Background: an optimization exercise with open tools, aiming at a short achievable clock period and few clock cycles. Do not read the settings as production practice.
RTL that was checked went through simulation tests only; none was proved equivalent to the original.
Not every run is shown, and edits may drop behaviour that the tests do not exercise.
Function not checked in runs 2 and 3: the RTL went through the layout flow alone.
Power is estimated from default activity; no workload was simulated.

==> run_1/clocks.png <==
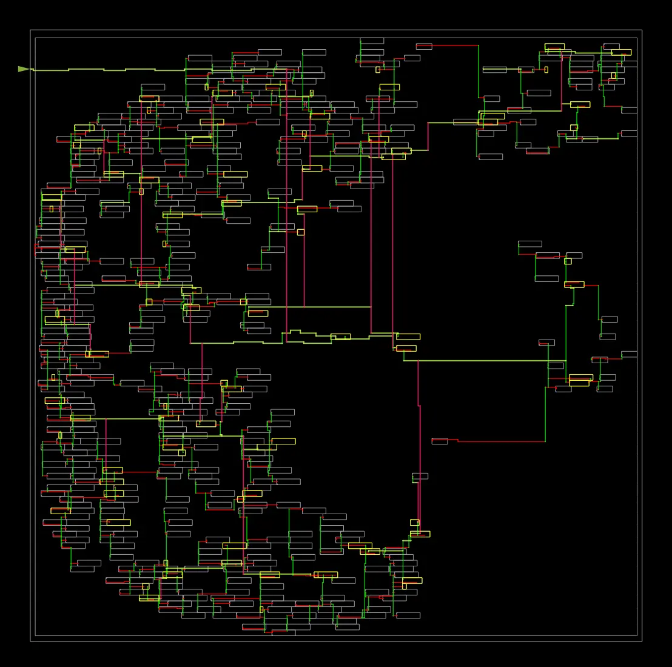
==> run_1/clk_routes.png <==
Drawn at 2 px/µm.
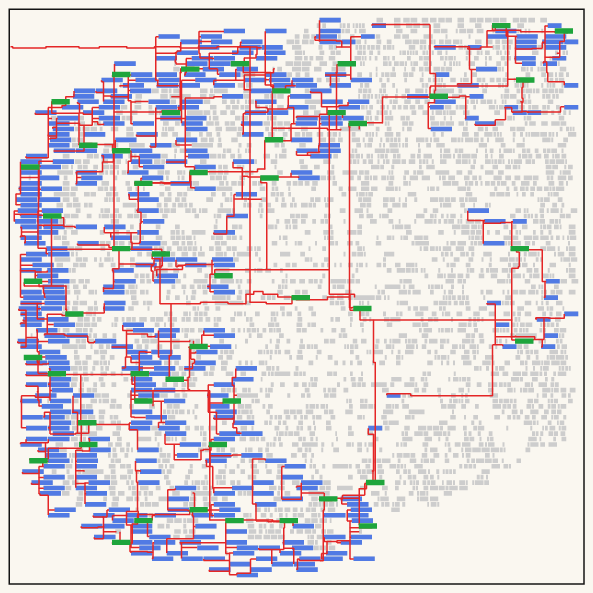
==> run_1/metal_density.png <==
Drawn at 1 px/µm. The die is cut into 29 by 29 equal tiles; black is low, pale yellow is high, scaled to the fullest tile. Values are wire area over tile area, all layers added.
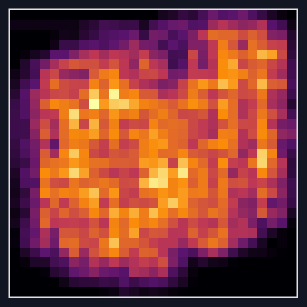
==> flow/design.v <==
`timescale 1ns / 1ps
module RegFile(
	input 		  clk,
	input 		  write_enable,
	input   [3:0] read_index_1,
	input   [3:0] read_index_2,
	input   [3:0] write_index,
	input  [23:0] write_data,
	output reg [23:0] read_data_1,
	output reg [23:0] read_data_2
    );
	reg [23:0] sp;
	reg [23:0] fp;
	reg [23:0] ra;
	reg [23:0] a0;
	reg [23:0] a1;
	reg [23:0] m0;
	reg [23:0] m1;
	reg [23:0] rv;
	reg [23:0] v0;
	reg [23:0] v1;
	reg [23:0] p0;
	reg [23:0] p1;
	reg [23:0] p2;
	reg [23:0] p3;
	reg [23:0] p4;
	always@(*) 
	begin
		case(read_index_1)
			0: read_data_1 = 0;
			1: read_data_1 = sp;
			2: read_data_1 = fp;
			3: read_data_1 = ra;
			4: read_data_1 = a0;
			5: read_data_1 = a1;
			6: read_data_1 = m0;
			7: read_data_1 = m1;
			8: read_data_1 = rv;
			9: read_data_1 = v0;
			10: read_data_1 = v1;
			11: read_data_1 = p0;
			12: read_data_1 = p1;
			13: read_data_1 = p2;
			14: read_data_1 = p3;
			15: read_data_1 = p4;
		endcase
	end
	always@(*) 
	begin
		case(read_index_2)
			0: read_data_2 = 0;
			1: read_data_2 = sp;
			2: read_data_2 = fp;
			3: read_data_2 = ra;
			4: read_data_2 = a0;
			5: read_data_2 = a1;
			6: read_data_2 = m0;
			7: read_data_2 = m1;
			8: read_data_2 = rv;
			9: read_data_2 = v0;
			10: read_data_2 = v1;
			11: read_data_2 = p0;
			12: read_data_2 = p1;
			13: read_data_2 = p2;
			14: read_data_2 = p3;
			15: read_data_2 = p4;
		endcase
	end
	always@(posedge clk)begin
		if(write_enable) begin
			case(write_index)
				1: sp <= write_data;
				2: fp <= write_data;
				3: ra <= write_data;
				4: a0 <= write_data;
				5: a1 <= write_data;
				6: m0 <= write_data;
				7: m1 <= write_data;
				8: rv <= write_data;
				9: v0 <= write_data;
				10: v1 <= write_data;
				11: p0 <= write_data;
				12: p1 <= write_data;
				13: p2 <= write_data;
				14: p3 <= write_data;
				15: p4 <= write_data;
		endcase
	end
	end
endmodule
`timescale 1ns / 1ps
module Core(
	input clk,
	input rst,  
	input core_hold,
	output reg[23:0] addr,  
	input [15:0] read_data,  
	output reg[15:0] write_data,
	output reg write_enable,  
	output reg req,
	input sw
    );
	reg		   reg_write_enable;
	reg  [3:0] reg_read_index_1;
	reg  [3:0] reg_read_index_2;
	reg  [3:0] reg_write_index;
	reg [23:0] reg_write_data;
	wire [23:0] reg_read_data_1;
	wire [23:0] reg_read_data_2;
	RegFile _RegFile(.clk(clk),
						  .write_enable(reg_write_enable),
						  .read_index_1(reg_read_index_1),
						  .read_index_2(reg_read_index_2),
						  .write_index(reg_write_index),
						  .write_data(reg_write_data),
						  .read_data_1(reg_read_data_1),
						  .read_data_2(reg_read_data_2));
	parameter ADD = 5'b00000;
	parameter SUB = 5'b00001;
	parameter CMP = 5'b00010;
	parameter AND = 5'b00011;
	parameter OR = 5'b00100;
	parameter XOR = 5'b00101;
	parameter MOV = 5'b00110;
	parameter BLT = 5'b00111;
	parameter BLTE = 5'b01000;
	parameter LOAD = 5'b01001;
	parameter STORE = 5'b01010;
	parameter JR = 5'b01011;
	parameter BE = 5'b01100;
	parameter BNE = 5'b01101;
	parameter SHIFTLI = 5'b01110;
	parameter SHIFTRI = 5'b01111;
	parameter INC = 5'b11111;
	parameter ADDI = 5'b10000;
	parameter SUBI = 5'b10001;
	parameter CMPI = 5'b10010;
	parameter ANDI = 5'b10011;
	parameter ORI = 5'b10100;
	parameter XORI = 5'b10101;
	parameter MOVI = 5'b10110;
	parameter LOADI = 5'b10111;
	parameter STOREI = 5'b11000;
	parameter JA = 5'b11001;
	parameter BEI = 5'b11010;
	parameter BNEI = 5'b11011;
	parameter BLTI = 5'b11100;
	parameter BLTEI = 5'b11101;
	parameter JS = 5'b11110;	
	parameter FETCH = 0;
	parameter FETCH2 = 1;
	parameter FETCH3 = 2;
	parameter FETCH4 = 3;
	parameter OPERATION = 4;
	parameter BRANCH = 5;
	parameter LOADSTATE = 6;
	parameter STORESTATE = 7;
	parameter I_OPERATION = 8;
	parameter I_BRANCH = 9;
	parameter I_LOAD = 10;
	parameter I_STORE = 11;
	parameter LOADSTATE2 = 12;
	parameter I_LOAD2 = 13;
	parameter STORESTATE2 = 14;
	reg[4:0] state;
	reg[23:0] PC;
	reg neg_flag;
	reg zero_flag;
	reg[4:0] OPCODE;  
	reg[22:0] immd;
	always @ (*) begin
		addr = 0;
		req = 1'b0;
		write_enable = 0;
		reg_write_data = 0;
		write_data = 0;
		reg_write_enable = 0;
		if(!core_hold)
			if(state == FETCH) begin
				req = 1'b1;
				addr = {2'd0, PC};
			end
			else if(state == FETCH2) begin
			end
			else if(state == FETCH3) begin
				req = 1'b1;
				addr = {2'd0, PC};
			end
			else if(state == FETCH4) begin
			end
			else if(state == OPERATION) begin
				reg_write_enable = 1'b1;
				case(OPCODE)
					ADD: begin
							reg_write_data = reg_read_data_1 + reg_read_data_2;
					end
					SUB: begin
							reg_write_data = reg_read_data_1 - reg_read_data_2;
					end
					CMP: begin
							reg_write_data = reg_read_data_1 - reg_read_data_2;
					end
					AND: begin
							reg_write_data = reg_read_data_1 & reg_read_data_2;
					end
					OR: begin
							reg_write_data = reg_read_data_1 | reg_read_data_2;
					end
					XOR: begin
							reg_write_data = reg_read_data_1 ^ reg_read_data_2;
					end
					MOV: begin
							reg_write_data = reg_read_data_2;
					end
					SHIFTLI: begin
							reg_write_data = reg_read_data_1 << reg_read_index_2;
					end
					SHIFTRI: begin
							reg_write_data = reg_read_data_1 >> reg_read_index_2;
					end
					INC: begin
							reg_write_data = reg_read_data_1 + 1'b1;
					end
				endcase
				if(OPCODE == CMP) begin
					reg_write_enable = 1'b0;
				end
			end
			else if(state == I_BRANCH) begin
				if(OPCODE == JS) begin
						reg_write_data = PC;  
						reg_write_enable = 1;
				end
			end
			else if(state == LOADSTATE) begin
				req = 1'b1;
				addr = {2'b00, reg_read_data_2};  
			end
			else if(state == LOADSTATE2) begin
				reg_write_data = read_data;  
				reg_write_enable = 1;
			end
			else if(state == I_LOAD) begin
				req = 1'b1;
				addr = {3'b000, immd};
			end
			else if(state == I_LOAD2) begin
				reg_write_data = read_data;
				reg_write_enable = 1;
			end
			else if(state == STORESTATE) begin
				req = 1'b1;
				write_enable = 1;
				addr = {2'b00, reg_read_data_2};
				write_data = reg_read_data_1[15:0];
			end 
			else if(state == STORESTATE2) begin
			end
			else if(state == I_STORE) begin
				req = 1'b1;
				addr = {3'b00, immd};
				write_data = reg_read_data_1[15:0];
				write_enable = 1;
			end
			else if(state == I_OPERATION) begin
				reg_write_enable = 1'b1;
				case(OPCODE)
					ADDI: begin
							reg_write_data = reg_read_data_1 + immd;
					end
					SUBI:begin
							reg_write_data = reg_read_data_1 - immd;
					end
					CMPI: begin
							reg_write_data = reg_read_data_1 - immd;
					end
					ANDI: begin
							reg_write_data = reg_read_data_1 & immd;
					end
					ORI: begin
							reg_write_data = reg_read_data_1 | immd;
					end
					XORI: begin
							reg_write_data = reg_read_data_1 ^ immd;
					end
					MOVI: begin
							reg_write_data = immd;
					end
				endcase
				if(OPCODE == CMPI) begin
					reg_write_enable = 1'b0;
				end
			end
	end
	always @ (posedge clk) begin
		if(rst) begin
			state <= FETCH;
			PC <= 24'h8000;
			neg_flag <= 0;
			zero_flag <= 0;
		end
		else if(!core_hold)
			if(state == FETCH && sw) begin
				state <= FETCH2;
				PC <= PC + 1'b1;
			end
			else if(state == FETCH2) begin
					OPCODE = read_data[15:11];
					reg_read_index_1 <= read_data[10:7];
					reg_read_index_2 <= read_data[6:3];
					reg_write_index <= read_data[10:7];
					immd[22:16] <= read_data[6:0];
					if(OPCODE == INC || OPCODE <= MOV || OPCODE == SHIFTLI || OPCODE == SHIFTRI) begin
						state <= OPERATION;
					end
					else if(OPCODE[4] == 1'b1) begin  
						state <= FETCH3;
					end
					else if(OPCODE == LOAD) begin
						state <= LOADSTATE;
					end
					else if(OPCODE == STORE) begin
						state <= STORESTATE;
					end
					else begin
						state <= BRANCH;
					end
			end
			else if(state == OPERATION || state == I_OPERATION) begin
				if(reg_write_data == 0) begin
					zero_flag <= 1; 
				end
				else begin
					zero_flag <= 0;
				end
				if(reg_write_data[23] == 1'b1) begin
					neg_flag <= 1;
				end
				else begin
					neg_flag <= 0;
				end
				state <= FETCH;
			end
			else if(state == BRANCH) begin
				case(OPCODE)
					BLT: begin
						if(neg_flag) 
							PC <= reg_read_data_1;
					end
					BLTE: begin
						if(neg_flag || zero_flag) 
							PC <= reg_read_data_1;
					end
					JR: begin
						PC <= reg_read_data_1;
					end
					BE: begin
						if(zero_flag)
							PC <= reg_read_data_1;
					end
					BNE: begin
						if(!zero_flag) 
							PC <= reg_read_data_1;
					end
				endcase
				state <= FETCH;
			end 
			else if(state == I_BRANCH) begin
				case(OPCODE)
					BLTI: begin
						if(neg_flag) 
							PC <= immd;
					end
					BLTEI: begin
						if(neg_flag || zero_flag) 
							PC <= immd;
					end
					JA: begin
						PC <= immd;
					end
					JS: begin
						PC <= immd;
					end
					BEI: begin
						if(zero_flag)
							PC <= immd;
					end
					BNEI: begin
						if(!zero_flag) 
							PC <= immd;
					end
				endcase
				state <= FETCH;
			end
			else if(state == STORESTATE) begin
				state <= STORESTATE2;
			end
			else if(state == STORESTATE2) begin
				state <= FETCH;
			end
			else if(state == I_STORE) begin
				state <= FETCH;
			end
			else if(state == LOADSTATE) begin
				state <= LOADSTATE2;
			end
			else if(state == LOADSTATE2) begin
				state <= FETCH;
			end
			else if(state == I_LOAD) begin
				state <= I_LOAD2;
			end
			else if(state == I_LOAD2) begin
				state <= FETCH;
			end
			else if(state == FETCH3) begin
				state <= FETCH4;
				PC <= PC + 1'b1;
			end
			else if(state == FETCH4) begin
				immd[15:0] <= read_data;
				if(OPCODE <= MOVI) 
					state <= I_OPERATION;
				else if(OPCODE == LOADI)
					state <= I_LOAD;
				else if(OPCODE == STOREI)
					state <= I_STORE;
				else begin
					if(OPCODE == JS) 
						reg_write_index <= 4'd3;
					state <= I_BRANCH; 
				end
			end
	end
endmodule
==> flow/run.sh <==
#!/bin/bash
# synth_recipe.tcl (not shown) runs the flow's synth.tcl, then flattens the netlist and writes it again
# the make line also repeats each setting of config.mk as NAME=value (left out here)
make -C /OpenROAD-flow-scripts/flow DESIGN_CONFIG=/design/flow/config.mk WORK_HOME=/design/flow/orfs CLKGATE_MAP_FILE= SYNTH_SCRIPT=/design/flow/synth_recipe.tcl finish
==> flow/config.mk <==
export PLATFORM = sky130hd
export DESIGN_NAME = Core
export DESIGN_NICKNAME = Core
export VERILOG_FILES = /design/flow/design.v
export SDC_FILE = /design/flow/constraint.sdc
export NUM_CORES = 4
export LEC_CHECK = 0
export CAP_MARGIN = 20
export CORE_AREA = 2.3 2.72 284.28 283.92
export DIE_AREA = 0 0 286.6 286.6
export SLEW_MARGIN = 20
==> flow/constraint.sdc <==
create_clock -name core_clock -period 7.0 [get_ports {clk}]
set_input_delay 1.4000 -clock core_clock [delete_from_list [all_inputs] [get_ports {clk}]]
set_output_delay 1.4000 -clock core_clock [all_outputs]
set_load 0.01 [all_outputs]
==> flow_metrics.env, run 1 <==
export IMPL_period_share=0.972
export IMPL_largest_cell_class="multi-input gates"
export IMPL_drtIter0Drc=5190
export IMPL_ys_flop_type="edfxtp_1"
export IMPL_crit_family="compound AO/OA/AOI/OAI gates"
export IMPL_place_area_um2=34700
export IMPL_final_cell_mix="edfxtp_1 (396), buf_4 (280), nor2_1 (233)"
export IMPL_nonClkBufAreaFrac=0.0831
export IMPL_maxClockFrequency_mhz=147
export IMPL_synth_xor_area_frac=0.0210
export IMPL_syn_cell_area_um2=31300
export IMPL_setup_viol=0
export IMPL_cpPeakStageDelay_ns=0.74
export IMPL_outcome="finished clean"
export IMPL_start_kind="flip-flop"
export IMPL_power_leader="the clock network"
export IMPL_synthMuxAreaShare=0.0744
export IMPL_power_density_nw_per_um2=172
export IMPL_busiest_layer="met2"
export IMPL_p_comb_w=0.000652
export IMPL_die_height_um=287
export IMPL_vias=31600
export IMPL_layout_nets=3546
export IMPL_post_cts_setup_buffer_count=0
export IMPL_cp_num_cells=24
export IMPL_die_area_um2=82100
export IMPL_stdcell_count=4472
export IMPL_antenna_cells=1
export IMPL_r2r_end="_RegFile.p0[23]"
export IMPL_end_kind="flip-flop"
export IMPL_clock_latency_ns=0.64
export IMPL_relSlewSlack=0.211
export IMPL_fin_util=0.462
export IMPL_cts_root_buf="clkbuf_16"
export IMPL_powerSeq_w=0.00277
export IMPL_coreArea_um2=79000
export IMPL_crit_buf_inv=5
export IMPL_die_x_um=287
export IMPL_path_max_fanout=44
export IMPL_cp_required_ns=7.39
export IMPL_synth_nets=3416
export IMPL_seq_share=0.342
export IMPL_clockPowerShare=0.453
export IMPL_clk_pin_slew_worst_paths_ns=0.07
export IMPL_synth_cells=3250
export IMPL_cts_buffers=49
export IMPL_via_per_inst=7.08
export IMPL_maxCapViolCount=0
export IMPL_worstHoldPathType="flip-flop to flip-flop"
export IMPL_yosysMostFrequentCell="edfxtp_1"
export IMPL_p_leak_nw=13.0
export IMPL_grt_util_all_layers=0.395
export IMPL_routed_wl_um=167000
export IMPL_dr_wl_met3_um=20800
export IMPL_drc_errors=0
export IMPL_comb_power_share=0.104
export IMPL_ys_seq_area_frac=0.399
export IMPL_slowest_stage="nor2_1"
export IMPL_p_switching_w=0.00164
export IMPL_wl_met2_um=70600
export IMPL_synth_seq_cells=426
export IMPL_synth_top_area_share=0.380
export IMPL_hold_buffers=0
export IMPL_ant_nets=0
export IMPL_yosys_area_top_type="edfxtp_1"
export IMPL_num_rows=103
export IMPL_p_sw_frac=0.262
export IMPL_cp_startpoint="immd[21]"
export IMPL_h_tree_depth=2
export IMPL_floorplan_initialDensity=0.396
export IMPL_grt_use_met2=0.590
export IMPL_post_place_ws_ns=0.359
export IMPL_fillCellCount=7501
export IMPL_grt_antenna_before_repair=3
export IMPL_met1_usage=0.504
export IMPL_vdd_drop_max_mv=0.196
export IMPL_cts_resized=0
export IMPL_worst_slack_ns=0.198
export IMPL_power_frac_seq=0.442
export IMPL_critical_path_class="flip-flop to flip-flop"
export IMPL_reg2reg_from="immd[21]"
export IMPL_p_total_w=0.00626
export IMPL_dr_pass1_iters=7
export IMPL_ios=62
export IMPL_wl_met1_um=62100
export IMPL_ff2ff_setup_slack_ns=0.20
export IMPL_synth_top_family_by_area="compound AO/OA/AOI/OAI gates"
export IMPL_worst_pin_slew_ns=1.17
export IMPL_syn2layout_area_growth_pct=16.6
export IMPL_cts_tree="done"
export IMPL_grt_pass1_wl_um=231000
export IMPL_top_layer="met4"
export IMPL_comb_multi_input_count=2438
export IMPL_synth_compound_area_share=0.239
export IMPL_finalSetupTns_ns=0
export IMPL_rsz0062_at_grt="no"
export IMPL_hold_depth=2
export IMPL_clockNetworkAreaShare=0.0481
export IMPL_use_met3=0.109
export IMPL_endpoint="_RegFile.p0[23]"
export IMPL_synthTopCellsByArea="edfxtp_1 (38%), ha_1 (5.8%), mux2i_1 (5.0%)"
export IMPL_crit_top_cell="xnor2_1"
export IMPL_clockBufferDepth=3
export IMPL_place_gp_congestion=1.07
export IMPL_seq_area_um2=12500
export IMPL_wl_per_cell_um=37.3
export IMPL_port_buffers=61
export IMPL_grt_max_degree=71
export IMPL_buffers=357
export IMPL_stdcell_area_um2=36500
export IMPL_final_hold_viol_count=0
export IMPL_synth_edf_count=396
export IMPL_fin_crit_ns=6.80
export IMPL_overflow=0
export IMPL_layout_commonest_cell="edfxtp_1"
export IMPL_reg2regPathDepth=24
export IMPL_drive_gt1_frac=0.152
export IMPL_n_all_inverters=108
export IMPL_synthAdderAreaFrac=0.0589
export IMPL_hold_end="PC[22]"
export IMPL_multi_input_area_um2=17500
export IMPL_holdWs_ns=0.545
export IMPL_nWellTaps=1050
export IMPL_grt_pass1_vias=29700
export IMPL_dpl_cell_count=4379
export IMPL_slew_violations=0
export IMPL_synthSimpleGateAreaFrac=0.156
export IMPL_internal_power_w=0.00462
export IMPL_worstHoldStart="PC[22]"
export IMPL_synth_cell_types=89
export IMPL_multi_input_area_share=0.479
export IMPL_ys_warnings_count=2
export IMPL_crit_chain="buf_12 > buf_4 > nor2_1 > a22oi_1 > o211ai_1 > inv_1 > nand4_1 > o21ai_0 > xnor2_1 > nor2_1 > ha_1 > and3_1 > o31ai_1 > o211ai_1 > a41oi_1 > a21oi_1 > nor4_1 > o21bai_1 > xnor2_1 > xnor2_1 > o221ai_2 > nand3_1 > inv_1 > buf_12"
export IMPL_avgSynthCellArea_um2=9.63
export IMPL_dp_hpwl_um=121000
export IMPL_worst_ep_arrival_time_ns=7.19
export IMPL_async_reset_ff_frac=0
export IMPL_synthTopCellsByCount="edfxtp_1 (396), nor2_1 (245), a21oi_1 (206), nand2_1 (190), o21ai_0 (180)"
Testbench counts for the RTL of run 1, summed over its fixed seeds: cycles 155,259.
Notes on clocks.png above:
clock sink count: 426
Clock Power: 0.00284 W
num sequential: 426
Post-Route Skew: 0.0239 ns
CLK BUF: 57

Notes on clk_routes.png above:
Blue marks flip-flops, count 426. Red marks clock wires, length 6,230 µm. Green marks clock drivers, count 49.
Position of the flops: all over the die.

Notes on metal_density.png above:
The densest ninth of the die: centre. The fullest tile reaches 0.86. The mean over all tiles is 0.36. 12% of the tiles are nearly empty. The emptiest ninth of the die: south-east. 47% of the tiles are over half the peak.

==> run_1/wires.png <==
Drawn at 1 px/µm. Two of the layers only.
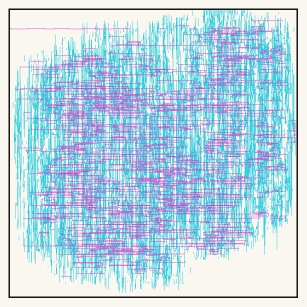

## Run 2: files that changed since run 1, shown whole
==> flow/design.v <==
`timescale 1ns / 1ps
module RegFile(
	input          clk,
	input          en,
	input          we_a,
	input    [3:0] wi_a,
	input   [23:0] wd_a,
	input          we_l,
	input    [3:0] wi_l,
	input   [23:0] wd_l,
	output [383:0] regs
    );
	reg [23:0] r [1:15];
	assign regs[23:0] = 24'd0;
	genvar g;
	generate
		for (g = 1; g < 16; g = g + 1) begin : out
			assign regs[24*g +: 24] = r[g];
		end
	endgenerate
	integer i;
	always @(posedge clk) begin
		if (en) begin
			for (i = 1; i < 16; i = i + 1) begin
				if (we_l && wi_l == i)
					r[i] <= wd_l;
				else if (we_a && wi_a == i)
					r[i] <= wd_a;
			end
		end
	end
endmodule
`timescale 1ns / 1ps
module Core(
	input clk,
	input rst,  
	input core_hold,
	output reg[23:0] addr,
	input [15:0] read_data,
	output reg[15:0] write_data,
	output reg write_enable,
	output reg req,
	input sw
    );
	parameter FRESH = 1;
	localparam [4:0] CMP = 5'd2, BLT = 5'd7, BLTE = 5'd8, LOAD = 5'd9, STORE = 5'd10,
		JR = 5'd11, BE = 5'd12, BNE = 5'd13, SHIFTLI = 5'd14, SHIFTRI = 5'd15,
		CMPI = 5'd18, LOADI = 5'd23, STOREI = 5'd24, JA = 5'd25, BEI = 5'd26,
		BNEI = 5'd27, BLTI = 5'd28, BLTEI = 5'd29, JS = 5'd30, INC = 5'd31;
	reg [15:0] q0, q1, q2, q3;
	reg  [2:0] cnt;
	reg        opv;      
	reg [23:0] opa, opb;
	reg        cur_f;    
	reg        arr_f;    
	reg [23:0] npc;      
	reg [23:0] hpc;      
	reg        zf, nf;
	reg        ld1, ld2;        
	reg  [3:0] ld1_r, ld2_r;
	wire go_en = !core_hold;
	wire [4:0] op = q0[15:11];
	wire [3:0] ra = q0[10:7];
	wire [3:0] rb = q0[6:3];
	wire is_inc = (op == INC);
	wire two = op[4] & ~is_inc;
	wire ibr = two && (op >= JA) && (op <= JS);
	wire rbr = (op == BLT) || (op == BLTE) || (op == JR) || (op == BE) || (op == BNE);
	wire is_ld = (op == LOAD) || (op == LOADI);
	wire is_st = (op == STORE) || (op == STOREI);
	wire is_alu = !ibr && !rbr && !is_ld && !is_st;
	wire byp = ibr && (cnt == 3'd1) && arr_f;
	wire complete = (cnt != 3'd0) && (!two || cnt >= 3'd2 || byp);
	wire [3:0] wdst = (op == JS) ? 4'd3 : ra;
	wire hz1 = ld1 && (ld1_r != 4'd0) &&
		(ld1_r == ra || (!two && ld1_r == rb) || (op == JS && ld1_r == 4'd3));
	wire hz2 = ld2 && (ld2_r != 4'd0) &&
		(ld2_r == ra || (!two && ld2_r == rb) || (op == JS && ld2_r == 4'd3));
	wire go = complete && opv && sw && !hz1 && !hz2;
	wire [23:0] imm = {1'b0, q0[6:0], q1};
	wire [23:0] bimm = {1'b0, q0[6:0], byp ? read_data : q1};
	wire [23:0] opx = is_inc ? 24'd1 : (two ? imm : opb);
	wire        sub = (op[3:0] == 4'd1) || (op[3:0] == 4'd2);
	wire [23:0] sum = opa + (sub ? ~opx : opx) + sub;
	reg  [23:0] res;
	always @(*) begin
		case (op[3:0])
			4'd3: res = opa & opx;
			4'd4: res = opa | opx;
			4'd5: res = opa ^ opx;
			4'd6: res = opx;
			4'd14: res = opa << rb;
			4'd15: res = is_inc ? sum : (opa >> rb);
			default: res = sum;
		endcase
	end
	reg cond;
	always @(*) begin
		case (op)
			BLT, BLTI: cond = nf;
			BLTE, BLTEI: cond = nf | zf;
			BE, BEI: cond = zf;
			BNE, BNEI: cond = !zf;
			default: cond = 1'b1;  
		endcase
	end
	wire redirect = go && (ibr || rbr) && cond;
	wire [23:0] target = rbr ? opa : bimm;
	wire alu_we = go && is_alu && op != CMP && op != CMPI;
	wire js_we = go && op == JS;
	wire we_a = (alu_we | js_we) && wdst != 4'd0;
	wire [23:0] wd_a = (op == JS) ? hpc + 24'd2 : res;
	wire [23:0] wd_l = {8'd0, read_data};
	wire [383:0] regs;
	RegFile _RegFile(.clk(clk), .en(go_en),
		.we_a(we_a), .wi_a(wdst), .wd_a(wd_a),
		.we_l(ld2), .wi_l(ld2_r), .wd_l(wd_l),
		.regs(regs));
	wire [1:0] pop = go ? (two ? (byp ? 2'd1 : 2'd2) : 2'd1) : 2'd0;
	wire push = arr_f && !(go && byp);
	wire [2:0] left = cnt - pop;
	wire data_req = go && (is_ld || is_st);
	wire fetch_ok = ({1'b0, left} + push + cur_f) < 4'd4;
	function [23:0] rdreg;
		input [383:0] rf;
		input [3:0] i;
		input wa;
		input [3:0] ia;
		input [23:0] da;
		input wl;
		input [3:0] il;
		input [23:0] dl;
		begin
			if (wl && il == i)
				rdreg = dl;
			else if (wa && ia == i)
				rdreg = da;
			else
				rdreg = rf[24*i +: 24];
		end
	endfunction
	wire [15:0] nh = (left == 3'd0) ? read_data : (pop == 2'd0) ? q0 : (pop == 2'd1) ? q1 : q2;
	wire nh_fresh = (left == 3'd0);
	wire [23:0] na_q0 = rdreg(regs, q0[10:7], we_a, wdst, wd_a, ld2, ld2_r, wd_l);
	wire [23:0] na_q1 = rdreg(regs, q1[10:7], we_a, wdst, wd_a, ld2, ld2_r, wd_l);
	wire [23:0] na_q2 = rdreg(regs, q2[10:7], we_a, wdst, wd_a, ld2, ld2_r, wd_l);
	wire [23:0] na_rd = rdreg(regs, read_data[10:7], we_a, wdst, wd_a, ld2, ld2_r, wd_l);
	wire [23:0] nb_q0 = rdreg(regs, q0[6:3], we_a, wdst, wd_a, ld2, ld2_r, wd_l);
	wire [23:0] nb_q1 = rdreg(regs, q1[6:3], we_a, wdst, wd_a, ld2, ld2_r, wd_l);
	wire [23:0] nb_q2 = rdreg(regs, q2[6:3], we_a, wdst, wd_a, ld2, ld2_r, wd_l);
	wire [23:0] nb_rd = rdreg(regs, read_data[6:3], we_a, wdst, wd_a, ld2, ld2_r, wd_l);
	wire [23:0] na = nh_fresh ? na_rd : (pop == 2'd0) ? na_q0 : (pop == 2'd1) ? na_q1 : na_q2;
	wire [23:0] nb = nh_fresh ? nb_rd : (pop == 2'd0) ? nb_q0 : (pop == 2'd1) ? nb_q1 : nb_q2;
	always @(posedge clk) begin
		if (rst) begin
			cnt <= 3'd0;
			opv <= 1'b0;
			cur_f <= 1'b1;
			arr_f <= 1'b0;
			npc <= 24'h008000;
			hpc <= 24'h008000;
			addr <= 24'h008000;
			req <= 1'b1;
			write_enable <= 1'b0;
			write_data <= 16'd0;
			zf <= 1'b0;
			nf <= 1'b0;
			ld1 <= 1'b0;
			ld2 <= 1'b0;
		end else if (go_en) begin
			if (go && is_alu) begin
				zf <= (res == 24'd0);
				nf <= res[23];
			end
			ld1 <= data_req && is_ld;
			ld1_r <= ra;
			ld2 <= ld1;
			ld2_r <= ld1_r;
			opa <= na;
			opb <= nb;
			opv <= FRESH ? 1'b1 : !nh_fresh;
			if (redirect) begin
				cnt <= 3'd0;
				hpc <= target;
			end else begin
				cnt <= left + push;
				hpc <= hpc + (go ? (two ? 24'd2 : 24'd1) : 24'd0);
				case (pop)
					2'd0: begin
						if (push && cnt == 3'd0) q0 <= read_data;
						if (push && cnt == 3'd1) q1 <= read_data;
						if (push && cnt == 3'd2) q2 <= read_data;
						if (push && cnt == 3'd3) q3 <= read_data;
					end
					2'd1: begin
						q0 <= (push && cnt == 3'd1) ? read_data : q1;
						q1 <= (push && cnt == 3'd2) ? read_data : q2;
						q2 <= (push && cnt == 3'd3) ? read_data : q3;
						if (push && cnt == 3'd4) q3 <= read_data;
					end
					default: begin
						q0 <= (push && cnt == 3'd2) ? read_data : q2;
						q1 <= (push && cnt == 3'd3) ? read_data : q3;
						if (push && cnt == 3'd4) q2 <= read_data;
					end
				endcase
			end
			arr_f <= cur_f && !redirect;
			if (data_req) begin
				addr <= two ? imm : opb;
				req <= 1'b1;
				write_enable <= is_st;
				write_data <= opa[15:0];
				cur_f <= 1'b0;
			end else if (redirect) begin
				addr <= target;
				req <= 1'b1;
				write_enable <= 1'b0;
				cur_f <= 1'b1;
				npc <= target;
			end else if (fetch_ok) begin
				addr <= npc + 24'd1;
				req <= 1'b1;
				write_enable <= 1'b0;
				cur_f <= 1'b1;
				npc <= npc + 24'd1;
			end else begin
				req <= 1'b0;
				write_enable <= 1'b0;
				cur_f <= 1'b0;
			end
		end
	end
endmodule
==> flow/config.mk <==
export PLATFORM = sky130hd
export DESIGN_NAME = Core
export DESIGN_NICKNAME = Core
export VERILOG_FILES = /design/flow/design.v
export SDC_FILE = /design/flow/constraint.sdc
export NUM_CORES = 4
export LEC_CHECK = 0
export ABC_CLOCK_PERIOD_IN_PS = 3000
export CAP_MARGIN = 20
export CORE_MARGIN = 2
export CORE_UTILIZATION = 45
export SETUP_SLACK_MARGIN = 3.5
export SLEW_MARGIN = 20
export TNS_END_PERCENT = 100
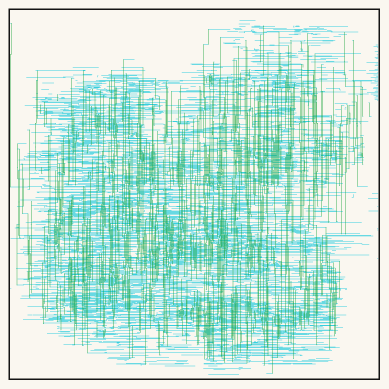
(run_2/wires.png)
Drawn at 1 px/µm. Two of the layers only.
Green marks metal 4, wire length 30.1 mm. Cyan marks metal 3, wire length 55.9 mm.

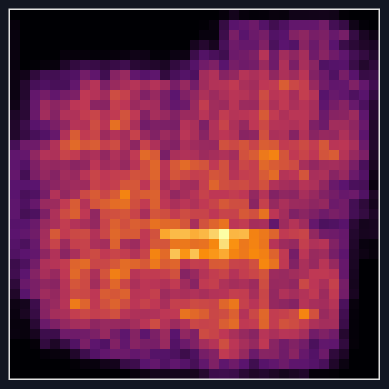
(run_2/metal_density.png)
Drawn at 1 px/µm. The die is cut into 37 by 37 equal tiles; black is low, pale yellow is high, scaled to the fullest tile. Values are wire area over tile area, all layers added.
26% of the tiles are over half the peak. The fullest tile reaches 1.3. 12% of the tiles are nearly empty. The emptiest ninth of the die: north-west.

==> run 2 against run 1 <==
Against the previous run:
- the layout now fails its checks (capacitance limit, slew limit)
- utilization rose by 10 points
- global-route usage rose by 5.3 points
- clock power rose by 36%
- flip-flop and latch count rose by 154
- highest routed layer is now met5
==> flow_metrics.env, run 2 <==
export IMPL_synth_cells=5720
export IMPL_ant_nets=0
export IMPL_maxClockFrequency_mhz=208
export IMPL_end_kind="flip-flop"
export IMPL_p_clk_w=0.00385
export IMPL_wl_met1_um=104000
export IMPL_stdcell_area_um2=74000
export IMPL_worst_ep_arrival_time_ns=5.43
export IMPL_power_leader="combinational logic"
export IMPL_avgSynthCellArea_um2=10.5
export IMPL_post_cts_setup_buffer_count=253
export IMPL_start_kind="flip-flop"
export IMPL_place_gp_congestion=1.07
export IMPL_antenna_cells=26
export IMPL_grt_use_met2=0.626
export IMPL_synthSimpleGateAreaFrac=0.115
export IMPL_largest_register="_RegFile.r"
export IMPL_fin_crit_ns=4.81
export IMPL_clockNetworkAreaShare=0.0311
export IMPL_grt_antenna_before_repair=19
export IMPL_synth_nets=5821
export IMPL_nWellTaps=1755
export IMPL_drc_errors=0
export IMPL_endpoint="zf"
export IMPL_seq_share=0.222
export IMPL_n_all_inverters=94
export IMPL_coreArea_um2=132000
export IMPL_p_leak_nw=25.3
export IMPL_final_cell_mix="mux4_2 (799), nand2_1 (521), edfxtp_1 (480)"
export IMPL_met1_usage=0.555
export IMPL_grt_util_all_layers=0.448
export IMPL_p_comb_w=0.00416
export IMPL_holdWs_ns=0.460
export IMPL_floorplan_initialDensity=0.454
export IMPL_critical_path_class="flip-flop to flip-flop"
export IMPL_outcome="complete, but fails checks"
export IMPL_cts_root_buf="clkbuf_16"
export IMPL_largest_reg_flops=360
export IMPL_hold_depth=1
export IMPL_worst_slack_ns=2.19
export IMPL_yosysMostFrequentCell="mux4_2"
export IMPL_rsz0062_at_grt="yes"
export IMPL_synth_top_family_by_area="multiplexers"
export IMPL_setup_viol=0
export IMPL_worstHoldStart="opv"
export IMPL_power_density_nw_per_um2=163
export IMPL_ff2ff_setup_slack_ns=2.19
export IMPL_relSlewSlack=-0.675
export IMPL_dr_pass1_iters=8
export IMPL_use_met3=0.200
export IMPL_cp_required_ns=7.62
export IMPL_port_buffers=61
export IMPL_cts_resized=578
export IMPL_ys_seq_area_frac=0.275
export IMPL_final_hold_viol_count=0
export IMPL_vias=60300
export IMPL_post_place_ws_ns=0.721
export IMPL_path_max_fanout=36
export IMPL_overflow=0
export IMPL_finalSetupTns_ns=0
export IMPL_grt_pass1_vias=54900
export IMPL_p_total_w=0.0121
export IMPL_die_area_um2=136000
export IMPL_slew_violations=15
export IMPL_ys_warnings_count=3
export IMPL_dp_hpwl_um=191000
export IMPL_num_rows=133
export IMPL_wl_per_cell_um=41.7
export IMPL_p_sw_frac=0.346
export IMPL_die_x_um=369
export IMPL_power_frac_seq=0.336
export IMPL_via_per_inst=7.90
export IMPL_crit_family="simple AND/OR/NAND/NOR gates"
export IMPL_synthTopCellsByCount="mux4_2 (799), nand2_1 (560), nor2_1 (554), edfxtp_1 (480), o21ai_0 (433)"
export IMPL_synth_xor_area_frac=0.0192
export IMPL_grt_pass1_wl_um=431000
export IMPL_fillCellCount=11000
export IMPL_period_share=0.687
export IMPL_yosys_area_top_type="mux4_2"
export IMPL_dpl_cell_count=7073
export IMPL_layout_commonest_cell="mux4_2"
export IMPL_hold_buffers=0
export IMPL_nonClkBufAreaFrac=0.105
export IMPL_syn2layout_area_growth_pct=23.8
export IMPL_ys_flop_type="edfxtp_1"
export IMPL_r2r_end="zf"
export IMPL_synth_edf_count=480
export IMPL_largest_cell_class="multi-input gates"
export IMPL_h_tree_depth=3
export IMPL_worstHoldPathType="flip-flop to flip-flop"
export IMPL_place_area_um2=62500
export IMPL_cts_buffers=74
export IMPL_maxCapViolCount=3
export IMPL_p_switching_w=0.00417
export IMPL_synth_seq_cells=580
export IMPL_powerSeq_w=0.00406
export IMPL_async_reset_ff_frac=0
export IMPL_clockBufferDepth=3
export IMPL_layout_nets=5902
export IMPL_drtIter0Drc=11100
export IMPL_top_layer="met5"
export IMPL_multi_input_area_um2=44900
export IMPL_clockPowerShare=0.319
export IMPL_fin_util=0.562
export IMPL_hold_end="opv"
export IMPL_worst_pin_slew_ns=2.49
export IMPL_grt_max_degree=87
export IMPL_internal_power_w=0.00789
export IMPL_comb_multi_input_count=4377
export IMPL_wl_met2_um=128000
export IMPL_cpPeakStageDelay_ns=0.64
export IMPL_busiest_layer="met2"
export IMPL_stdcell_count=7634
export IMPL_reg2reg_from="q0[6]"
export IMPL_cts_tree="done"
export IMPL_synthTopCellsByArea="mux4_2 (30%), edfxtp_1 (24%), mux2i_1 (4.7%)"
export IMPL_comb_power_share=0.345
export IMPL_crit_chain="buf_4 > buf_4 > mux2i_1 > or2_2 > inv_1 > xnor2_1 > ha_1 > a21oi_1 > nor2_1 > nor3_1 > nand3_4 > buf_6 > nor3_2 > nand4_1 > o21ai_1"
export IMPL_die_height_um=369
export IMPL_clk_pin_slew_worst_paths_ns=0.06
export IMPL_synthMuxAreaShare=0.369
export IMPL_violations="capacitance limit, slew limit"
export IMPL_drive_gt1_frac=0.401
export IMPL_cp_startpoint="q0[6]"
export IMPL_synth_top_area_share=0.301
export IMPL_buffers=674
export IMPL_synth_compound_area_share=0.149
export IMPL_multi_input_area_share=0.607
export IMPL_ios=62
export IMPL_dr_wl_met3_um=55900
export IMPL_slowest_stage="buf_4"
export IMPL_cp_num_cells=15
export IMPL_reg2regPathDepth=15
export IMPL_vdd_drop_max_mv=0.186
export IMPL_routed_wl_um=319000
export IMPL_synthAdderAreaFrac=0.0173
export IMPL_seq_area_um2=16400
export IMPL_synth_cell_types=115
export IMPL_crit_top_cell="buf_4"
export IMPL_crit_buf_inv=4
export IMPL_syn_cell_area_um2=59800
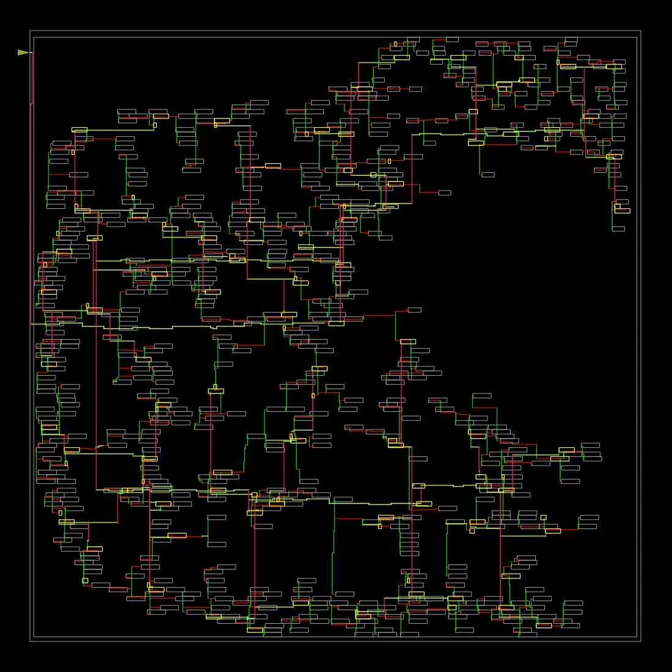
(run_2/clocks.png)
num sequential: 580
Post-Route Skew: 0.0411 ns
clock sink count: 580
CLK BUF: 89
worst-skew pair later-pin latency: 0.72 ns

## Run 3: files that changed since run 2, shown whole
==> flow/design.v <==
`timescale 1ns / 1ps
module RegFile;
endmodule
`timescale 1ns / 1ps
module Core(
	input clk,
	input rst,  
	input core_hold,
	output reg[23:0] addr,
	input [15:0] read_data,
	output reg[15:0] write_data,
	output reg write_enable,
	output reg req,
	input sw
    );
	localparam [4:0] CMP = 5'd2, BLT = 5'd7, BLTE = 5'd8, LOAD = 5'd9, STORE = 5'd10,
		JR = 5'd11, BE = 5'd12, BNE = 5'd13, SHIFTLI = 5'd14, SHIFTRI = 5'd15,
		CMPI = 5'd18, LOADI = 5'd23, STOREI = 5'd24, JA = 5'd25, BEI = 5'd26,
		BNEI = 5'd27, BLTI = 5'd28, BLTEI = 5'd29, JS = 5'd30, INC = 5'd31;
	reg [15:0] q0, q1, q2, q3;
	reg  [2:0] cnt;
	reg [23:0] opa, opb;   
	reg        cur_f;    
	reg        arr_f;    
	reg [23:0] npc;      
	reg [23:0] hpc;      
	reg [23:0] zres;     
	reg        nf;
	reg        ld1, ld2;        
	reg  [3:0] ld1_r, ld2_r;
	wire go_en = !core_hold;
	wire [4:0] op = q0[15:11];
	wire [3:0] ra = q0[10:7];
	wire [3:0] rb = q0[6:3];
	wire is_inc = (op == INC);
	wire is_js = (op == JS);
	wire two = op[4] & ~is_inc;
	wire ibr = two && (op >= JA) && (op <= JS);
	wire rbr = (op == BLT) || (op == BLTE) || (op == JR) || (op == BE) || (op == BNE);
	wire is_ld = (op == LOAD) || (op == LOADI);
	wire is_st = (op == STORE) || (op == STOREI);
	wire is_alu = !ibr && !rbr && !is_ld && !is_st;
	wire byp = ibr && (cnt == 3'd1) && arr_f;
	wire complete = (cnt != 3'd0) && (!two || cnt >= 3'd2 || byp);
	wire hz1 = ld1 && (ld1_r == ra || (!two && ld1_r == rb) || (is_js && ld1_r == 4'd3));
	wire hz2 = ld2 && (ld2_r == ra || (!two && ld2_r == rb) || (is_js && ld2_r == 4'd3));
	wire go1 = complete && !hz1 && !hz2;
	wire go = go1 && sw;
	wire [23:0] imm = {1'b0, q0[6:0], q1};
	wire [23:0] bimm = {1'b0, q0[6:0], byp ? read_data : q1};
	wire [23:0] opx = is_inc ? 24'd1 : (two ? imm : opb);
	wire        sub = (op[3:0] == 4'd1) || (op[3:0] == 4'd2);
	wire [23:0] opy = sub ? ~opx : opx;
	wire [23:0] pg_p = opa ^ opy;
	wire [23:0] pg_g = opa & opy;
	reg  [23:0] cg, cp;
	integer k, l;
	always @(*) begin
		cg = pg_g;
		cp = pg_p;
		cg[0] = pg_g[0] | (pg_p[0] & sub);
		for (l = 0; l < 5; l = l + 1)
			for (k = 0; k < 24; k = k + 1)
				if (k[l]) begin
					cg[k] = cg[k] | (cp[k] & cg[((k >> l) << l) - 1]);
					cp[k] = cp[k] & cp[((k >> l) << l) - 1];
				end
	end
	wire [23:0] sum = pg_p ^ {cg[22:0], sub};
	reg  [23:0] res;
	always @(*) begin
		case (op[3:0])
			4'd3: res = opa & opx;
			4'd4: res = opa | opx;
			4'd5: res = opa ^ opx;
			4'd6: res = opx;
			4'd14: res = opa << rb;
			4'd15: res = is_inc ? sum : (opa >> rb);
			default: res = sum;
		endcase
	end
	wire zf = (zres == 24'd0);
	reg cond;
	always @(*) begin
		case (op)
			BLT, BLTI: cond = nf;
			BLTE, BLTEI: cond = nf | zf;
			BE, BEI: cond = zf;
			BNE, BNEI: cond = !zf;
			default: cond = 1'b1;  
		endcase
	end
	wire redirect = go && (ibr || rbr) && cond;
	wire [23:0] target = rbr ? opa : bimm;
	wire alu_we = go && is_alu && op != CMP && op != CMPI && ra != 4'd0;
	wire js_we = go && is_js;
	wire [23:0] link = hpc + 24'd2;
	wire [23:0] wd_l = {8'd0, read_data};
	reg [23:0] r [1:15];
	integer i;
	always @(posedge clk) begin
		if (go_en) begin
			for (i = 1; i < 16; i = i + 1) begin
				if (alu_we && ra == i)
					r[i] <= res;
				else if (ld2 && ld2_r == i)
					r[i] <= wd_l;
				else if (js_we && i == 3)
					r[i] <= link;
			end
		end
	end
	wire [1:0] pop = go ? (two ? (byp ? 2'd1 : 2'd2) : 2'd1) : 2'd0;
	wire push = arr_f && !(go && byp);
	wire [2:0] left = cnt - pop;
	wire data_req = go && (is_ld || is_st);
	wire fetch_ok = ({1'b0, left} + push + cur_f) < 4'd4;
	function [23:0] rdreg;
		input [3:0] idx;
		begin
			rdreg = (idx == 4'd0) ? 24'd0 : r[idx];
		end
	endfunction
	wire nh_fresh = (left == 3'd0);
	wire [15:0] nh = nh_fresh ? read_data : (pop == 2'd0) ? q0 : (pop == 2'd1) ? q1 : q2;
	wire [3:0] na_i = nh[10:7];
	wire [3:0] nb_i = nh[6:3];
	wire [23:0] ca = nh_fresh ? rdreg(read_data[10:7]) :
		(pop == 2'd0) ? rdreg(q0[10:7]) : (pop == 2'd1) ? rdreg(q1[10:7]) : rdreg(q2[10:7]);
	wire [23:0] cb = nh_fresh ? rdreg(read_data[6:3]) :
		(pop == 2'd0) ? rdreg(q0[6:3]) : (pop == 2'd1) ? rdreg(q1[6:3]) : rdreg(q2[6:3]);
	wire [23:0] na = (alu_we && ra == na_i) ? res :
		(ld2 && ld2_r == na_i) ? wd_l : (js_we && na_i == 4'd3) ? link : ca;
	wire [23:0] nb = (alu_we && ra == nb_i) ? res :
		(ld2 && ld2_r == nb_i) ? wd_l : (js_we && nb_i == 4'd3) ? link : cb;
	always @(posedge clk) begin
		if (rst) begin
			cnt <= 3'd0;
			cur_f <= 1'b1;
			arr_f <= 1'b0;
			npc <= 24'h008000;
			hpc <= 24'h008000;
			addr <= 24'h008000;
			req <= 1'b1;
			write_enable <= 1'b0;
			write_data <= 16'd0;
			zres <= 24'd1;  
			nf <= 1'b0;
			ld1 <= 1'b0;
			ld2 <= 1'b0;
		end else if (go_en) begin
			if (go && is_alu) begin
				zres <= res;
				nf <= res[23];
			end
			ld1 <= data_req && is_ld && ra != 4'd0;
			ld1_r <= ra;
			ld2 <= ld1;
			ld2_r <= ld1_r;
			opa <= na;
			opb <= nb;
			if (redirect) begin
				cnt <= 3'd0;
				hpc <= target;
			end else begin
				cnt <= left + push;
				hpc <= hpc + (go ? (two ? 24'd2 : 24'd1) : 24'd0);
				case (pop)
					2'd0: begin
						if (push && cnt == 3'd0) q0 <= read_data;
						if (push && cnt == 3'd1) q1 <= read_data;
						if (push && cnt == 3'd2) q2 <= read_data;
						if (push && cnt == 3'd3) q3 <= read_data;
					end
					2'd1: begin
						q0 <= (push && cnt == 3'd1) ? read_data : q1;
						q1 <= (push && cnt == 3'd2) ? read_data : q2;
						q2 <= (push && cnt == 3'd3) ? read_data : q3;
						if (push && cnt == 3'd4) q3 <= read_data;
					end
					default: begin
						q0 <= (push && cnt == 3'd2) ? read_data : q2;
						q1 <= (push && cnt == 3'd3) ? read_data : q3;
						if (push && cnt == 3'd4) q2 <= read_data;
					end
				endcase
			end
			arr_f <= cur_f && !redirect;
			if (data_req) begin
				addr <= two ? imm : opb;
				req <= 1'b1;
				write_enable <= is_st;
				write_data <= opa[15:0];
				cur_f <= 1'b0;
			end else if (redirect) begin
				addr <= target;
				req <= 1'b1;
				write_enable <= 1'b0;
				cur_f <= 1'b1;
				npc <= target;
			end else if (fetch_ok) begin
				addr <= npc + 24'd1;
				req <= 1'b1;
				write_enable <= 1'b0;
				cur_f <= 1'b1;
				npc <= npc + 24'd1;
			end else begin
				req <= 1'b0;
				write_enable <= 1'b0;
				cur_f <= 1'b0;
			end
		end
	end
endmodule
==> run 3 against run 2 <==
Against the previous run:
- synthesized cell count rose by 18%
- area after synthesis decreased by 9.7%
- the flow now stops in global routing
==> flow_metrics.env, run 3 <==
export IMPL_cts_resized=601
export IMPL_syn_cell_area_um2=54000
export IMPL_firstError="[ERROR GRT-0232] Routing congestion too high. Check the congestion heatmap in the GUI."
export IMPL_die_height_um=350
export IMPL_floorplan_initialDensity=0.452
export IMPL_synth_xor_area_frac=0.0183
export IMPL_cts_root_buf="clkbuf_16"
export IMPL_outcome="aborted with a tool error"
export IMPL_port_buffers=61
export IMPL_h_tree_depth=3
export IMPL_synthTopCellsByCount="a22oi_1 (863), clkbuf_1 (751), nor2_1 (632), a21oi_1 (607), edfxtp_1 (480)"
export IMPL_place_area_um2=56900
export IMPL_use_met3=0.664
export IMPL_avgSynthCellArea_um2=8.02
export IMPL_ios=62
export IMPL_ys_seq_area_frac=0.312
export IMPL_cts_buffers=77
export IMPL_yosysMostFrequentCell="a22oi_1"
export IMPL_hold_buffers=0
export IMPL_grt_use_met2=0.840
export IMPL_ys_warnings_count=26
export IMPL_synthSimpleGateAreaFrac=0.166
export IMPL_synth_compound_area_share=0.341
export IMPL_async_reset_ff_frac=0
export IMPL_met1_usage=0.798
export IMPL_synthMuxAreaShare=0.0548
export IMPL_synth_edf_count=480
export IMPL_synth_top_family_by_area="compound AO/OA/AOI/OAI gates"
export IMPL_synthTopCellsByArea="edfxtp_1 (27%), a22oi_1 (12%), a21oi_1 (5.6%)"
export IMPL_synth_nets=6835
export IMPL_busiest_layer="met2"
export IMPL_synth_cells=6731
export IMPL_post_place_ws_ns=0.695
export IMPL_grt_max_degree=74
export IMPL_cts_sinks=601
export IMPL_dp_hpwl_um=246000
export IMPL_synth_seq_cells=601
export IMPL_post_cts_setup_buffer_count=282
export IMPL_clockBufferDepth=3
export IMPL_grt_util_all_layers=0.751
export IMPL_synthAdderAreaFrac=0.0204
export IMPL_die_x_um=350
export IMPL_overflow=1
export IMPL_stop_stage="global routing"
export IMPL_ys_flop_type="edfxtp_1"
export IMPL_num_rows=127
export IMPL_place_gp_congestion=1.15
export IMPL_synth_top_area_share=0.267
export IMPL_yosys_area_top_type="edfxtp_1"
export IMPL_synth_cell_types=99
export IMPL_dpl_cell_count=7648
==> run 4: a larger rewrite; changed files in full <==
==> flow/design.v <==
`timescale 1ns / 1ps
module RegFile;
endmodule
`timescale 1ns / 1ps
module Core(
	input clk,
	input rst,  
	input core_hold,
	output reg[23:0] addr,
	input [15:0] read_data,
	output reg[15:0] write_data,
	output reg write_enable,
	output reg req,
	input sw
    );
	localparam D_TWO = 0;    
	localparam D_IBR = 1;    
	localparam D_RBR = 2;    
	localparam D_LD  = 3;    
	localparam D_ST  = 4;    
	localparam D_ALU = 5;    
	localparam D_WR  = 6;    
	localparam D_SUB = 7;    
	localparam D_INC = 8;    
	localparam D_JS  = 9;
	localparam D_SUM = 10;   
	localparam D_AND = 11;
	localparam D_OR  = 12;
	localparam D_XOR = 13;
	localparam D_MOV = 14;
	localparam D_SHL = 15;
	localparam D_SHR = 16;
	localparam D_CN  = 17;   
	localparam D_CZ  = 18;
	localparam D_CNZ = 19;
	localparam D_CAL = 20;   
	localparam DW = 21;
	function [DW-1:0] dec;
		input [15:0] w;
		reg [4:0] o;
		reg t;
		begin
			o = w[15:11];
			t = o[4] && o != 5'd31;
			dec = {DW{1'b0}};
			dec[D_TWO] = t;
			dec[D_IBR] = o >= 5'd25 && o <= 5'd30;
			dec[D_RBR] = o == 5'd7 || o == 5'd8 || o == 5'd11 || o == 5'd12 || o == 5'd13;
			dec[D_LD] = o == 5'd9 || o == 5'd23;
			dec[D_ST] = o == 5'd10 || o == 5'd24;
			dec[D_ALU] = o <= 5'd6 || o == 5'd14 || o == 5'd15 || (o >= 5'd16 && o <= 5'd22) || o == 5'd31;
			dec[D_WR] = dec[D_ALU] && o != 5'd2 && o != 5'd18;
			dec[D_SUB] = (o[3:0] == 4'd1 || o[3:0] == 4'd2) && (o <= 5'd2 || (o >= 5'd17 && o <= 5'd18));
			dec[D_INC] = o == 5'd31;
			dec[D_JS] = o == 5'd30;
			dec[D_SUM] = o <= 5'd2 || (o >= 5'd16 && o <= 5'd18) || o == 5'd31;
			dec[D_AND] = o == 5'd3 || o == 5'd19;
			dec[D_OR] = o == 5'd4 || o == 5'd20;
			dec[D_XOR] = o == 5'd5 || o == 5'd21;
			dec[D_MOV] = o == 5'd6 || o == 5'd22;
			dec[D_SHL] = o == 5'd14;
			dec[D_SHR] = o == 5'd15;
			dec[D_CN] = o == 5'd7 || o == 5'd28;
			dec[D_CZ] = o == 5'd12 || o == 5'd26;
			dec[D_CNZ] = o == 5'd13 || o == 5'd27;
			dec[D_CAL] = o == 5'd11 || o == 5'd25 || o == 5'd30;
			if (o == 5'd8 || o == 5'd29) begin
				dec[D_CN] = 1'b1;
				dec[D_CZ] = 1'b1;
			end
		end
	endfunction
	reg [15:0] w0, w1, w2, w3;   
	reg [15:0] m0, m1, m2, m3;   
	reg  [3:0] qv;       
	reg  [3:0] mv;       
	reg        ni;       
	reg [DW-1:0] dh;     
	reg [23:0] opa;      
	reg [23:0] opb;      
	reg        cur_f;    
	reg        arr_f;    
	reg [23:0] npc;      
	reg [23:0] hpc;      
	reg [23:0] zres;     
	reg        nf;
	reg        ld1, ld2;        
	reg  [3:0] ld1_r, ld2_r;
	reg  [1:0] hzc;      
	reg [23:0] res_q;    
	reg        wb_we;    
	reg  [3:0] wb_r;
	reg        fa, fb;   
	wire go_en = !core_hold;
	wire [3:0] ra = w0[10:7];
	wire [3:0] rb = w0[6:3];
	wire two = dh[D_TWO];
	wire byp = dh[D_IBR] && !mv[0] && arr_f;
	wire complete = qv[0] && (!two || mv[0] || byp);
	wire gpre = complete && hzc == 2'd0;
	wire [23:0] link = hpc + 24'd2;
	wire [23:0] A = fa ? res_q : opa;
	wire [23:0] B = fb ? res_q : opb;
	wire [23:0] opy = B ^ {24{dh[D_SUB]}};
	wire [23:0] sum = A + opy + dh[D_SUB];
	wire [23:0] res_o =
		({24{dh[D_AND]}} & (A & B)) |
		({24{dh[D_OR]}} & (A | B)) |
		({24{dh[D_XOR]}} & (A ^ B)) |
		({24{dh[D_MOV]}} & B) |
		({24{dh[D_SHL]}} & (A << rb)) |
		({24{dh[D_SHR]}} & (A >> rb)) |
		({24{dh[D_JS]}} & link);
	wire [23:0] res = dh[D_SUM] ? sum : res_o;
	reg [23:0] r [1:15];
	function [23:0] rdreg;
		input [3:0] idx;
		begin
			rdreg = (idx == 4'd0) ? 24'd0 : r[idx];
		end
	endfunction
	wire [23:0] wd_l = {8'd0, read_data};
	wire [15:0] s1_w0, s1_w1, s1_w2, s1_w3, s0_w0, s0_w1, s0_w2, s0_w3;
	wire [15:0] s1_m0, s1_m1, s1_m2, s1_m3, s0_m0, s0_m1, s0_m2, s0_m3;
	wire [3:0] s1_qv, s0_qv, s1_mv, s0_mv;
	wire s1_ni, s0_ni;
	wire [DW-1:0] s1_dh, s0_dh;
	wire [23:0] s1_opa, s1_opb, s0_opa, s0_opb;
	wire [1:0] s1_hzc, s0_hzc;
	wire s1_cur_f, s1_arr_f, s0_cur_f, s0_arr_f;
	wire [23:0] s1_npc, s1_hpc, s0_npc, s0_hpc;
	wire s1_flags, s0_flags;
	wire s1_ld1, s0_ld1;
	wire [23:0] s1_addr, s0_addr;
	wire s1_req, s1_we, s0_req, s0_we;
	wire [15:0] s1_wd, s0_wd;
	wire s1_alu_we, s1_js_we, s0_alu_we, s0_js_we;
	wire s1_fa, s1_fb, s0_fa, s0_fb;
	wire [DW-1:0] dec_rd = dec(read_data);
	wire [DW-1:0] dec_w1 = dec(w1);
	wire [23:0] fr_a = rdreg(read_data[10:7]);
	wire [23:0] fr_b = rdreg(read_data[6:3]);
	wire [23:0] w1_a = rdreg(w1[10:7]);
	wire [23:0] w1_b = rdreg(w1[6:3]);
	CoreStep s1(.go(gpre),
		.w0(w0), .w1(w1), .w2(w2), .w3(w3), .m0(m0), .m1(m1), .m2(m2), .m3(m3),
		.qv(qv), .mv(mv), .ni(ni), .dh(dh), .opa(opa), .opb(opb),
		.cur_f(cur_f), .arr_f(arr_f), .npc(npc), .hpc(hpc), .zres(zres), .nf(nf),
		.ld1(ld1), .ld2(ld2), .ld1_r(ld1_r), .ld2_r(ld2_r), .hzc(hzc),
		.read_data(read_data), .A(A), .B(B), .res_q(res_q), .wb_we(wb_we), .wb_r(wb_r),
		.fa(fa), .fb(fb),
		.dec_rd(dec_rd), .dec_w1(dec_w1), .fr_a(fr_a), .fr_b(fr_b), .w1_a(w1_a), .w1_b(w1_b),
		.n_w0(s1_w0), .n_w1(s1_w1), .n_w2(s1_w2), .n_w3(s1_w3),
		.n_m0(s1_m0), .n_m1(s1_m1), .n_m2(s1_m2), .n_m3(s1_m3),
		.n_qv(s1_qv), .n_mv(s1_mv), .n_ni(s1_ni), .n_dh(s1_dh),
		.n_opa(s1_opa), .n_opb(s1_opb), .n_hzc(s1_hzc), .n_cur_f(s1_cur_f), .n_arr_f(s1_arr_f),
		.n_npc(s1_npc), .n_hpc(s1_hpc), .set_flags(s1_flags), .n_ld1(s1_ld1),
		.n_addr(s1_addr), .n_req(s1_req), .n_we(s1_we), .n_wd(s1_wd),
		.alu_we(s1_alu_we), .js_we(s1_js_we), .n_fa(s1_fa), .n_fb(s1_fb));
	CoreStep s0(.go(1'b0),
		.w0(w0), .w1(w1), .w2(w2), .w3(w3), .m0(m0), .m1(m1), .m2(m2), .m3(m3),
		.qv(qv), .mv(mv), .ni(ni), .dh(dh), .opa(opa), .opb(opb),
		.cur_f(cur_f), .arr_f(arr_f), .npc(npc), .hpc(hpc), .zres(zres), .nf(nf),
		.ld1(ld1), .ld2(ld2), .ld1_r(ld1_r), .ld2_r(ld2_r), .hzc(hzc),
		.read_data(read_data), .A(A), .B(B), .res_q(res_q), .wb_we(wb_we), .wb_r(wb_r),
		.fa(fa), .fb(fb),
		.dec_rd(dec_rd), .dec_w1(dec_w1), .fr_a(fr_a), .fr_b(fr_b), .w1_a(w1_a), .w1_b(w1_b),
		.n_w0(s0_w0), .n_w1(s0_w1), .n_w2(s0_w2), .n_w3(s0_w3),
		.n_m0(s0_m0), .n_m1(s0_m1), .n_m2(s0_m2), .n_m3(s0_m3),
		.n_qv(s0_qv), .n_mv(s0_mv), .n_ni(s0_ni), .n_dh(s0_dh),
		.n_opa(s0_opa), .n_opb(s0_opb), .n_hzc(s0_hzc), .n_cur_f(s0_cur_f), .n_arr_f(s0_arr_f),
		.n_npc(s0_npc), .n_hpc(s0_hpc), .set_flags(s0_flags), .n_ld1(s0_ld1),
		.n_addr(s0_addr), .n_req(s0_req), .n_we(s0_we), .n_wd(s0_wd),
		.alu_we(s0_alu_we), .js_we(s0_js_we), .n_fa(s0_fa), .n_fb(s0_fb));
	integer i;
	always @(posedge clk) begin
		if (go_en) begin
			for (i = 1; i < 16; i = i + 1) begin
				if (ld2 && ld2_r == i)
					r[i] <= wd_l;
				else if (wb_we && wb_r == i)
					r[i] <= res_q;
			end
		end
	end
	always @(posedge clk) begin
		if (rst) begin
			qv <= 4'd0;
			ni <= 1'b0;
			cur_f <= 1'b1;
			arr_f <= 1'b0;
			npc <= 24'h008000;
			hpc <= 24'h008000;
			addr <= 24'h008000;
			req <= 1'b1;
			write_enable <= 1'b0;
			write_data <= 16'd0;
			zres <= 24'd1;  
			nf <= 1'b0;
			ld1 <= 1'b0;
			ld2 <= 1'b0;
			hzc <= 2'd0;
			wb_we <= 1'b0;
			fa <= 1'b0;
			fb <= 1'b0;
		end else if (go_en) begin
			if (sw ? (s1_alu_we || s1_js_we) : 1'b0) begin
				res_q <= res;
				wb_r <= s1_js_we ? 4'd3 : ra;
			end
			wb_we <= sw ? (s1_alu_we || s1_js_we) : 1'b0;
			fa <= sw ? s1_fa : s0_fa;
			fb <= sw ? s1_fb : s0_fb;
			if (sw ? s1_flags : s0_flags) begin
				zres <= res;
				nf <= res[23];
			end
			ld1 <= sw ? s1_ld1 : s0_ld1;
			ld1_r <= ra;
			ld2 <= ld1;
			ld2_r <= ld1_r;
			w0 <= sw ? s1_w0 : s0_w0;
			w1 <= sw ? s1_w1 : s0_w1;
			w2 <= sw ? s1_w2 : s0_w2;
			w3 <= sw ? s1_w3 : s0_w3;
			m0 <= sw ? s1_m0 : s0_m0;
			m1 <= sw ? s1_m1 : s0_m1;
			m2 <= sw ? s1_m2 : s0_m2;
			m3 <= sw ? s1_m3 : s0_m3;
			qv <= sw ? s1_qv : s0_qv;
			mv <= sw ? s1_mv : s0_mv;
			ni <= sw ? s1_ni : s0_ni;
			dh <= sw ? s1_dh : s0_dh;
			opa <= sw ? s1_opa : s0_opa;
			opb <= sw ? s1_opb : s0_opb;
			hzc <= sw ? s1_hzc : s0_hzc;
			cur_f <= sw ? s1_cur_f : s0_cur_f;
			arr_f <= sw ? s1_arr_f : s0_arr_f;
			npc <= sw ? s1_npc : s0_npc;
			hpc <= sw ? s1_hpc : s0_hpc;
			addr <= sw ? s1_addr : s0_addr;
			req <= sw ? s1_req : s0_req;
			write_enable <= sw ? s1_we : s0_we;
			write_data <= sw ? s1_wd : s0_wd;
		end
	end
endmodule
module CoreStep #(parameter DW = 21) (
	input go,
	input [15:0] w0, w1, w2, w3, m0, m1, m2, m3,
	input [3:0] qv, mv,
	input ni,
	input [DW-1:0] dh,
	input [23:0] opa, opb,
	input cur_f, arr_f,
	input [23:0] npc, hpc, zres,
	input nf, ld1, ld2,
	input [3:0] ld1_r, ld2_r,
	input [1:0] hzc,
	input [15:0] read_data,
	input [23:0] A, B, res_q,
	input wb_we,
	input [3:0] wb_r,
	input fa, fb,
	input [DW-1:0] dec_rd, dec_w1,
	input [23:0] fr_a, fr_b, w1_a, w1_b,
	output [15:0] n_w0, n_w1, n_w2, n_w3, n_m0, n_m1, n_m2, n_m3,
	output [3:0] n_qv, n_mv,
	output n_ni,
	output [DW-1:0] n_dh,
	output [23:0] n_opa, n_opb,
	output [1:0] n_hzc,
	output n_cur_f, n_arr_f,
	output [23:0] n_npc, n_hpc,
	output set_flags, n_ld1,
	output [23:0] n_addr,
	output n_req, n_we,
	output [15:0] n_wd,
	output alu_we, js_we,
	output n_fa, n_fb
    );
	localparam D_TWO = 0;    
	localparam D_IBR = 1;    
	localparam D_RBR = 2;    
	localparam D_LD  = 3;    
	localparam D_ST  = 4;    
	localparam D_ALU = 5;    
	localparam D_WR  = 6;    
	localparam D_SUB = 7;    
	localparam D_INC = 8;    
	localparam D_JS  = 9;
	localparam D_SUM = 10;   
	localparam D_AND = 11;
	localparam D_OR  = 12;
	localparam D_XOR = 13;
	localparam D_MOV = 14;
	localparam D_SHL = 15;
	localparam D_SHR = 16;
	localparam D_CN  = 17;   
	localparam D_CZ  = 18;
	localparam D_CNZ = 19;
	localparam D_CAL = 20;   
	wire [3:0] ra = w0[10:7];
	wire two = dh[D_TWO];
	wire q_empty = !qv[0];
	wire byp = dh[D_IBR] && !mv[0] && arr_f;
	wire [23:0] imm = {1'b0, w0[6:0], m0};
	wire [23:0] bimm = {1'b0, w0[6:0], byp ? read_data : m0};
	wire zf = (zres == 24'd0);
	wire cond = dh[D_CAL] | (dh[D_CN] & nf) | (dh[D_CZ] & zf) | (dh[D_CNZ] & !zf);
	wire redirect = go && (dh[D_IBR] || dh[D_RBR]) && cond;
	wire [23:0] target = dh[D_RBR] ? A : bimm;
	assign alu_we = go && dh[D_WR] && ra != 4'd0;
	assign js_we = go && dh[D_JS];
	assign set_flags = go && dh[D_ALU];
	wire [23:0] wd_l = {8'd0, read_data};
	wire [3:0] vs = go ? {1'b0, qv[3:1]} : qv;    
	wire [3:0] ms = go ? {1'b0, mv[3:1]} : mv;
	wire push = arr_f && !(go && byp);
	wire data_req = go && (dh[D_LD] || dh[D_ST]);
	wire fetch_ok = (push && cur_f) ? !vs[1] : (push || cur_f) ? !vs[2] : !vs[3];
	wire [3:0] ins = {4{push && !ni}} & ~vs & {vs[2:0], 1'b1};
	wire [3:0] imi = {4{push && ni}} & vs & {1'b1, ~vs[3:1]};
	wire [15:0] s_w0 = go ? w1 : w0;
	wire [15:0] s_w1 = go ? w2 : w1;
	wire [15:0] s_w2 = go ? w3 : w2;
	wire [15:0] s_m0 = go ? m1 : m0;
	wire [15:0] s_m1 = go ? m2 : m1;
	wire [15:0] s_m2 = go ? m3 : m2;
	assign n_w0 = ins[0] ? read_data : s_w0;
	assign n_w1 = ins[1] ? read_data : s_w1;
	assign n_w2 = ins[2] ? read_data : s_w2;
	assign n_w3 = ins[3] ? read_data : w3;
	assign n_m0 = imi[0] ? read_data : s_m0;
	assign n_m1 = imi[1] ? read_data : s_m1;
	assign n_m2 = imi[2] ? read_data : s_m2;
	assign n_m3 = imi[3] ? read_data : m3;
	assign n_qv = redirect ? 4'd0 : (vs | ins);
	assign n_mv = (ms & ~ins) | imi;
	assign n_ni = (redirect || (go && byp)) ? 1'b0 : !push ? ni : ni ? 1'b0 : dec_rd[D_TWO];
	assign n_hpc = redirect ? target : !go ? hpc : hpc + (two ? 24'd2 : 24'd1);
	wire fresh = go ? !qv[1] : q_empty;
	wire hold = !go && !q_empty;
	wire [15:0] nh = fresh ? read_data : go ? w1 : w0;
	wire [DW-1:0] nd = fresh ? dec_rd : go ? dec_w1 : dh;
	wire [3:0] na_i = nh[10:7];
	wire [3:0] nb_i = nh[6:3];
	wire n_inc = nd[D_INC];
	wire n_two = nd[D_TWO];
	assign n_dh = nd;
	wire [15:0] nm = go ? (mv[1] ? m1 : read_data) : (mv[0] ? m0 : read_data);
	wire [23:0] nbi = {1'b0, nh[6:0], nm};
	wire e_we = alu_we || js_we;
	wire [3:0] e_r = js_we ? 4'd3 : ra;
	wire [23:0] ca = fresh ? fr_a : w1_a;
	wire [23:0] cb = fresh ? fr_b : w1_b;
	assign n_fa = e_we && e_r == na_i;
	assign n_fb = e_we && e_r == nb_i && !n_inc && !n_two;
	assign n_opa = hold ? (fa ? res_q : (ld2 && ld2_r == ra) ? wd_l : opa) :
		(wb_we && wb_r == na_i) ? res_q :
		(ld2 && ld2_r == na_i) ? wd_l : ca;
	assign n_opb = n_two ? nbi : n_inc ? 24'd1 :
		hold ? (fb ? res_q : (ld2 && ld2_r == nb_i) ? wd_l : opb) :
		(wb_we && wb_r == nb_i) ? res_q :
		(ld2 && ld2_r == nb_i) ? wd_l : cb;
	function uses;
		input [15:0] w;
		input [DW-1:0] d;
		input [3:0] rr;
		begin
			uses = (!d[D_IBR] && w[10:7] == rr) || (!d[D_TWO] && w[6:3] == rr) ||
				(d[D_JS] && rr == 4'd3);
		end
	endfunction
	wire ld_now = dh[D_LD] && ra != 4'd0;
	wire [1:0] hz_g = (ld_now && uses(nh, nd, ra)) ? 2'd2 : (ld1 && uses(nh, nd, ld1_r)) ? 2'd1 : 2'd0;
	wire [1:0] hz_f = (ld1 && uses(read_data, dec_rd, ld1_r)) ? 2'd1 : 2'd0;
	wire [1:0] hz_n = q_empty ? hz_f : (hzc == 2'd0) ? 2'd0 : hzc - 2'd1;
	assign n_hzc = go ? hz_g : hz_n;
	assign n_ld1 = data_req && dh[D_LD] && ra != 4'd0;
	assign n_arr_f = cur_f && !redirect;
	assign n_addr = data_req ? (two ? imm : B) : redirect ? target : npc + 24'd1;
	assign n_req = data_req || redirect || fetch_ok;
	assign n_we = data_req && dh[D_ST];
	assign n_wd = A[15:0];
	assign n_cur_f = !data_req && (redirect || fetch_ok);
	assign n_npc = data_req ? npc : redirect ? target : fetch_ok ? npc + 24'd1 : npc;
endmodule
==> flow/config.mk <==
export PLATFORM = sky130hd
export DESIGN_NAME = Core
export DESIGN_NICKNAME = Core
export VERILOG_FILES = /design/flow/design.v
export SDC_FILE = /design/flow/constraint.sdc
export NUM_CORES = 4
export LEC_CHECK = 0
export ABC_CLOCK_PERIOD_IN_PS = 2000
export CAP_MARGIN = 35
export CORE_MARGIN = 2
export CORE_UTILIZATION = 30
export PLACE_DENSITY = 0.45
export SETUP_SLACK_MARGIN = 4.0
export SLEW_MARGIN = 35
export TNS_END_PERCENT = 100
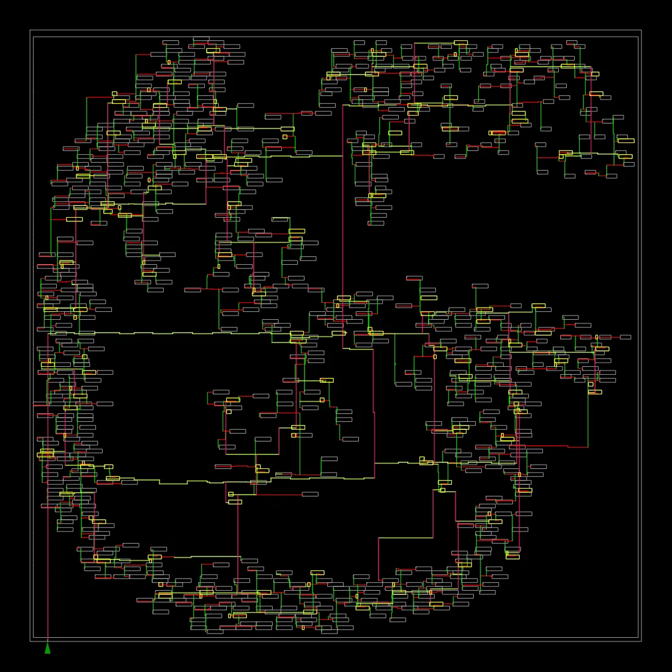
(run_4/clocks.png)
worst-skew pair later-pin latency: 0.79 ns
num sequential: 720

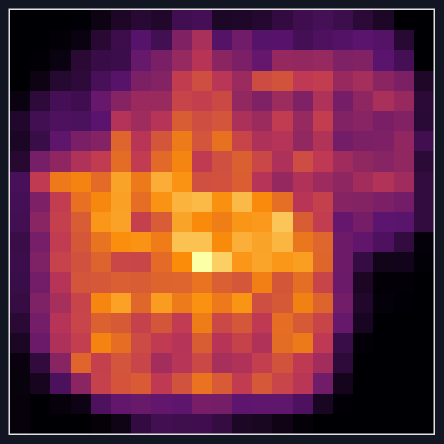
(run_4/metal_density.png)
Drawn at 1 px/µm. The die is cut into 21 by 21 equal tiles; black is low, pale yellow is high, scaled to the fullest tile. Values are wire area over tile area, all layers added.
The densest ninth of the die: centre. The mean over all tiles is 0.36. 37% of the tiles are over half the peak.

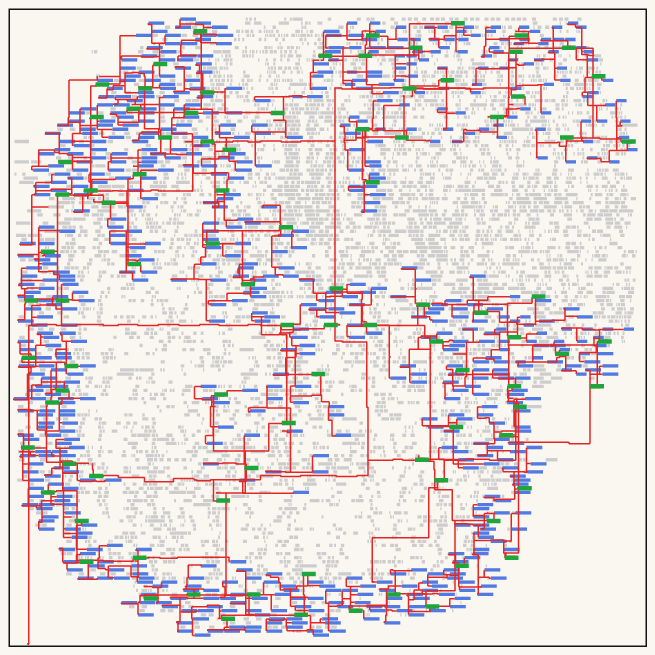
(run_4/clk_routes.png)
Drawn at 1.5 px/µm.
Blue marks flip-flops, count 720. Red marks clock wires, length 12,600 µm. Green marks clock drivers, count 91.
There are 92 routed clock nets.

==> run 4 against run 3 <==
Against the previous run:
- area after synthesis decreased by 2.2%
- the run now finishes clean
- synthesized cell count decreased by 13%
==> flow_metrics.env, run 4 <==
export IMPL_largest_register="r"
export IMPL_num_rows=153
export IMPL_crit_chain="mux2i_4 > inv_2 > a211oi_4 > nor2_2 > fa_2 > a21oi_4 > or3_4 > a311oi_4 > or2_4 > o41ai_4 > xor2_1 > a32oi_2 > a22o_1"
export IMPL_via_per_inst=6.88
export IMPL_nonClkBufAreaFrac=0.114
export IMPL_die_height_um=424
export IMPL_vias=58000
export IMPL_p_total_w=0.0124
export IMPL_antenna_cells=16
export IMPL_dpl_cell_count=7902
export IMPL_port_buffers=61
export IMPL_power_density_nw_per_um2=183
export IMPL_setup_viol=0
export IMPL_grt_antenna_before_repair=27
export IMPL_hold_end="addr[6]"
export IMPL_drive_gt1_frac=0.274
export IMPL_crit_family="compound AO/OA/AOI/OAI gates"
export IMPL_seq_area_um2=20400
export IMPL_busiest_layer="met2"
export IMPL_p_sw_frac=0.310
export IMPL_top_layer="met5"
export IMPL_p_comb_w=0.00253
export IMPL_cts_sinks=720
export IMPL_grt_pass1_vias=53200
export IMPL_synth_cells=5825
export IMPL_ys_seq_area_frac=0.385
export IMPL_clockBufferDepth=3
export IMPL_maxCapViolCount=0
export IMPL_dp_hpwl_um=229000
export IMPL_cts_tree="done"
export IMPL_synth_seq_cells=720
export IMPL_largest_cell_class="multi-input gates"
export IMPL_multi_input_area_share=0.488
export IMPL_place_gp_congestion=1.05
export IMPL_endpoint="zres[16]"
export IMPL_cpPeakStageDelay_ns=0.57
export IMPL_ys_flop_type="edfxtp_1"
export IMPL_die_x_um=424
export IMPL_ant_nets=0
export IMPL_synth_xor_area_frac=0.0237
export IMPL_critical_path_class="flip-flop to flip-flop"
export IMPL_end_kind="flip-flop"
export IMPL_yosysMostFrequentCell="edfxtp_1"
export IMPL_synthSimpleGateAreaFrac=0.151
export IMPL_synth_nets=5921
export IMPL_worstHoldStart="addr[6]"
export IMPL_hold_depth=2
export IMPL_synth_cell_types=92
export IMPL_largest_reg_flops=360
export IMPL_rsz0062_at_grt="yes"
export IMPL_start_kind="flip-flop"
export IMPL_reg2reg_from="opa[0]"
export IMPL_synth_top_family_by_area="compound AO/OA/AOI/OAI gates"
export IMPL_fin_util=0.389
export IMPL_seq_share=0.300
export IMPL_floorplan_initialDensity=0.303
export IMPL_comb_power_share=0.204
export IMPL_reg2regPathDepth=13
export IMPL_ios=62
export IMPL_post_place_ws_ns=2.00
export IMPL_clockNetworkAreaShare=0.0462
export IMPL_hold_buffers=0
export IMPL_grt_use_met2=0.531
export IMPL_place_area_um2=57400
export IMPL_drc_errors=0
export IMPL_nWellTaps=2325
export IMPL_final_cell_mix="edfxtp_1 (592), nand2_1 (528), a21oi_1 (447)"
export IMPL_die_area_um2=179000
export IMPL_synth_compound_area_share=0.244
export IMPL_slowest_stage="edfxtp_1"
export IMPL_synthMuxAreaShare=0.126
export IMPL_path_max_fanout=3
export IMPL_grt_pass1_wl_um=473000
export IMPL_worst_pin_slew_ns=1.04
export IMPL_slew_violations=0
export IMPL_wl_met1_um=138000
export IMPL_cp_startpoint="opa[0]"
export IMPL_drtIter0Drc=11400
export IMPL_synth_edf_count=592
export IMPL_p_leak_nw=23.7
export IMPL_synthAdderAreaFrac=0.0183
export IMPL_async_reset_ff_frac=0
export IMPL_dr_wl_met3_um=48800
export IMPL_crit_buf_inv=1
export IMPL_cp_num_cells=13
export IMPL_synthTopCellsByArea="edfxtp_1 (34%), mux2_2 (7.2%), dfxtp_1 (4.9%)"
export IMPL_power_frac_seq=0.384
export IMPL_vdd_drop_max_mv=0.299
export IMPL_final_hold_viol_count=0
export IMPL_fillCellCount=17200
export IMPL_syn2layout_area_growth_pct=28.4
export IMPL_powerSeq_w=0.00476
export IMPL_synthTopCellsByCount="edfxtp_1 (592), nand2_1 (545), clkbuf_1 (511), a21oi_1 (488), nor2_1 (462)"
export IMPL_wl_met2_um=143000
export IMPL_power_leader="the clock network"
export IMPL_comb_multi_input_count=4388
export IMPL_wl_per_cell_um=42.3
export IMPL_routed_wl_um=356000
export IMPL_yosys_area_top_type="edfxtp_1"
export IMPL_cp_required_ns=7.65
export IMPL_buffers=684
export IMPL_worst_slack_ns=3.46
export IMPL_clk_pin_slew_worst_paths_ns=0.07
export IMPL_internal_power_w=0.00857
export IMPL_skew_ns=0.0703
export IMPL_dr_pass1_iters=12
export IMPL_layout_nets=6106
export IMPL_cts_buffers=91
export IMPL_relSlewSlack=0.308
export IMPL_n_all_inverters=125
export IMPL_syn_cell_area_um2=52800
export IMPL_outcome="finished clean"
export IMPL_finalSetupTns_ns=0
export IMPL_worst_ep_arrival_time_ns=4.19
export IMPL_period_share=0.506
export IMPL_post_cts_setup_buffer_count=211
export IMPL_cts_resized=632
export IMPL_avgSynthCellArea_um2=9.07
export IMPL_multi_input_area_um2=33100
export IMPL_coreArea_um2=174000
export IMPL_h_tree_depth=3
export IMPL_holdWs_ns=0.445
export IMPL_layout_commonest_cell="edfxtp_1"
export IMPL_ff2ff_setup_slack_ns=3.46
export IMPL_stdcell_area_um2=67800
export IMPL_grt_max_degree=60
export IMPL_p_switching_w=0.00384
export IMPL_use_met3=0.141
export IMPL_overflow=0
export IMPL_worstHoldPathType="flip-flop to flip-flop"
export IMPL_fin_crit_ns=3.54
export IMPL_p_clk_w=0.00512
export IMPL_clkbuf_count=107
export IMPL_stdcell_count=8429
export IMPL_cts_root_buf="clkbuf_16"
export IMPL_clockPowerShare=0.413
export IMPL_synth_top_area_share=0.337
export IMPL_r2r_end="zres[16]"
Testbench counts for the RTL of run 4, summed over its fixed seeds: cycles 68,900.
==> run_4/wires.png <==
Drawn at 1 px/µm. Two of the layers only.
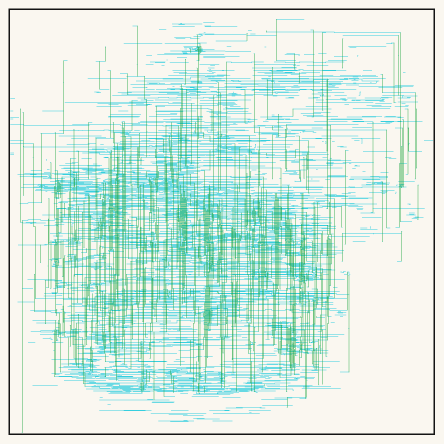

==> run 5, diff against run 4 <==
--- a/flow/design.v
+++ b/flow/design.v
@@ -83,7 +83,8 @@
 	reg [23:0] npc;      
 	reg [23:0] hpc;      
 	reg [23:0] zres;     
-	reg        nf;
+	reg        nf;       
+	reg        zclr;     
 	reg        ld1, ld2;        
 	reg  [3:0] ld1_r, ld2_r;
 	reg  [1:0] hzc;      
@@ -145,7 +146,7 @@
 	CoreStep s1(.go(gpre),
 		.w0(w0), .w1(w1), .w2(w2), .w3(w3), .m0(m0), .m1(m1), .m2(m2), .m3(m3),
 		.qv(qv), .mv(mv), .ni(ni), .dh(dh), .opa(opa), .opb(opb),
-		.cur_f(cur_f), .arr_f(arr_f), .npc(npc), .hpc(hpc), .zres(zres), .nf(nf),
+		.cur_f(cur_f), .arr_f(arr_f), .npc(npc), .hpc(hpc), .zres(zres), .nf(nf), .zclr(zclr),
 		.ld1(ld1), .ld2(ld2), .ld1_r(ld1_r), .ld2_r(ld2_r), .hzc(hzc),
 		.read_data(read_data), .A(A), .B(B), .res_q(res_q), .wb_we(wb_we), .wb_r(wb_r),
 		.fa(fa), .fb(fb),
@@ -160,7 +161,7 @@
 	CoreStep s0(.go(1'b0),
 		.w0(w0), .w1(w1), .w2(w2), .w3(w3), .m0(m0), .m1(m1), .m2(m2), .m3(m3),
 		.qv(qv), .mv(mv), .ni(ni), .dh(dh), .opa(opa), .opb(opb),
-		.cur_f(cur_f), .arr_f(arr_f), .npc(npc), .hpc(hpc), .zres(zres), .nf(nf),
+		.cur_f(cur_f), .arr_f(arr_f), .npc(npc), .hpc(hpc), .zres(zres), .nf(nf), .zclr(zclr),
 		.ld1(ld1), .ld2(ld2), .ld1_r(ld1_r), .ld2_r(ld2_r), .hzc(hzc),
 		.read_data(read_data), .A(A), .B(B), .res_q(res_q), .wb_we(wb_we), .wb_r(wb_r),
 		.fa(fa), .fb(fb),
@@ -172,6 +173,12 @@
 		.n_npc(s0_npc), .n_hpc(s0_hpc), .set_flags(s0_flags), .n_ld1(s0_ld1),
 		.n_addr(s0_addr), .n_req(s0_req), .n_we(s0_we), .n_wd(s0_wd),
 		.alu_we(s0_alu_we), .js_we(s0_js_we), .n_fa(s0_fa), .n_fb(s0_fb));
+	always @(posedge clk) begin
+		if (go_en && (sw ? s1_flags : s0_flags)) begin
+			zres <= res;
+			nf <= res[23];
+		end
+	end
 	integer i;
 	always @(posedge clk) begin
 		if (go_en) begin
@@ -195,8 +202,7 @@
 			req <= 1'b1;
 			write_enable <= 1'b0;
 			write_data <= 16'd0;
-			zres <= 24'd1;  
-			nf <= 1'b0;
+			zclr <= 1'b1;
 			ld1 <= 1'b0;
 			ld2 <= 1'b0;
 			hzc <= 2'd0;
@@ -211,10 +217,8 @@
 			wb_we <= sw ? (s1_alu_we || s1_js_we) : 1'b0;
 			fa <= sw ? s1_fa : s0_fa;
 			fb <= sw ? s1_fb : s0_fb;
-			if (sw ? s1_flags : s0_flags) begin
-				zres <= res;
-				nf <= res[23];
-			end
+			if (sw ? s1_flags : s0_flags)
+				zclr <= 1'b0;
 			ld1 <= sw ? s1_ld1 : s0_ld1;
 			ld1_r <= ra;
 			ld2 <= ld1;
@@ -254,7 +258,7 @@
 	input [23:0] opa, opb,
 	input cur_f, arr_f,
 	input [23:0] npc, hpc, zres,
-	input nf, ld1, ld2,
+	input nf, zclr, ld1, ld2,
 	input [3:0] ld1_r, ld2_r,
 	input [1:0] hzc,
 	input [15:0] read_data,
@@ -306,8 +310,9 @@
 	wire byp = dh[D_IBR] && !mv[0] && arr_f;
 	wire [23:0] imm = {1'b0, w0[6:0], m0};
 	wire [23:0] bimm = {1'b0, w0[6:0], byp ? read_data : m0};
-	wire zf = (zres == 24'd0);
-	wire cond = dh[D_CAL] | (dh[D_CN] & nf) | (dh[D_CZ] & zf) | (dh[D_CNZ] & !zf);
+	wire zf = !zclr && (zres == 24'd0);
+	wire nfl = !zclr && nf;
+	wire cond = dh[D_CAL] | (dh[D_CN] & nfl) | (dh[D_CZ] & zf) | (dh[D_CNZ] & !zf);
 	wire redirect = go && (dh[D_IBR] || dh[D_RBR]) && cond;
 	wire [23:0] target = dh[D_RBR] ? A : bimm;
 	assign alu_we = go && dh[D_WR] && ra != 4'd0;
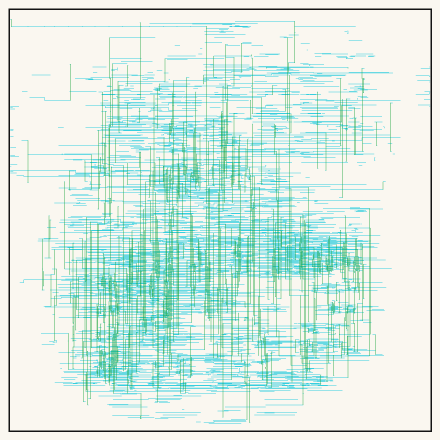
(run_5/wires.png)
Drawn at 1 px/µm. Two of the layers only.
Cyan marks metal 3, wire length 47.1 mm. Green marks metal 4, wire length 20.2 mm.

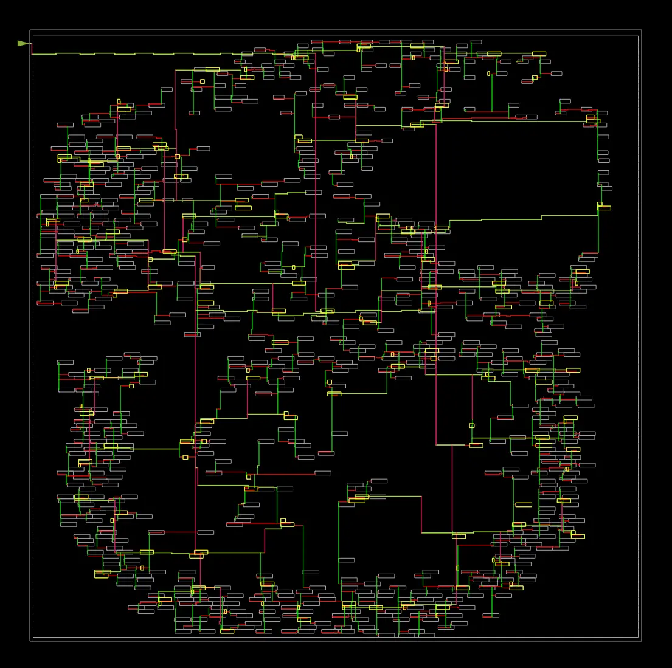
(run_5/clocks.png)
TritonCTS buffer count: 91
CLK BUF: 107
num sequential: 721
clock sink count: 721
Clock Power: 0.00500 W

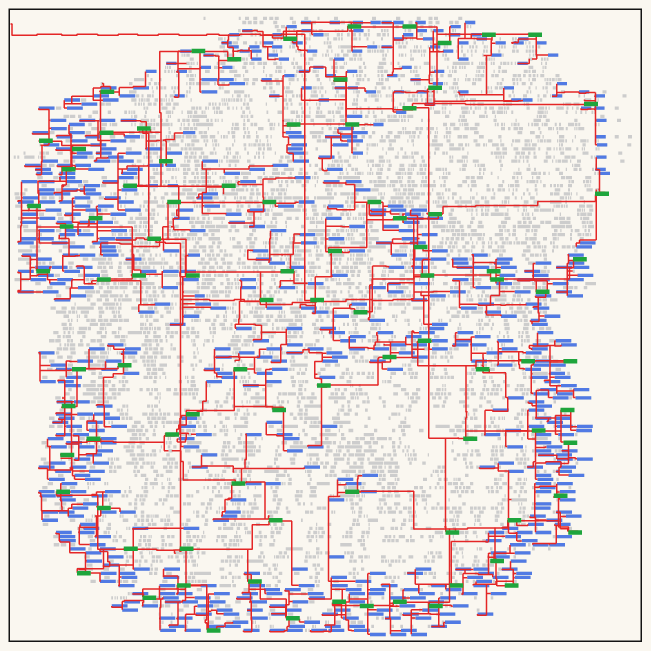
(run_5/clk_routes.png)
Drawn at 1.5 px/µm.
Red marks clock wires, length 12,900 µm. Green marks clock drivers, count 91. Blue marks flip-flops, count 721.
There are 92 routed clock nets. Position of the flops: all over the die.

==> run 5 against run 4 <==
Against the previous run:
- sequential share of layout area increased by 0.83 points
- area after synthesis down 1.5%
- die area decreased by 1.5%
==> flow_metrics.env, run 5 <==
export IMPL_outcome="finished clean"
export IMPL_maxCapViolCount=0
export IMPL_layout_nets=6100
export IMPL_use_met3=0.132
export IMPL_p_total_w=0.0122
export IMPL_worst_ep_arrival_time_ns=3.84
export IMPL_clockNetworkAreaShare=0.0451
export IMPL_vias=56500
export IMPL_rsz0062_at_grt="yes"
export IMPL_clock_latency_ns=0.74
export IMPL_reg2reg_from="res_q[0]"
export IMPL_crit_top_cell="buf_4"
export IMPL_ys_warnings_count=27
export IMPL_grt_pass1_wl_um=441000
export IMPL_place_gp_congestion=1.03
export IMPL_synthAdderAreaFrac=0.0186
export IMPL_setup_viol=0
export IMPL_holdWs_ns=0.446
export IMPL_cts_resized=598
export IMPL_crit_chain="buf_12 > nand2b_4 > o21ai_4 > inv_4 > a211oi_4 > nor2_2 > fa_2 > a21oi_4 > buf_4 > buf_6 > buf_4 > buf_4 > buf_4 > buf_4 > buf_6 > buf_6 > buf_6 > nor2b_2 > nor2_1 > xor2_1 > a21oi_2"
export IMPL_reg2regPathDepth=21
export IMPL_ant_nets=0
export IMPL_buffers=701
export IMPL_nonClkBufAreaFrac=0.115
export IMPL_synth_top_area_share=0.356
export IMPL_period_share=0.483
export IMPL_ios=62
export IMPL_async_reset_ff_frac=0
export IMPL_yosys_area_top_type="edfxtp_1"
export IMPL_stdcell_count=8390
export IMPL_clockPowerShare=0.409
export IMPL_p_switching_w=0.00376
export IMPL_clk_pin_slew_worst_paths_ns=0.06
export IMPL_final_cell_mix="edfxtp_1 (616), nand2_1 (528), a22oi_1 (436)"
export IMPL_hold_buffers=0
export IMPL_hold_end="addr[9]"
export IMPL_synth_top_family_by_area="compound AO/OA/AOI/OAI gates"
export IMPL_final_hold_viol_count=0
export IMPL_cp_startpoint="res_q[0]"
export IMPL_maxClockFrequency_mhz=296
export IMPL_post_place_ws_ns=1.91
export IMPL_synth_edf_count=616
export IMPL_endpoint="res_q[4]"
export IMPL_worst_slack_ns=3.62
export IMPL_crit_family="buffers and inverters"
export IMPL_top_layer="met5"
export IMPL_grt_pass1_vias=51800
export IMPL_overflow=0
export IMPL_multi_input_area_um2=32100
export IMPL_drtIter0Drc=10300
export IMPL_port_buffers=61
export IMPL_cpPeakStageDelay_ns=0.44
export IMPL_syn2layout_area_growth_pct=28.4
export IMPL_ff2ff_setup_slack_ns=3.62
export IMPL_critical_path_class="flip-flop to flip-flop"
export IMPL_routed_wl_um=327000
export IMPL_fillCellCount=17100
export IMPL_largest_cell_class="multi-input gates"
export IMPL_grt_use_met2=0.487
export IMPL_vdd_drop_max_mv=0.194
export IMPL_num_rows=152
export IMPL_via_per_inst=6.73
export IMPL_worstHoldPathType="flip-flop to flip-flop"
export IMPL_met1_usage=0.490
export IMPL_finalSetupTns_ns=0
export IMPL_antenna_cells=2
export IMPL_p_comb_w=0.00245
export IMPL_power_leader="the clock network"
export IMPL_seq_area_um2=20600
export IMPL_post_cts_setup_buffer_count=273
Testbench counts for the RTL of run 5, summed over its fixed seeds: cycles 68,900.
==> run_5/metal_density.png <==
Drawn at 1 px/µm. The die is cut into 21 by 21 equal tiles; black is low, pale yellow is high, scaled to the fullest tile. Values are wire area over tile area, all layers added.
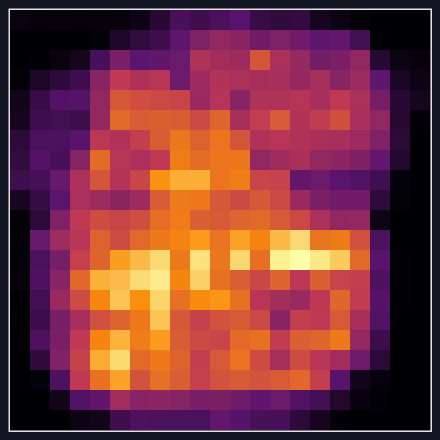

==> run 6, diff against run 5 <==
--- a/flow/config.mk
+++ b/flow/config.mk
@@ -8,8 +8,8 @@
 export ABC_CLOCK_PERIOD_IN_PS = 2000
 export CAP_MARGIN = 35
 export CORE_MARGIN = 2
-export CORE_UTILIZATION = 30
-export PLACE_DENSITY = 0.45
+export CORE_UTILIZATION = 28
+export PLACE_DENSITY = 0.4
 export SETUP_SLACK_MARGIN = 4.0
 export SLEW_MARGIN = 35
 export TNS_END_PERCENT = 100
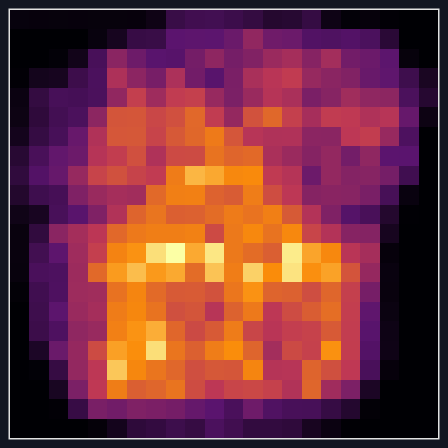
(run_6/metal_density.png)
The die is cut into 22 by 22 equal tiles; black is low, pale yellow is high, scaled to the fullest tile. Values are wire area over tile area, all layers added.
16% of the tiles are nearly empty. The densest ninth of the die: centre. The emptiest ninth of the die: north-west. The fullest tile reaches 0.88. The mean over all tiles is 0.32. 34% of the tiles are over half the peak.

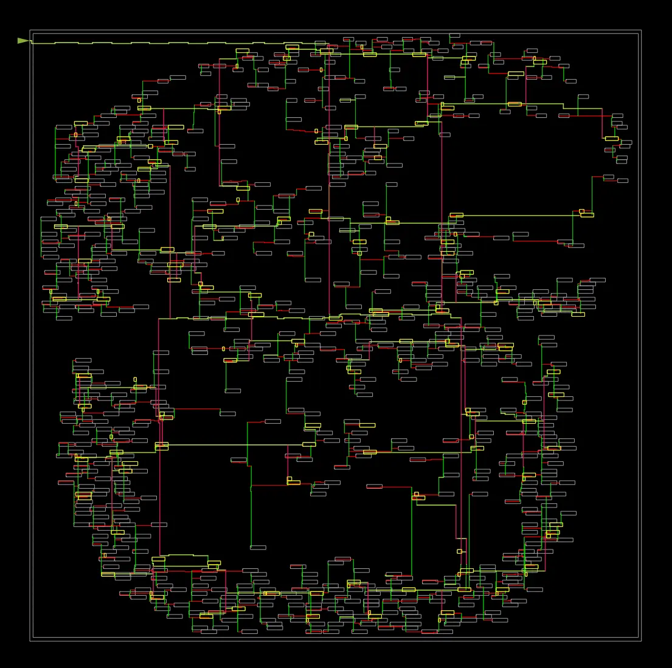
(run_6/clocks.png)
CLK BUF: 112
TritonCTS buffer count: 93
worst-skew pair later-pin latency: 0.77 ns

==> run 6 against run 5 <==
Against the previous run:
- sequential power barely moved
- worst setup slack got worse by 0.049 ns
- cell count rose by 3.3%
- combinational power rose by 5%
- register-to-register slack got worse by 0.05 ns
- flip-flop and latch count did not move
- synthesized cell count did not move
- maximum frequency fell by 1.4%
- critical path type unchanged
- critical endpoint is now res_q[0]
==> flow_metrics.env, run 6 <==
export IMPL_avgSynthCellArea_um2=8.98
export IMPL_ios=62
export IMPL_p_leak_nw=24.2
export IMPL_fillCellCount=18700
export IMPL_fin_util=0.373
export IMPL_place_area_um2=56700
export IMPL_synth_seq_cells=721
export IMPL_die_x_um=435
export IMPL_stdcell_area_um2=69000
export IMPL_dr_wl_met3_um=46000
export IMPL_seq_share=0.299
export IMPL_hold_end="write_data[10]"
export IMPL_wl_per_cell_um=39.3
export IMPL_holdWs_ns=0.445
export IMPL_grt_pass1_vias=52500
export IMPL_cts_sinks=721
export IMPL_nonClkBufAreaFrac=0.130
export IMPL_r2r_end="res_q[0]"
export IMPL_cp_startpoint="fa"
export IMPL_final_cell_mix="edfxtp_1 (616), nand2_1 (529), buf_4 (464)"
export IMPL_wl_met2_um=136000
export IMPL_layout_commonest_cell="edfxtp_1"
export IMPL_worst_ep_arrival_time_ns=3.89
export IMPL_num_rows=158
export IMPL_yosysMostFrequentCell="edfxtp_1"
export IMPL_crit_family="buffers and inverters"
export IMPL_fin_crit_ns=3.43
export IMPL_ys_flop_type="edfxtp_1"
export IMPL_syn_cell_area_um2=52000
export IMPL_path_max_fanout=5
export IMPL_busiest_layer="met2"
export IMPL_post_cts_setup_buffer_count=281
export IMPL_vias=56800
export IMPL_slew_violations=0
export IMPL_final_hold_viol_count=0
export IMPL_syn2layout_area_growth_pct=32.7
export IMPL_wl_met1_um=140000
export IMPL_synthTopCellsByArea="edfxtp_1 (36%), a22oi_1 (6.4%), mux2_2 (6.2%)"
export IMPL_worst_pin_slew_ns=1.00
export IMPL_synth_edf_count=616
export IMPL_outcome="finished clean"
export IMPL_die_height_um=435
export IMPL_top_layer="met5"
export IMPL_p_sw_frac=0.306
export IMPL_cts_root_buf="clkbuf_16"
export IMPL_rsz0062_at_grt="yes"
export IMPL_crit_chain="buf_12 > buf_16 > o21ai_4 > inv_2 > buf_4 > buf_4 > buf_4 > buf_4 > buf_4 > buf_4 > buf_4 > buf_4 > buf_4 > buf_6 > ha_4 > a222oi_1 > o211ai_1 > a211oi_2 > a21oi_2"
export IMPL_p_clk_w=0.00513
export IMPL_vdd_drop_max_mv=0.166
export IMPL_crit_buf_inv=13
export IMPL_power_frac_seq=0.383
export IMPL_grt_util_all_layers=0.339
export IMPL_synthSimpleGateAreaFrac=0.148
export IMPL_stdcell_count=8664
export IMPL_antenna_cells=2
export IMPL_drc_errors=0
export IMPL_grt_pass1_wl_um=454000
export IMPL_n_all_inverters=133
export IMPL_grt_max_degree=81
export IMPL_period_share=0.490
export IMPL_power_density_nw_per_um2=181
export IMPL_place_gp_congestion=1.05
export IMPL_ant_nets=0
export IMPL_overflow=0
export IMPL_ff2ff_setup_slack_ns=3.57
export IMPL_clk_pin_slew_worst_paths_ns=0.07
export IMPL_finalSetupTns_ns=0
export IMPL_drive_gt1_frac=0.296
export IMPL_dpl_cell_count=8025
export IMPL_h_tree_depth=3
export IMPL_maxCapViolCount=0
export IMPL_dp_hpwl_um=214000
export IMPL_worst_slack_ns=3.57
export IMPL_nWellTaps=2480
export IMPL_worstHoldStart="write_data[10]"
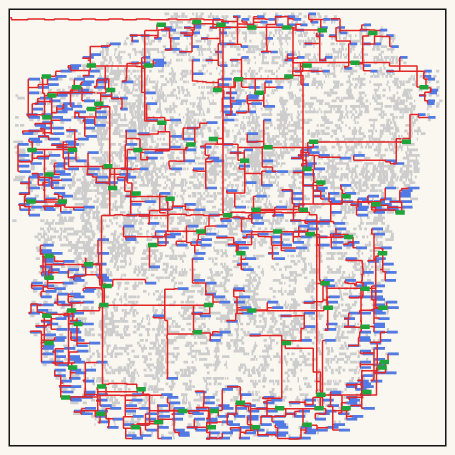
(run_6/clk_routes.png)
Drawn at 1 px/µm.
Blue marks flip-flops, count 721. Green marks clock drivers, count 93. Red marks clock wires, length 13,000 µm.
There are 94 routed clock nets.

==> run 7, diff against run 6 <==
==> flow/config.mk (replaced) <==
export PLATFORM = sky130hd
export DESIGN_NAME = Core
export DESIGN_NICKNAME = Core
export VERILOG_FILES = /design/flow/design.v
export SDC_FILE = /design/flow/constraint.sdc
export NUM_CORES = 4
export LEC_CHECK = 0
export ABC_CLOCK_PERIOD_IN_PS = 1000
export CAP_MARGIN = 35
export CORE_MARGIN = 2
export CORE_UTILIZATION = 30
export PLACE_DENSITY = 0.45
export SETUP_SLACK_MARGIN = 4.0
export SLEW_MARGIN = 35
export TNS_END_PERCENT = 100
==> run 7 against run 6 <==
Against the previous run:
- still clean
- clock power shrank 3%
- clock skew down 0.015 ns
- global-route usage up 1.7 points
- synthesized cell count is the same
- final area is 3.2% lower
- critical path type unchanged
- largest cell class unchanged
==> flow_metrics.env, run 7 <==
export IMPL_outcome="finished clean"
export IMPL_die_x_um=420
export IMPL_syn2layout_area_growth_pct=28.4
export IMPL_maxClockFrequency_mhz=296
export IMPL_synthAdderAreaFrac=0.0186
export IMPL_p_total_w=0.0122
export IMPL_ys_flop_type="edfxtp_1"
export IMPL_largest_reg_flops=360
export IMPL_yosys_area_top_type="edfxtp_1"
export IMPL_nWellTaps=2310
export IMPL_wl_per_cell_um=39.0
export IMPL_internal_power_w=0.00847
export IMPL_fin_util=0.389
export IMPL_end_kind="flip-flop"
export IMPL_synthTopCellsByArea="edfxtp_1 (36%), a22oi_1 (6.4%), mux2_2 (6.2%)"
export IMPL_cpPeakStageDelay_ns=0.44
export IMPL_busiest_layer="met1"
export IMPL_grt_antenna_before_repair=12
export IMPL_crit_top_cell="buf_4"
export IMPL_seq_area_um2=20600
export IMPL_final_cell_mix="edfxtp_1 (616), nand2_1 (528), a22oi_1 (436)"
export IMPL_cts_resized=598
export IMPL_routed_wl_um=327000
export IMPL_synth_cells=5793
export IMPL_synthMuxAreaShare=0.102
export IMPL_worst_ep_arrival_time_ns=3.84
export IMPL_num_rows=152
export IMPL_endpoint="res_q[4]"
export IMPL_grt_pass1_vias=51800
export IMPL_power_frac_seq=0.391
export IMPL_finalSetupTns_ns=0
export IMPL_grt_util_all_layers=0.357
export IMPL_layout_commonest_cell="edfxtp_1"
export IMPL_ff2ff_setup_slack_ns=3.62
export IMPL_design_seq_count=721
export IMPL_crit_buf_inv=11
export IMPL_syn_cell_area_um2=52000
export IMPL_hold_buffers=0
export IMPL_clock_latency_ns=0.74
export IMPL_worstHoldStart="addr[9]"
export IMPL_reg2regPathDepth=21
export IMPL_die_height_um=420
export IMPL_post_cts_setup_buffer_count=273
export IMPL_comb_multi_input_count=4356
export IMPL_dr_wl_met3_um=47100
export IMPL_synth_top_area_share=0.356
export IMPL_use_met3=0.132
export IMPL_buffers=701
export IMPL_setup_viol=0
export IMPL_fin_crit_ns=3.38
export IMPL_met1_usage=0.490
export IMPL_place_area_um2=56300
export IMPL_ys_seq_area_frac=0.396
export IMPL_via_per_inst=6.73
export IMPL_synthSimpleGateAreaFrac=0.148
export IMPL_grt_pass1_wl_um=441000
export IMPL_stdcell_area_um2=66800
export IMPL_wl_met2_um=128000
export IMPL_p_comb_w=0.00245
export IMPL_p_clk_w=0.00500
export IMPL_power_leader="the clock network"
export IMPL_ant_nets=0
export IMPL_worst_pin_slew_ns=0.987
export IMPL_layout_nets=6100
export IMPL_h_tree_depth=3
export IMPL_grt_max_degree=77
export IMPL_die_area_um2=177000
export IMPL_holdWs_ns=0.446
export IMPL_reg2reg_from="res_q[0]"
export IMPL_slew_violations=0
export IMPL_drtIter0Drc=10300
export IMPL_dpl_cell_count=7829
export IMPL_synth_edf_count=616
export IMPL_clockNetworkAreaShare=0.0451
export IMPL_async_reset_ff_frac=0
export IMPL_yosysMostFrequentCell="edfxtp_1"
export IMPL_final_hold_viol_count=0
export IMPL_n_all_inverters=133
export IMPL_hold_depth=1
export IMPL_multi_input_area_um2=32100
export IMPL_cts_buffers=91
export IMPL_clk_pin_slew_worst_paths_ns=0.06
export IMPL_power_density_nw_per_um2=183
export IMPL_coreArea_um2=172000
export IMPL_ys_warnings_count=27
==> run 8, diff against run 7 <==
==> flow/config.mk (replaced) <==
export PLATFORM = sky130hd
export DESIGN_NAME = Core
export DESIGN_NICKNAME = Core
export VERILOG_FILES = /design/flow/design.v
export SDC_FILE = /design/flow/constraint.sdc
export NUM_CORES = 4
export LEC_CHECK = 0
export ABC_CLOCK_PERIOD_IN_PS = 2000
export CAP_MARGIN = 35
export CORE_MARGIN = 2
export CORE_UTILIZATION = 30
export PLACE_DENSITY = 0.45
export SETUP_SLACK_MARGIN = 4.6
export SLEW_MARGIN = 35
export TNS_END_PERCENT = 100
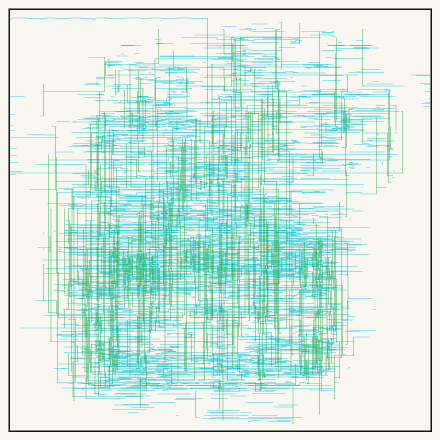
(run_8/wires.png)
Drawn at 1 px/µm. Two of the layers only.
Green marks metal 4, wire length 26.0 mm. Cyan marks metal 3, wire length 56.9 mm.

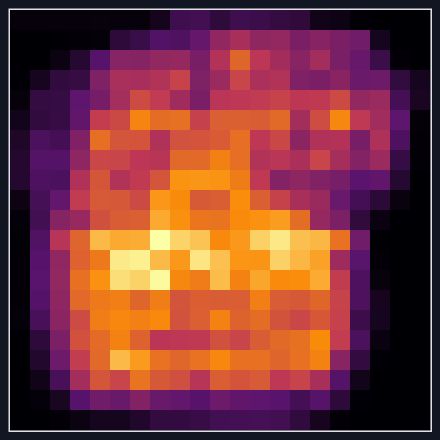
(run_8/metal_density.png)
Drawn at 1 px/µm. The die is cut into 21 by 21 equal tiles; black is low, pale yellow is high, scaled to the fullest tile. Values are wire area over tile area, all layers added.
The fullest tile reaches 0.98. The densest ninth of the die: centre. The mean over all tiles is 0.37. 39% of the tiles are over half the peak. 17% of the tiles are nearly empty.

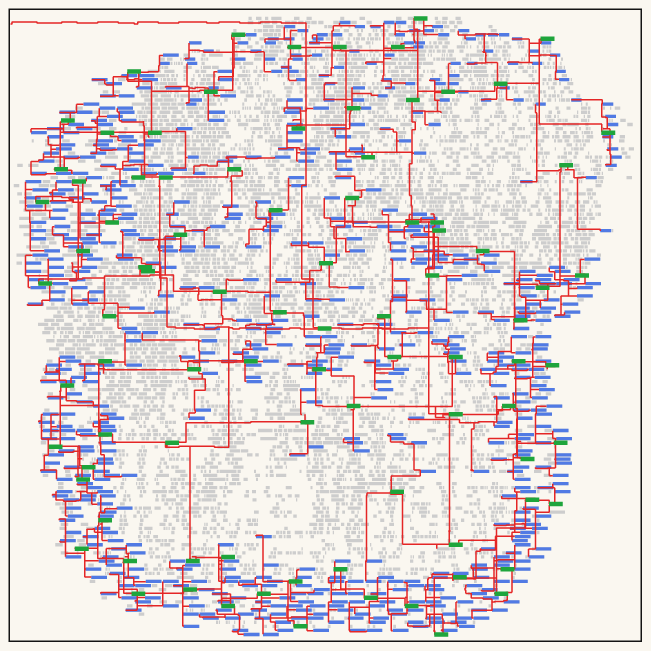
(run_8/clk_routes.png)
Drawn at 1.5 px/µm.
Blue marks flip-flops, count 721. Green marks clock drivers, count 89. Red marks clock wires, length 12,500 µm.
There are 90 routed clock nets. Position of the flops: all over the die.

==> run 8 against run 7 <==
Against the previous run:
- wire length grew 9.1%
- sequential power is essentially flat
- still clean on timing, DRC and antenna
- worst hold slack better by 0.0075 ns
- clock skew increased by 0.0090 ns
==> flow_metrics.env, run 8 <==
export IMPL_wl_met1_um=137000
export IMPL_final_hold_viol_count=0
export IMPL_end_kind="flip-flop"
export IMPL_worst_ep_arrival_time_ns=3.79
export IMPL_overflow=0
export IMPL_cp_startpoint="opa[11]"
export IMPL_setup_viol=0
export IMPL_fin_crit_ns=3.33
export IMPL_stdcell_count=8722
export IMPL_p_switching_w=0.00395
export IMPL_buffers=1025
export IMPL_via_per_inst=6.86
export IMPL_cp_num_cells=11
export IMPL_crit_buf_inv=1
export IMPL_internal_power_w=0.00866
export IMPL_cts_tree="done"
export IMPL_synthMuxAreaShare=0.102
export IMPL_slew_violations=0
export IMPL_worst_slack_ns=3.67
export IMPL_ys_warnings_count=27
export IMPL_avgSynthCellArea_um2=8.98
export IMPL_vdd_drop_max_mv=0.191
export IMPL_finalSetupTns_ns=0
export IMPL_busiest_layer="met2"
export IMPL_place_area_um2=57200
export IMPL_vias=59900
export IMPL_synthAdderAreaFrac=0.0186
export IMPL_p_total_w=0.0126
export IMPL_p_sw_frac=0.313
export IMPL_antenna_cells=10
export IMPL_clkbuf_count=111
export IMPL_die_height_um=420
export IMPL_worstHoldStart="addr[7]"
export IMPL_comb_multi_input_count=4363
export IMPL_wl_met2_um=137000
export IMPL_synth_cell_types=97
export IMPL_post_place_ws_ns=1.94
export IMPL_port_buffers=61
export IMPL_yosys_area_top_type="edfxtp_1"
export IMPL_reg2regPathDepth=11
export IMPL_rsz0062_at_grt="yes"
export IMPL_n_all_inverters=134
export IMPL_dr_wl_met3_um=56900
export IMPL_hold_buffers=0
export IMPL_p_clk_w=0.00486
export IMPL_cts_resized=1320
export IMPL_critical_path_class="flip-flop to flip-flop"
export IMPL_cp_required_ns=7.46
export IMPL_dr_pass1_iters=17
export IMPL_syn_cell_area_um2=52000
export IMPL_outcome="finished clean"
export IMPL_cts_buffers=89
export IMPL_synthSimpleGateAreaFrac=0.148
export IMPL_clk_pin_slew_worst_paths_ns=0.06
export IMPL_seq_area_um2=20700
export IMPL_endpoint="res_q[22]"
export IMPL_p_comb_w=0.00295
export IMPL_synth_compound_area_share=0.258
export IMPL_synth_top_family_by_area="compound AO/OA/AOI/OAI gates"
export IMPL_synth_cells=5793
export IMPL_h_tree_depth=3
export IMPL_ant_nets=0
export IMPL_top_layer="met5"
export IMPL_yosysMostFrequentCell="edfxtp_1"
export IMPL_slowest_stage="edfxtp_1"
export IMPL_drc_errors=0
export IMPL_synth_nets=5889
export IMPL_clock_latency_ns=0.74
export IMPL_cts_root_buf="clkbuf_16"
export IMPL_final_cell_mix="edfxtp_1 (616), buf_4 (488), nand2_1 (487)"
export IMPL_synth_seq_cells=721
export IMPL_crit_family="compound AO/OA/AOI/OAI gates"
export IMPL_grt_pass1_vias=53500
export IMPL_ys_seq_area_frac=0.396
export IMPL_ff2ff_setup_slack_ns=3.67
export IMPL_fin_util=0.439
export IMPL_clockPowerShare=0.386
export IMPL_synth_top_area_share=0.356
export IMPL_cts_sinks=721
export IMPL_maxCapViolCount=0
export IMPL_num_rows=152
export IMPL_worstHoldPathType="flip-flop to flip-flop"
export IMPL_nonClkBufAreaFrac=0.173
export IMPL_multi_input_area_share=0.467
export IMPL_seq_share=0.274
export IMPL_coreArea_um2=172000
export IMPL_synth_xor_area_frac=0.0251
export IMPL_nWellTaps=2310
export IMPL_post_cts_setup_buffer_count=428
export IMPL_r2r_end="res_q[22]"
export IMPL_wl_per_cell_um=41.0
export IMPL_async_reset_ff_frac=0
export IMPL_largest_cell_class="multi-input gates"

[port drivers added, routing unchanged]
The results above use ideal ports. As a check the final layouts listed here were re-extracted and re-timed, cells and wires unchanged. Step 1: set_driving_cell puts a clkbuf_16 on clk and a buf_2 on each other input, an assumption about the parent block. Step 2 adds t to the input delays and takes it off the output delays; t is the mean of the earliest and latest rising clock arrival at the registers after step 1. Input paths then give back, and output paths get back, about the clock's delay inside the block. Slacks: no drivers / after step 1 / after step 2; pairs: no drivers / after step 1.
| run | shift t [ns] | slack for setup (ns) | clock arrival spread, ns | slew at the worst register clock pin (ns) |
|---|---|---|---|---|
| run 1 | 0.699 | 0.198 / 0.198 / 0.198 | 0.024 / 0.024 | 0.07 / 0.07 |
| run 2 | 0.782 | 2.193 / 2.193 / 2.062 | 0.042 / 0.041 | 0.07 / 0.07 |
| run 4 | 0.857 | 3.461 / 3.402 / 2.545 | 0.071 / 0.070 | 0.07 / 0.07 |
| run 5 | 0.809 | 3.617 / 3.390 / 2.580 | 0.041 / 0.041 | 0.07 / 0.07 |
| run 6 | 0.829 | 3.568 / 3.568 / 2.755 | 0.058 / 0.057 | 0.08 / 0.08 |
| run 7 | 0.809 | 3.617 / 3.390 / 2.580 | 0.041 / 0.041 | 0.07 / 0.07 |
| run 8 | 0.815 | 3.671 / 3.486 / 2.671 | 0.062 / 0.061 | 0.07 / 0.07 |
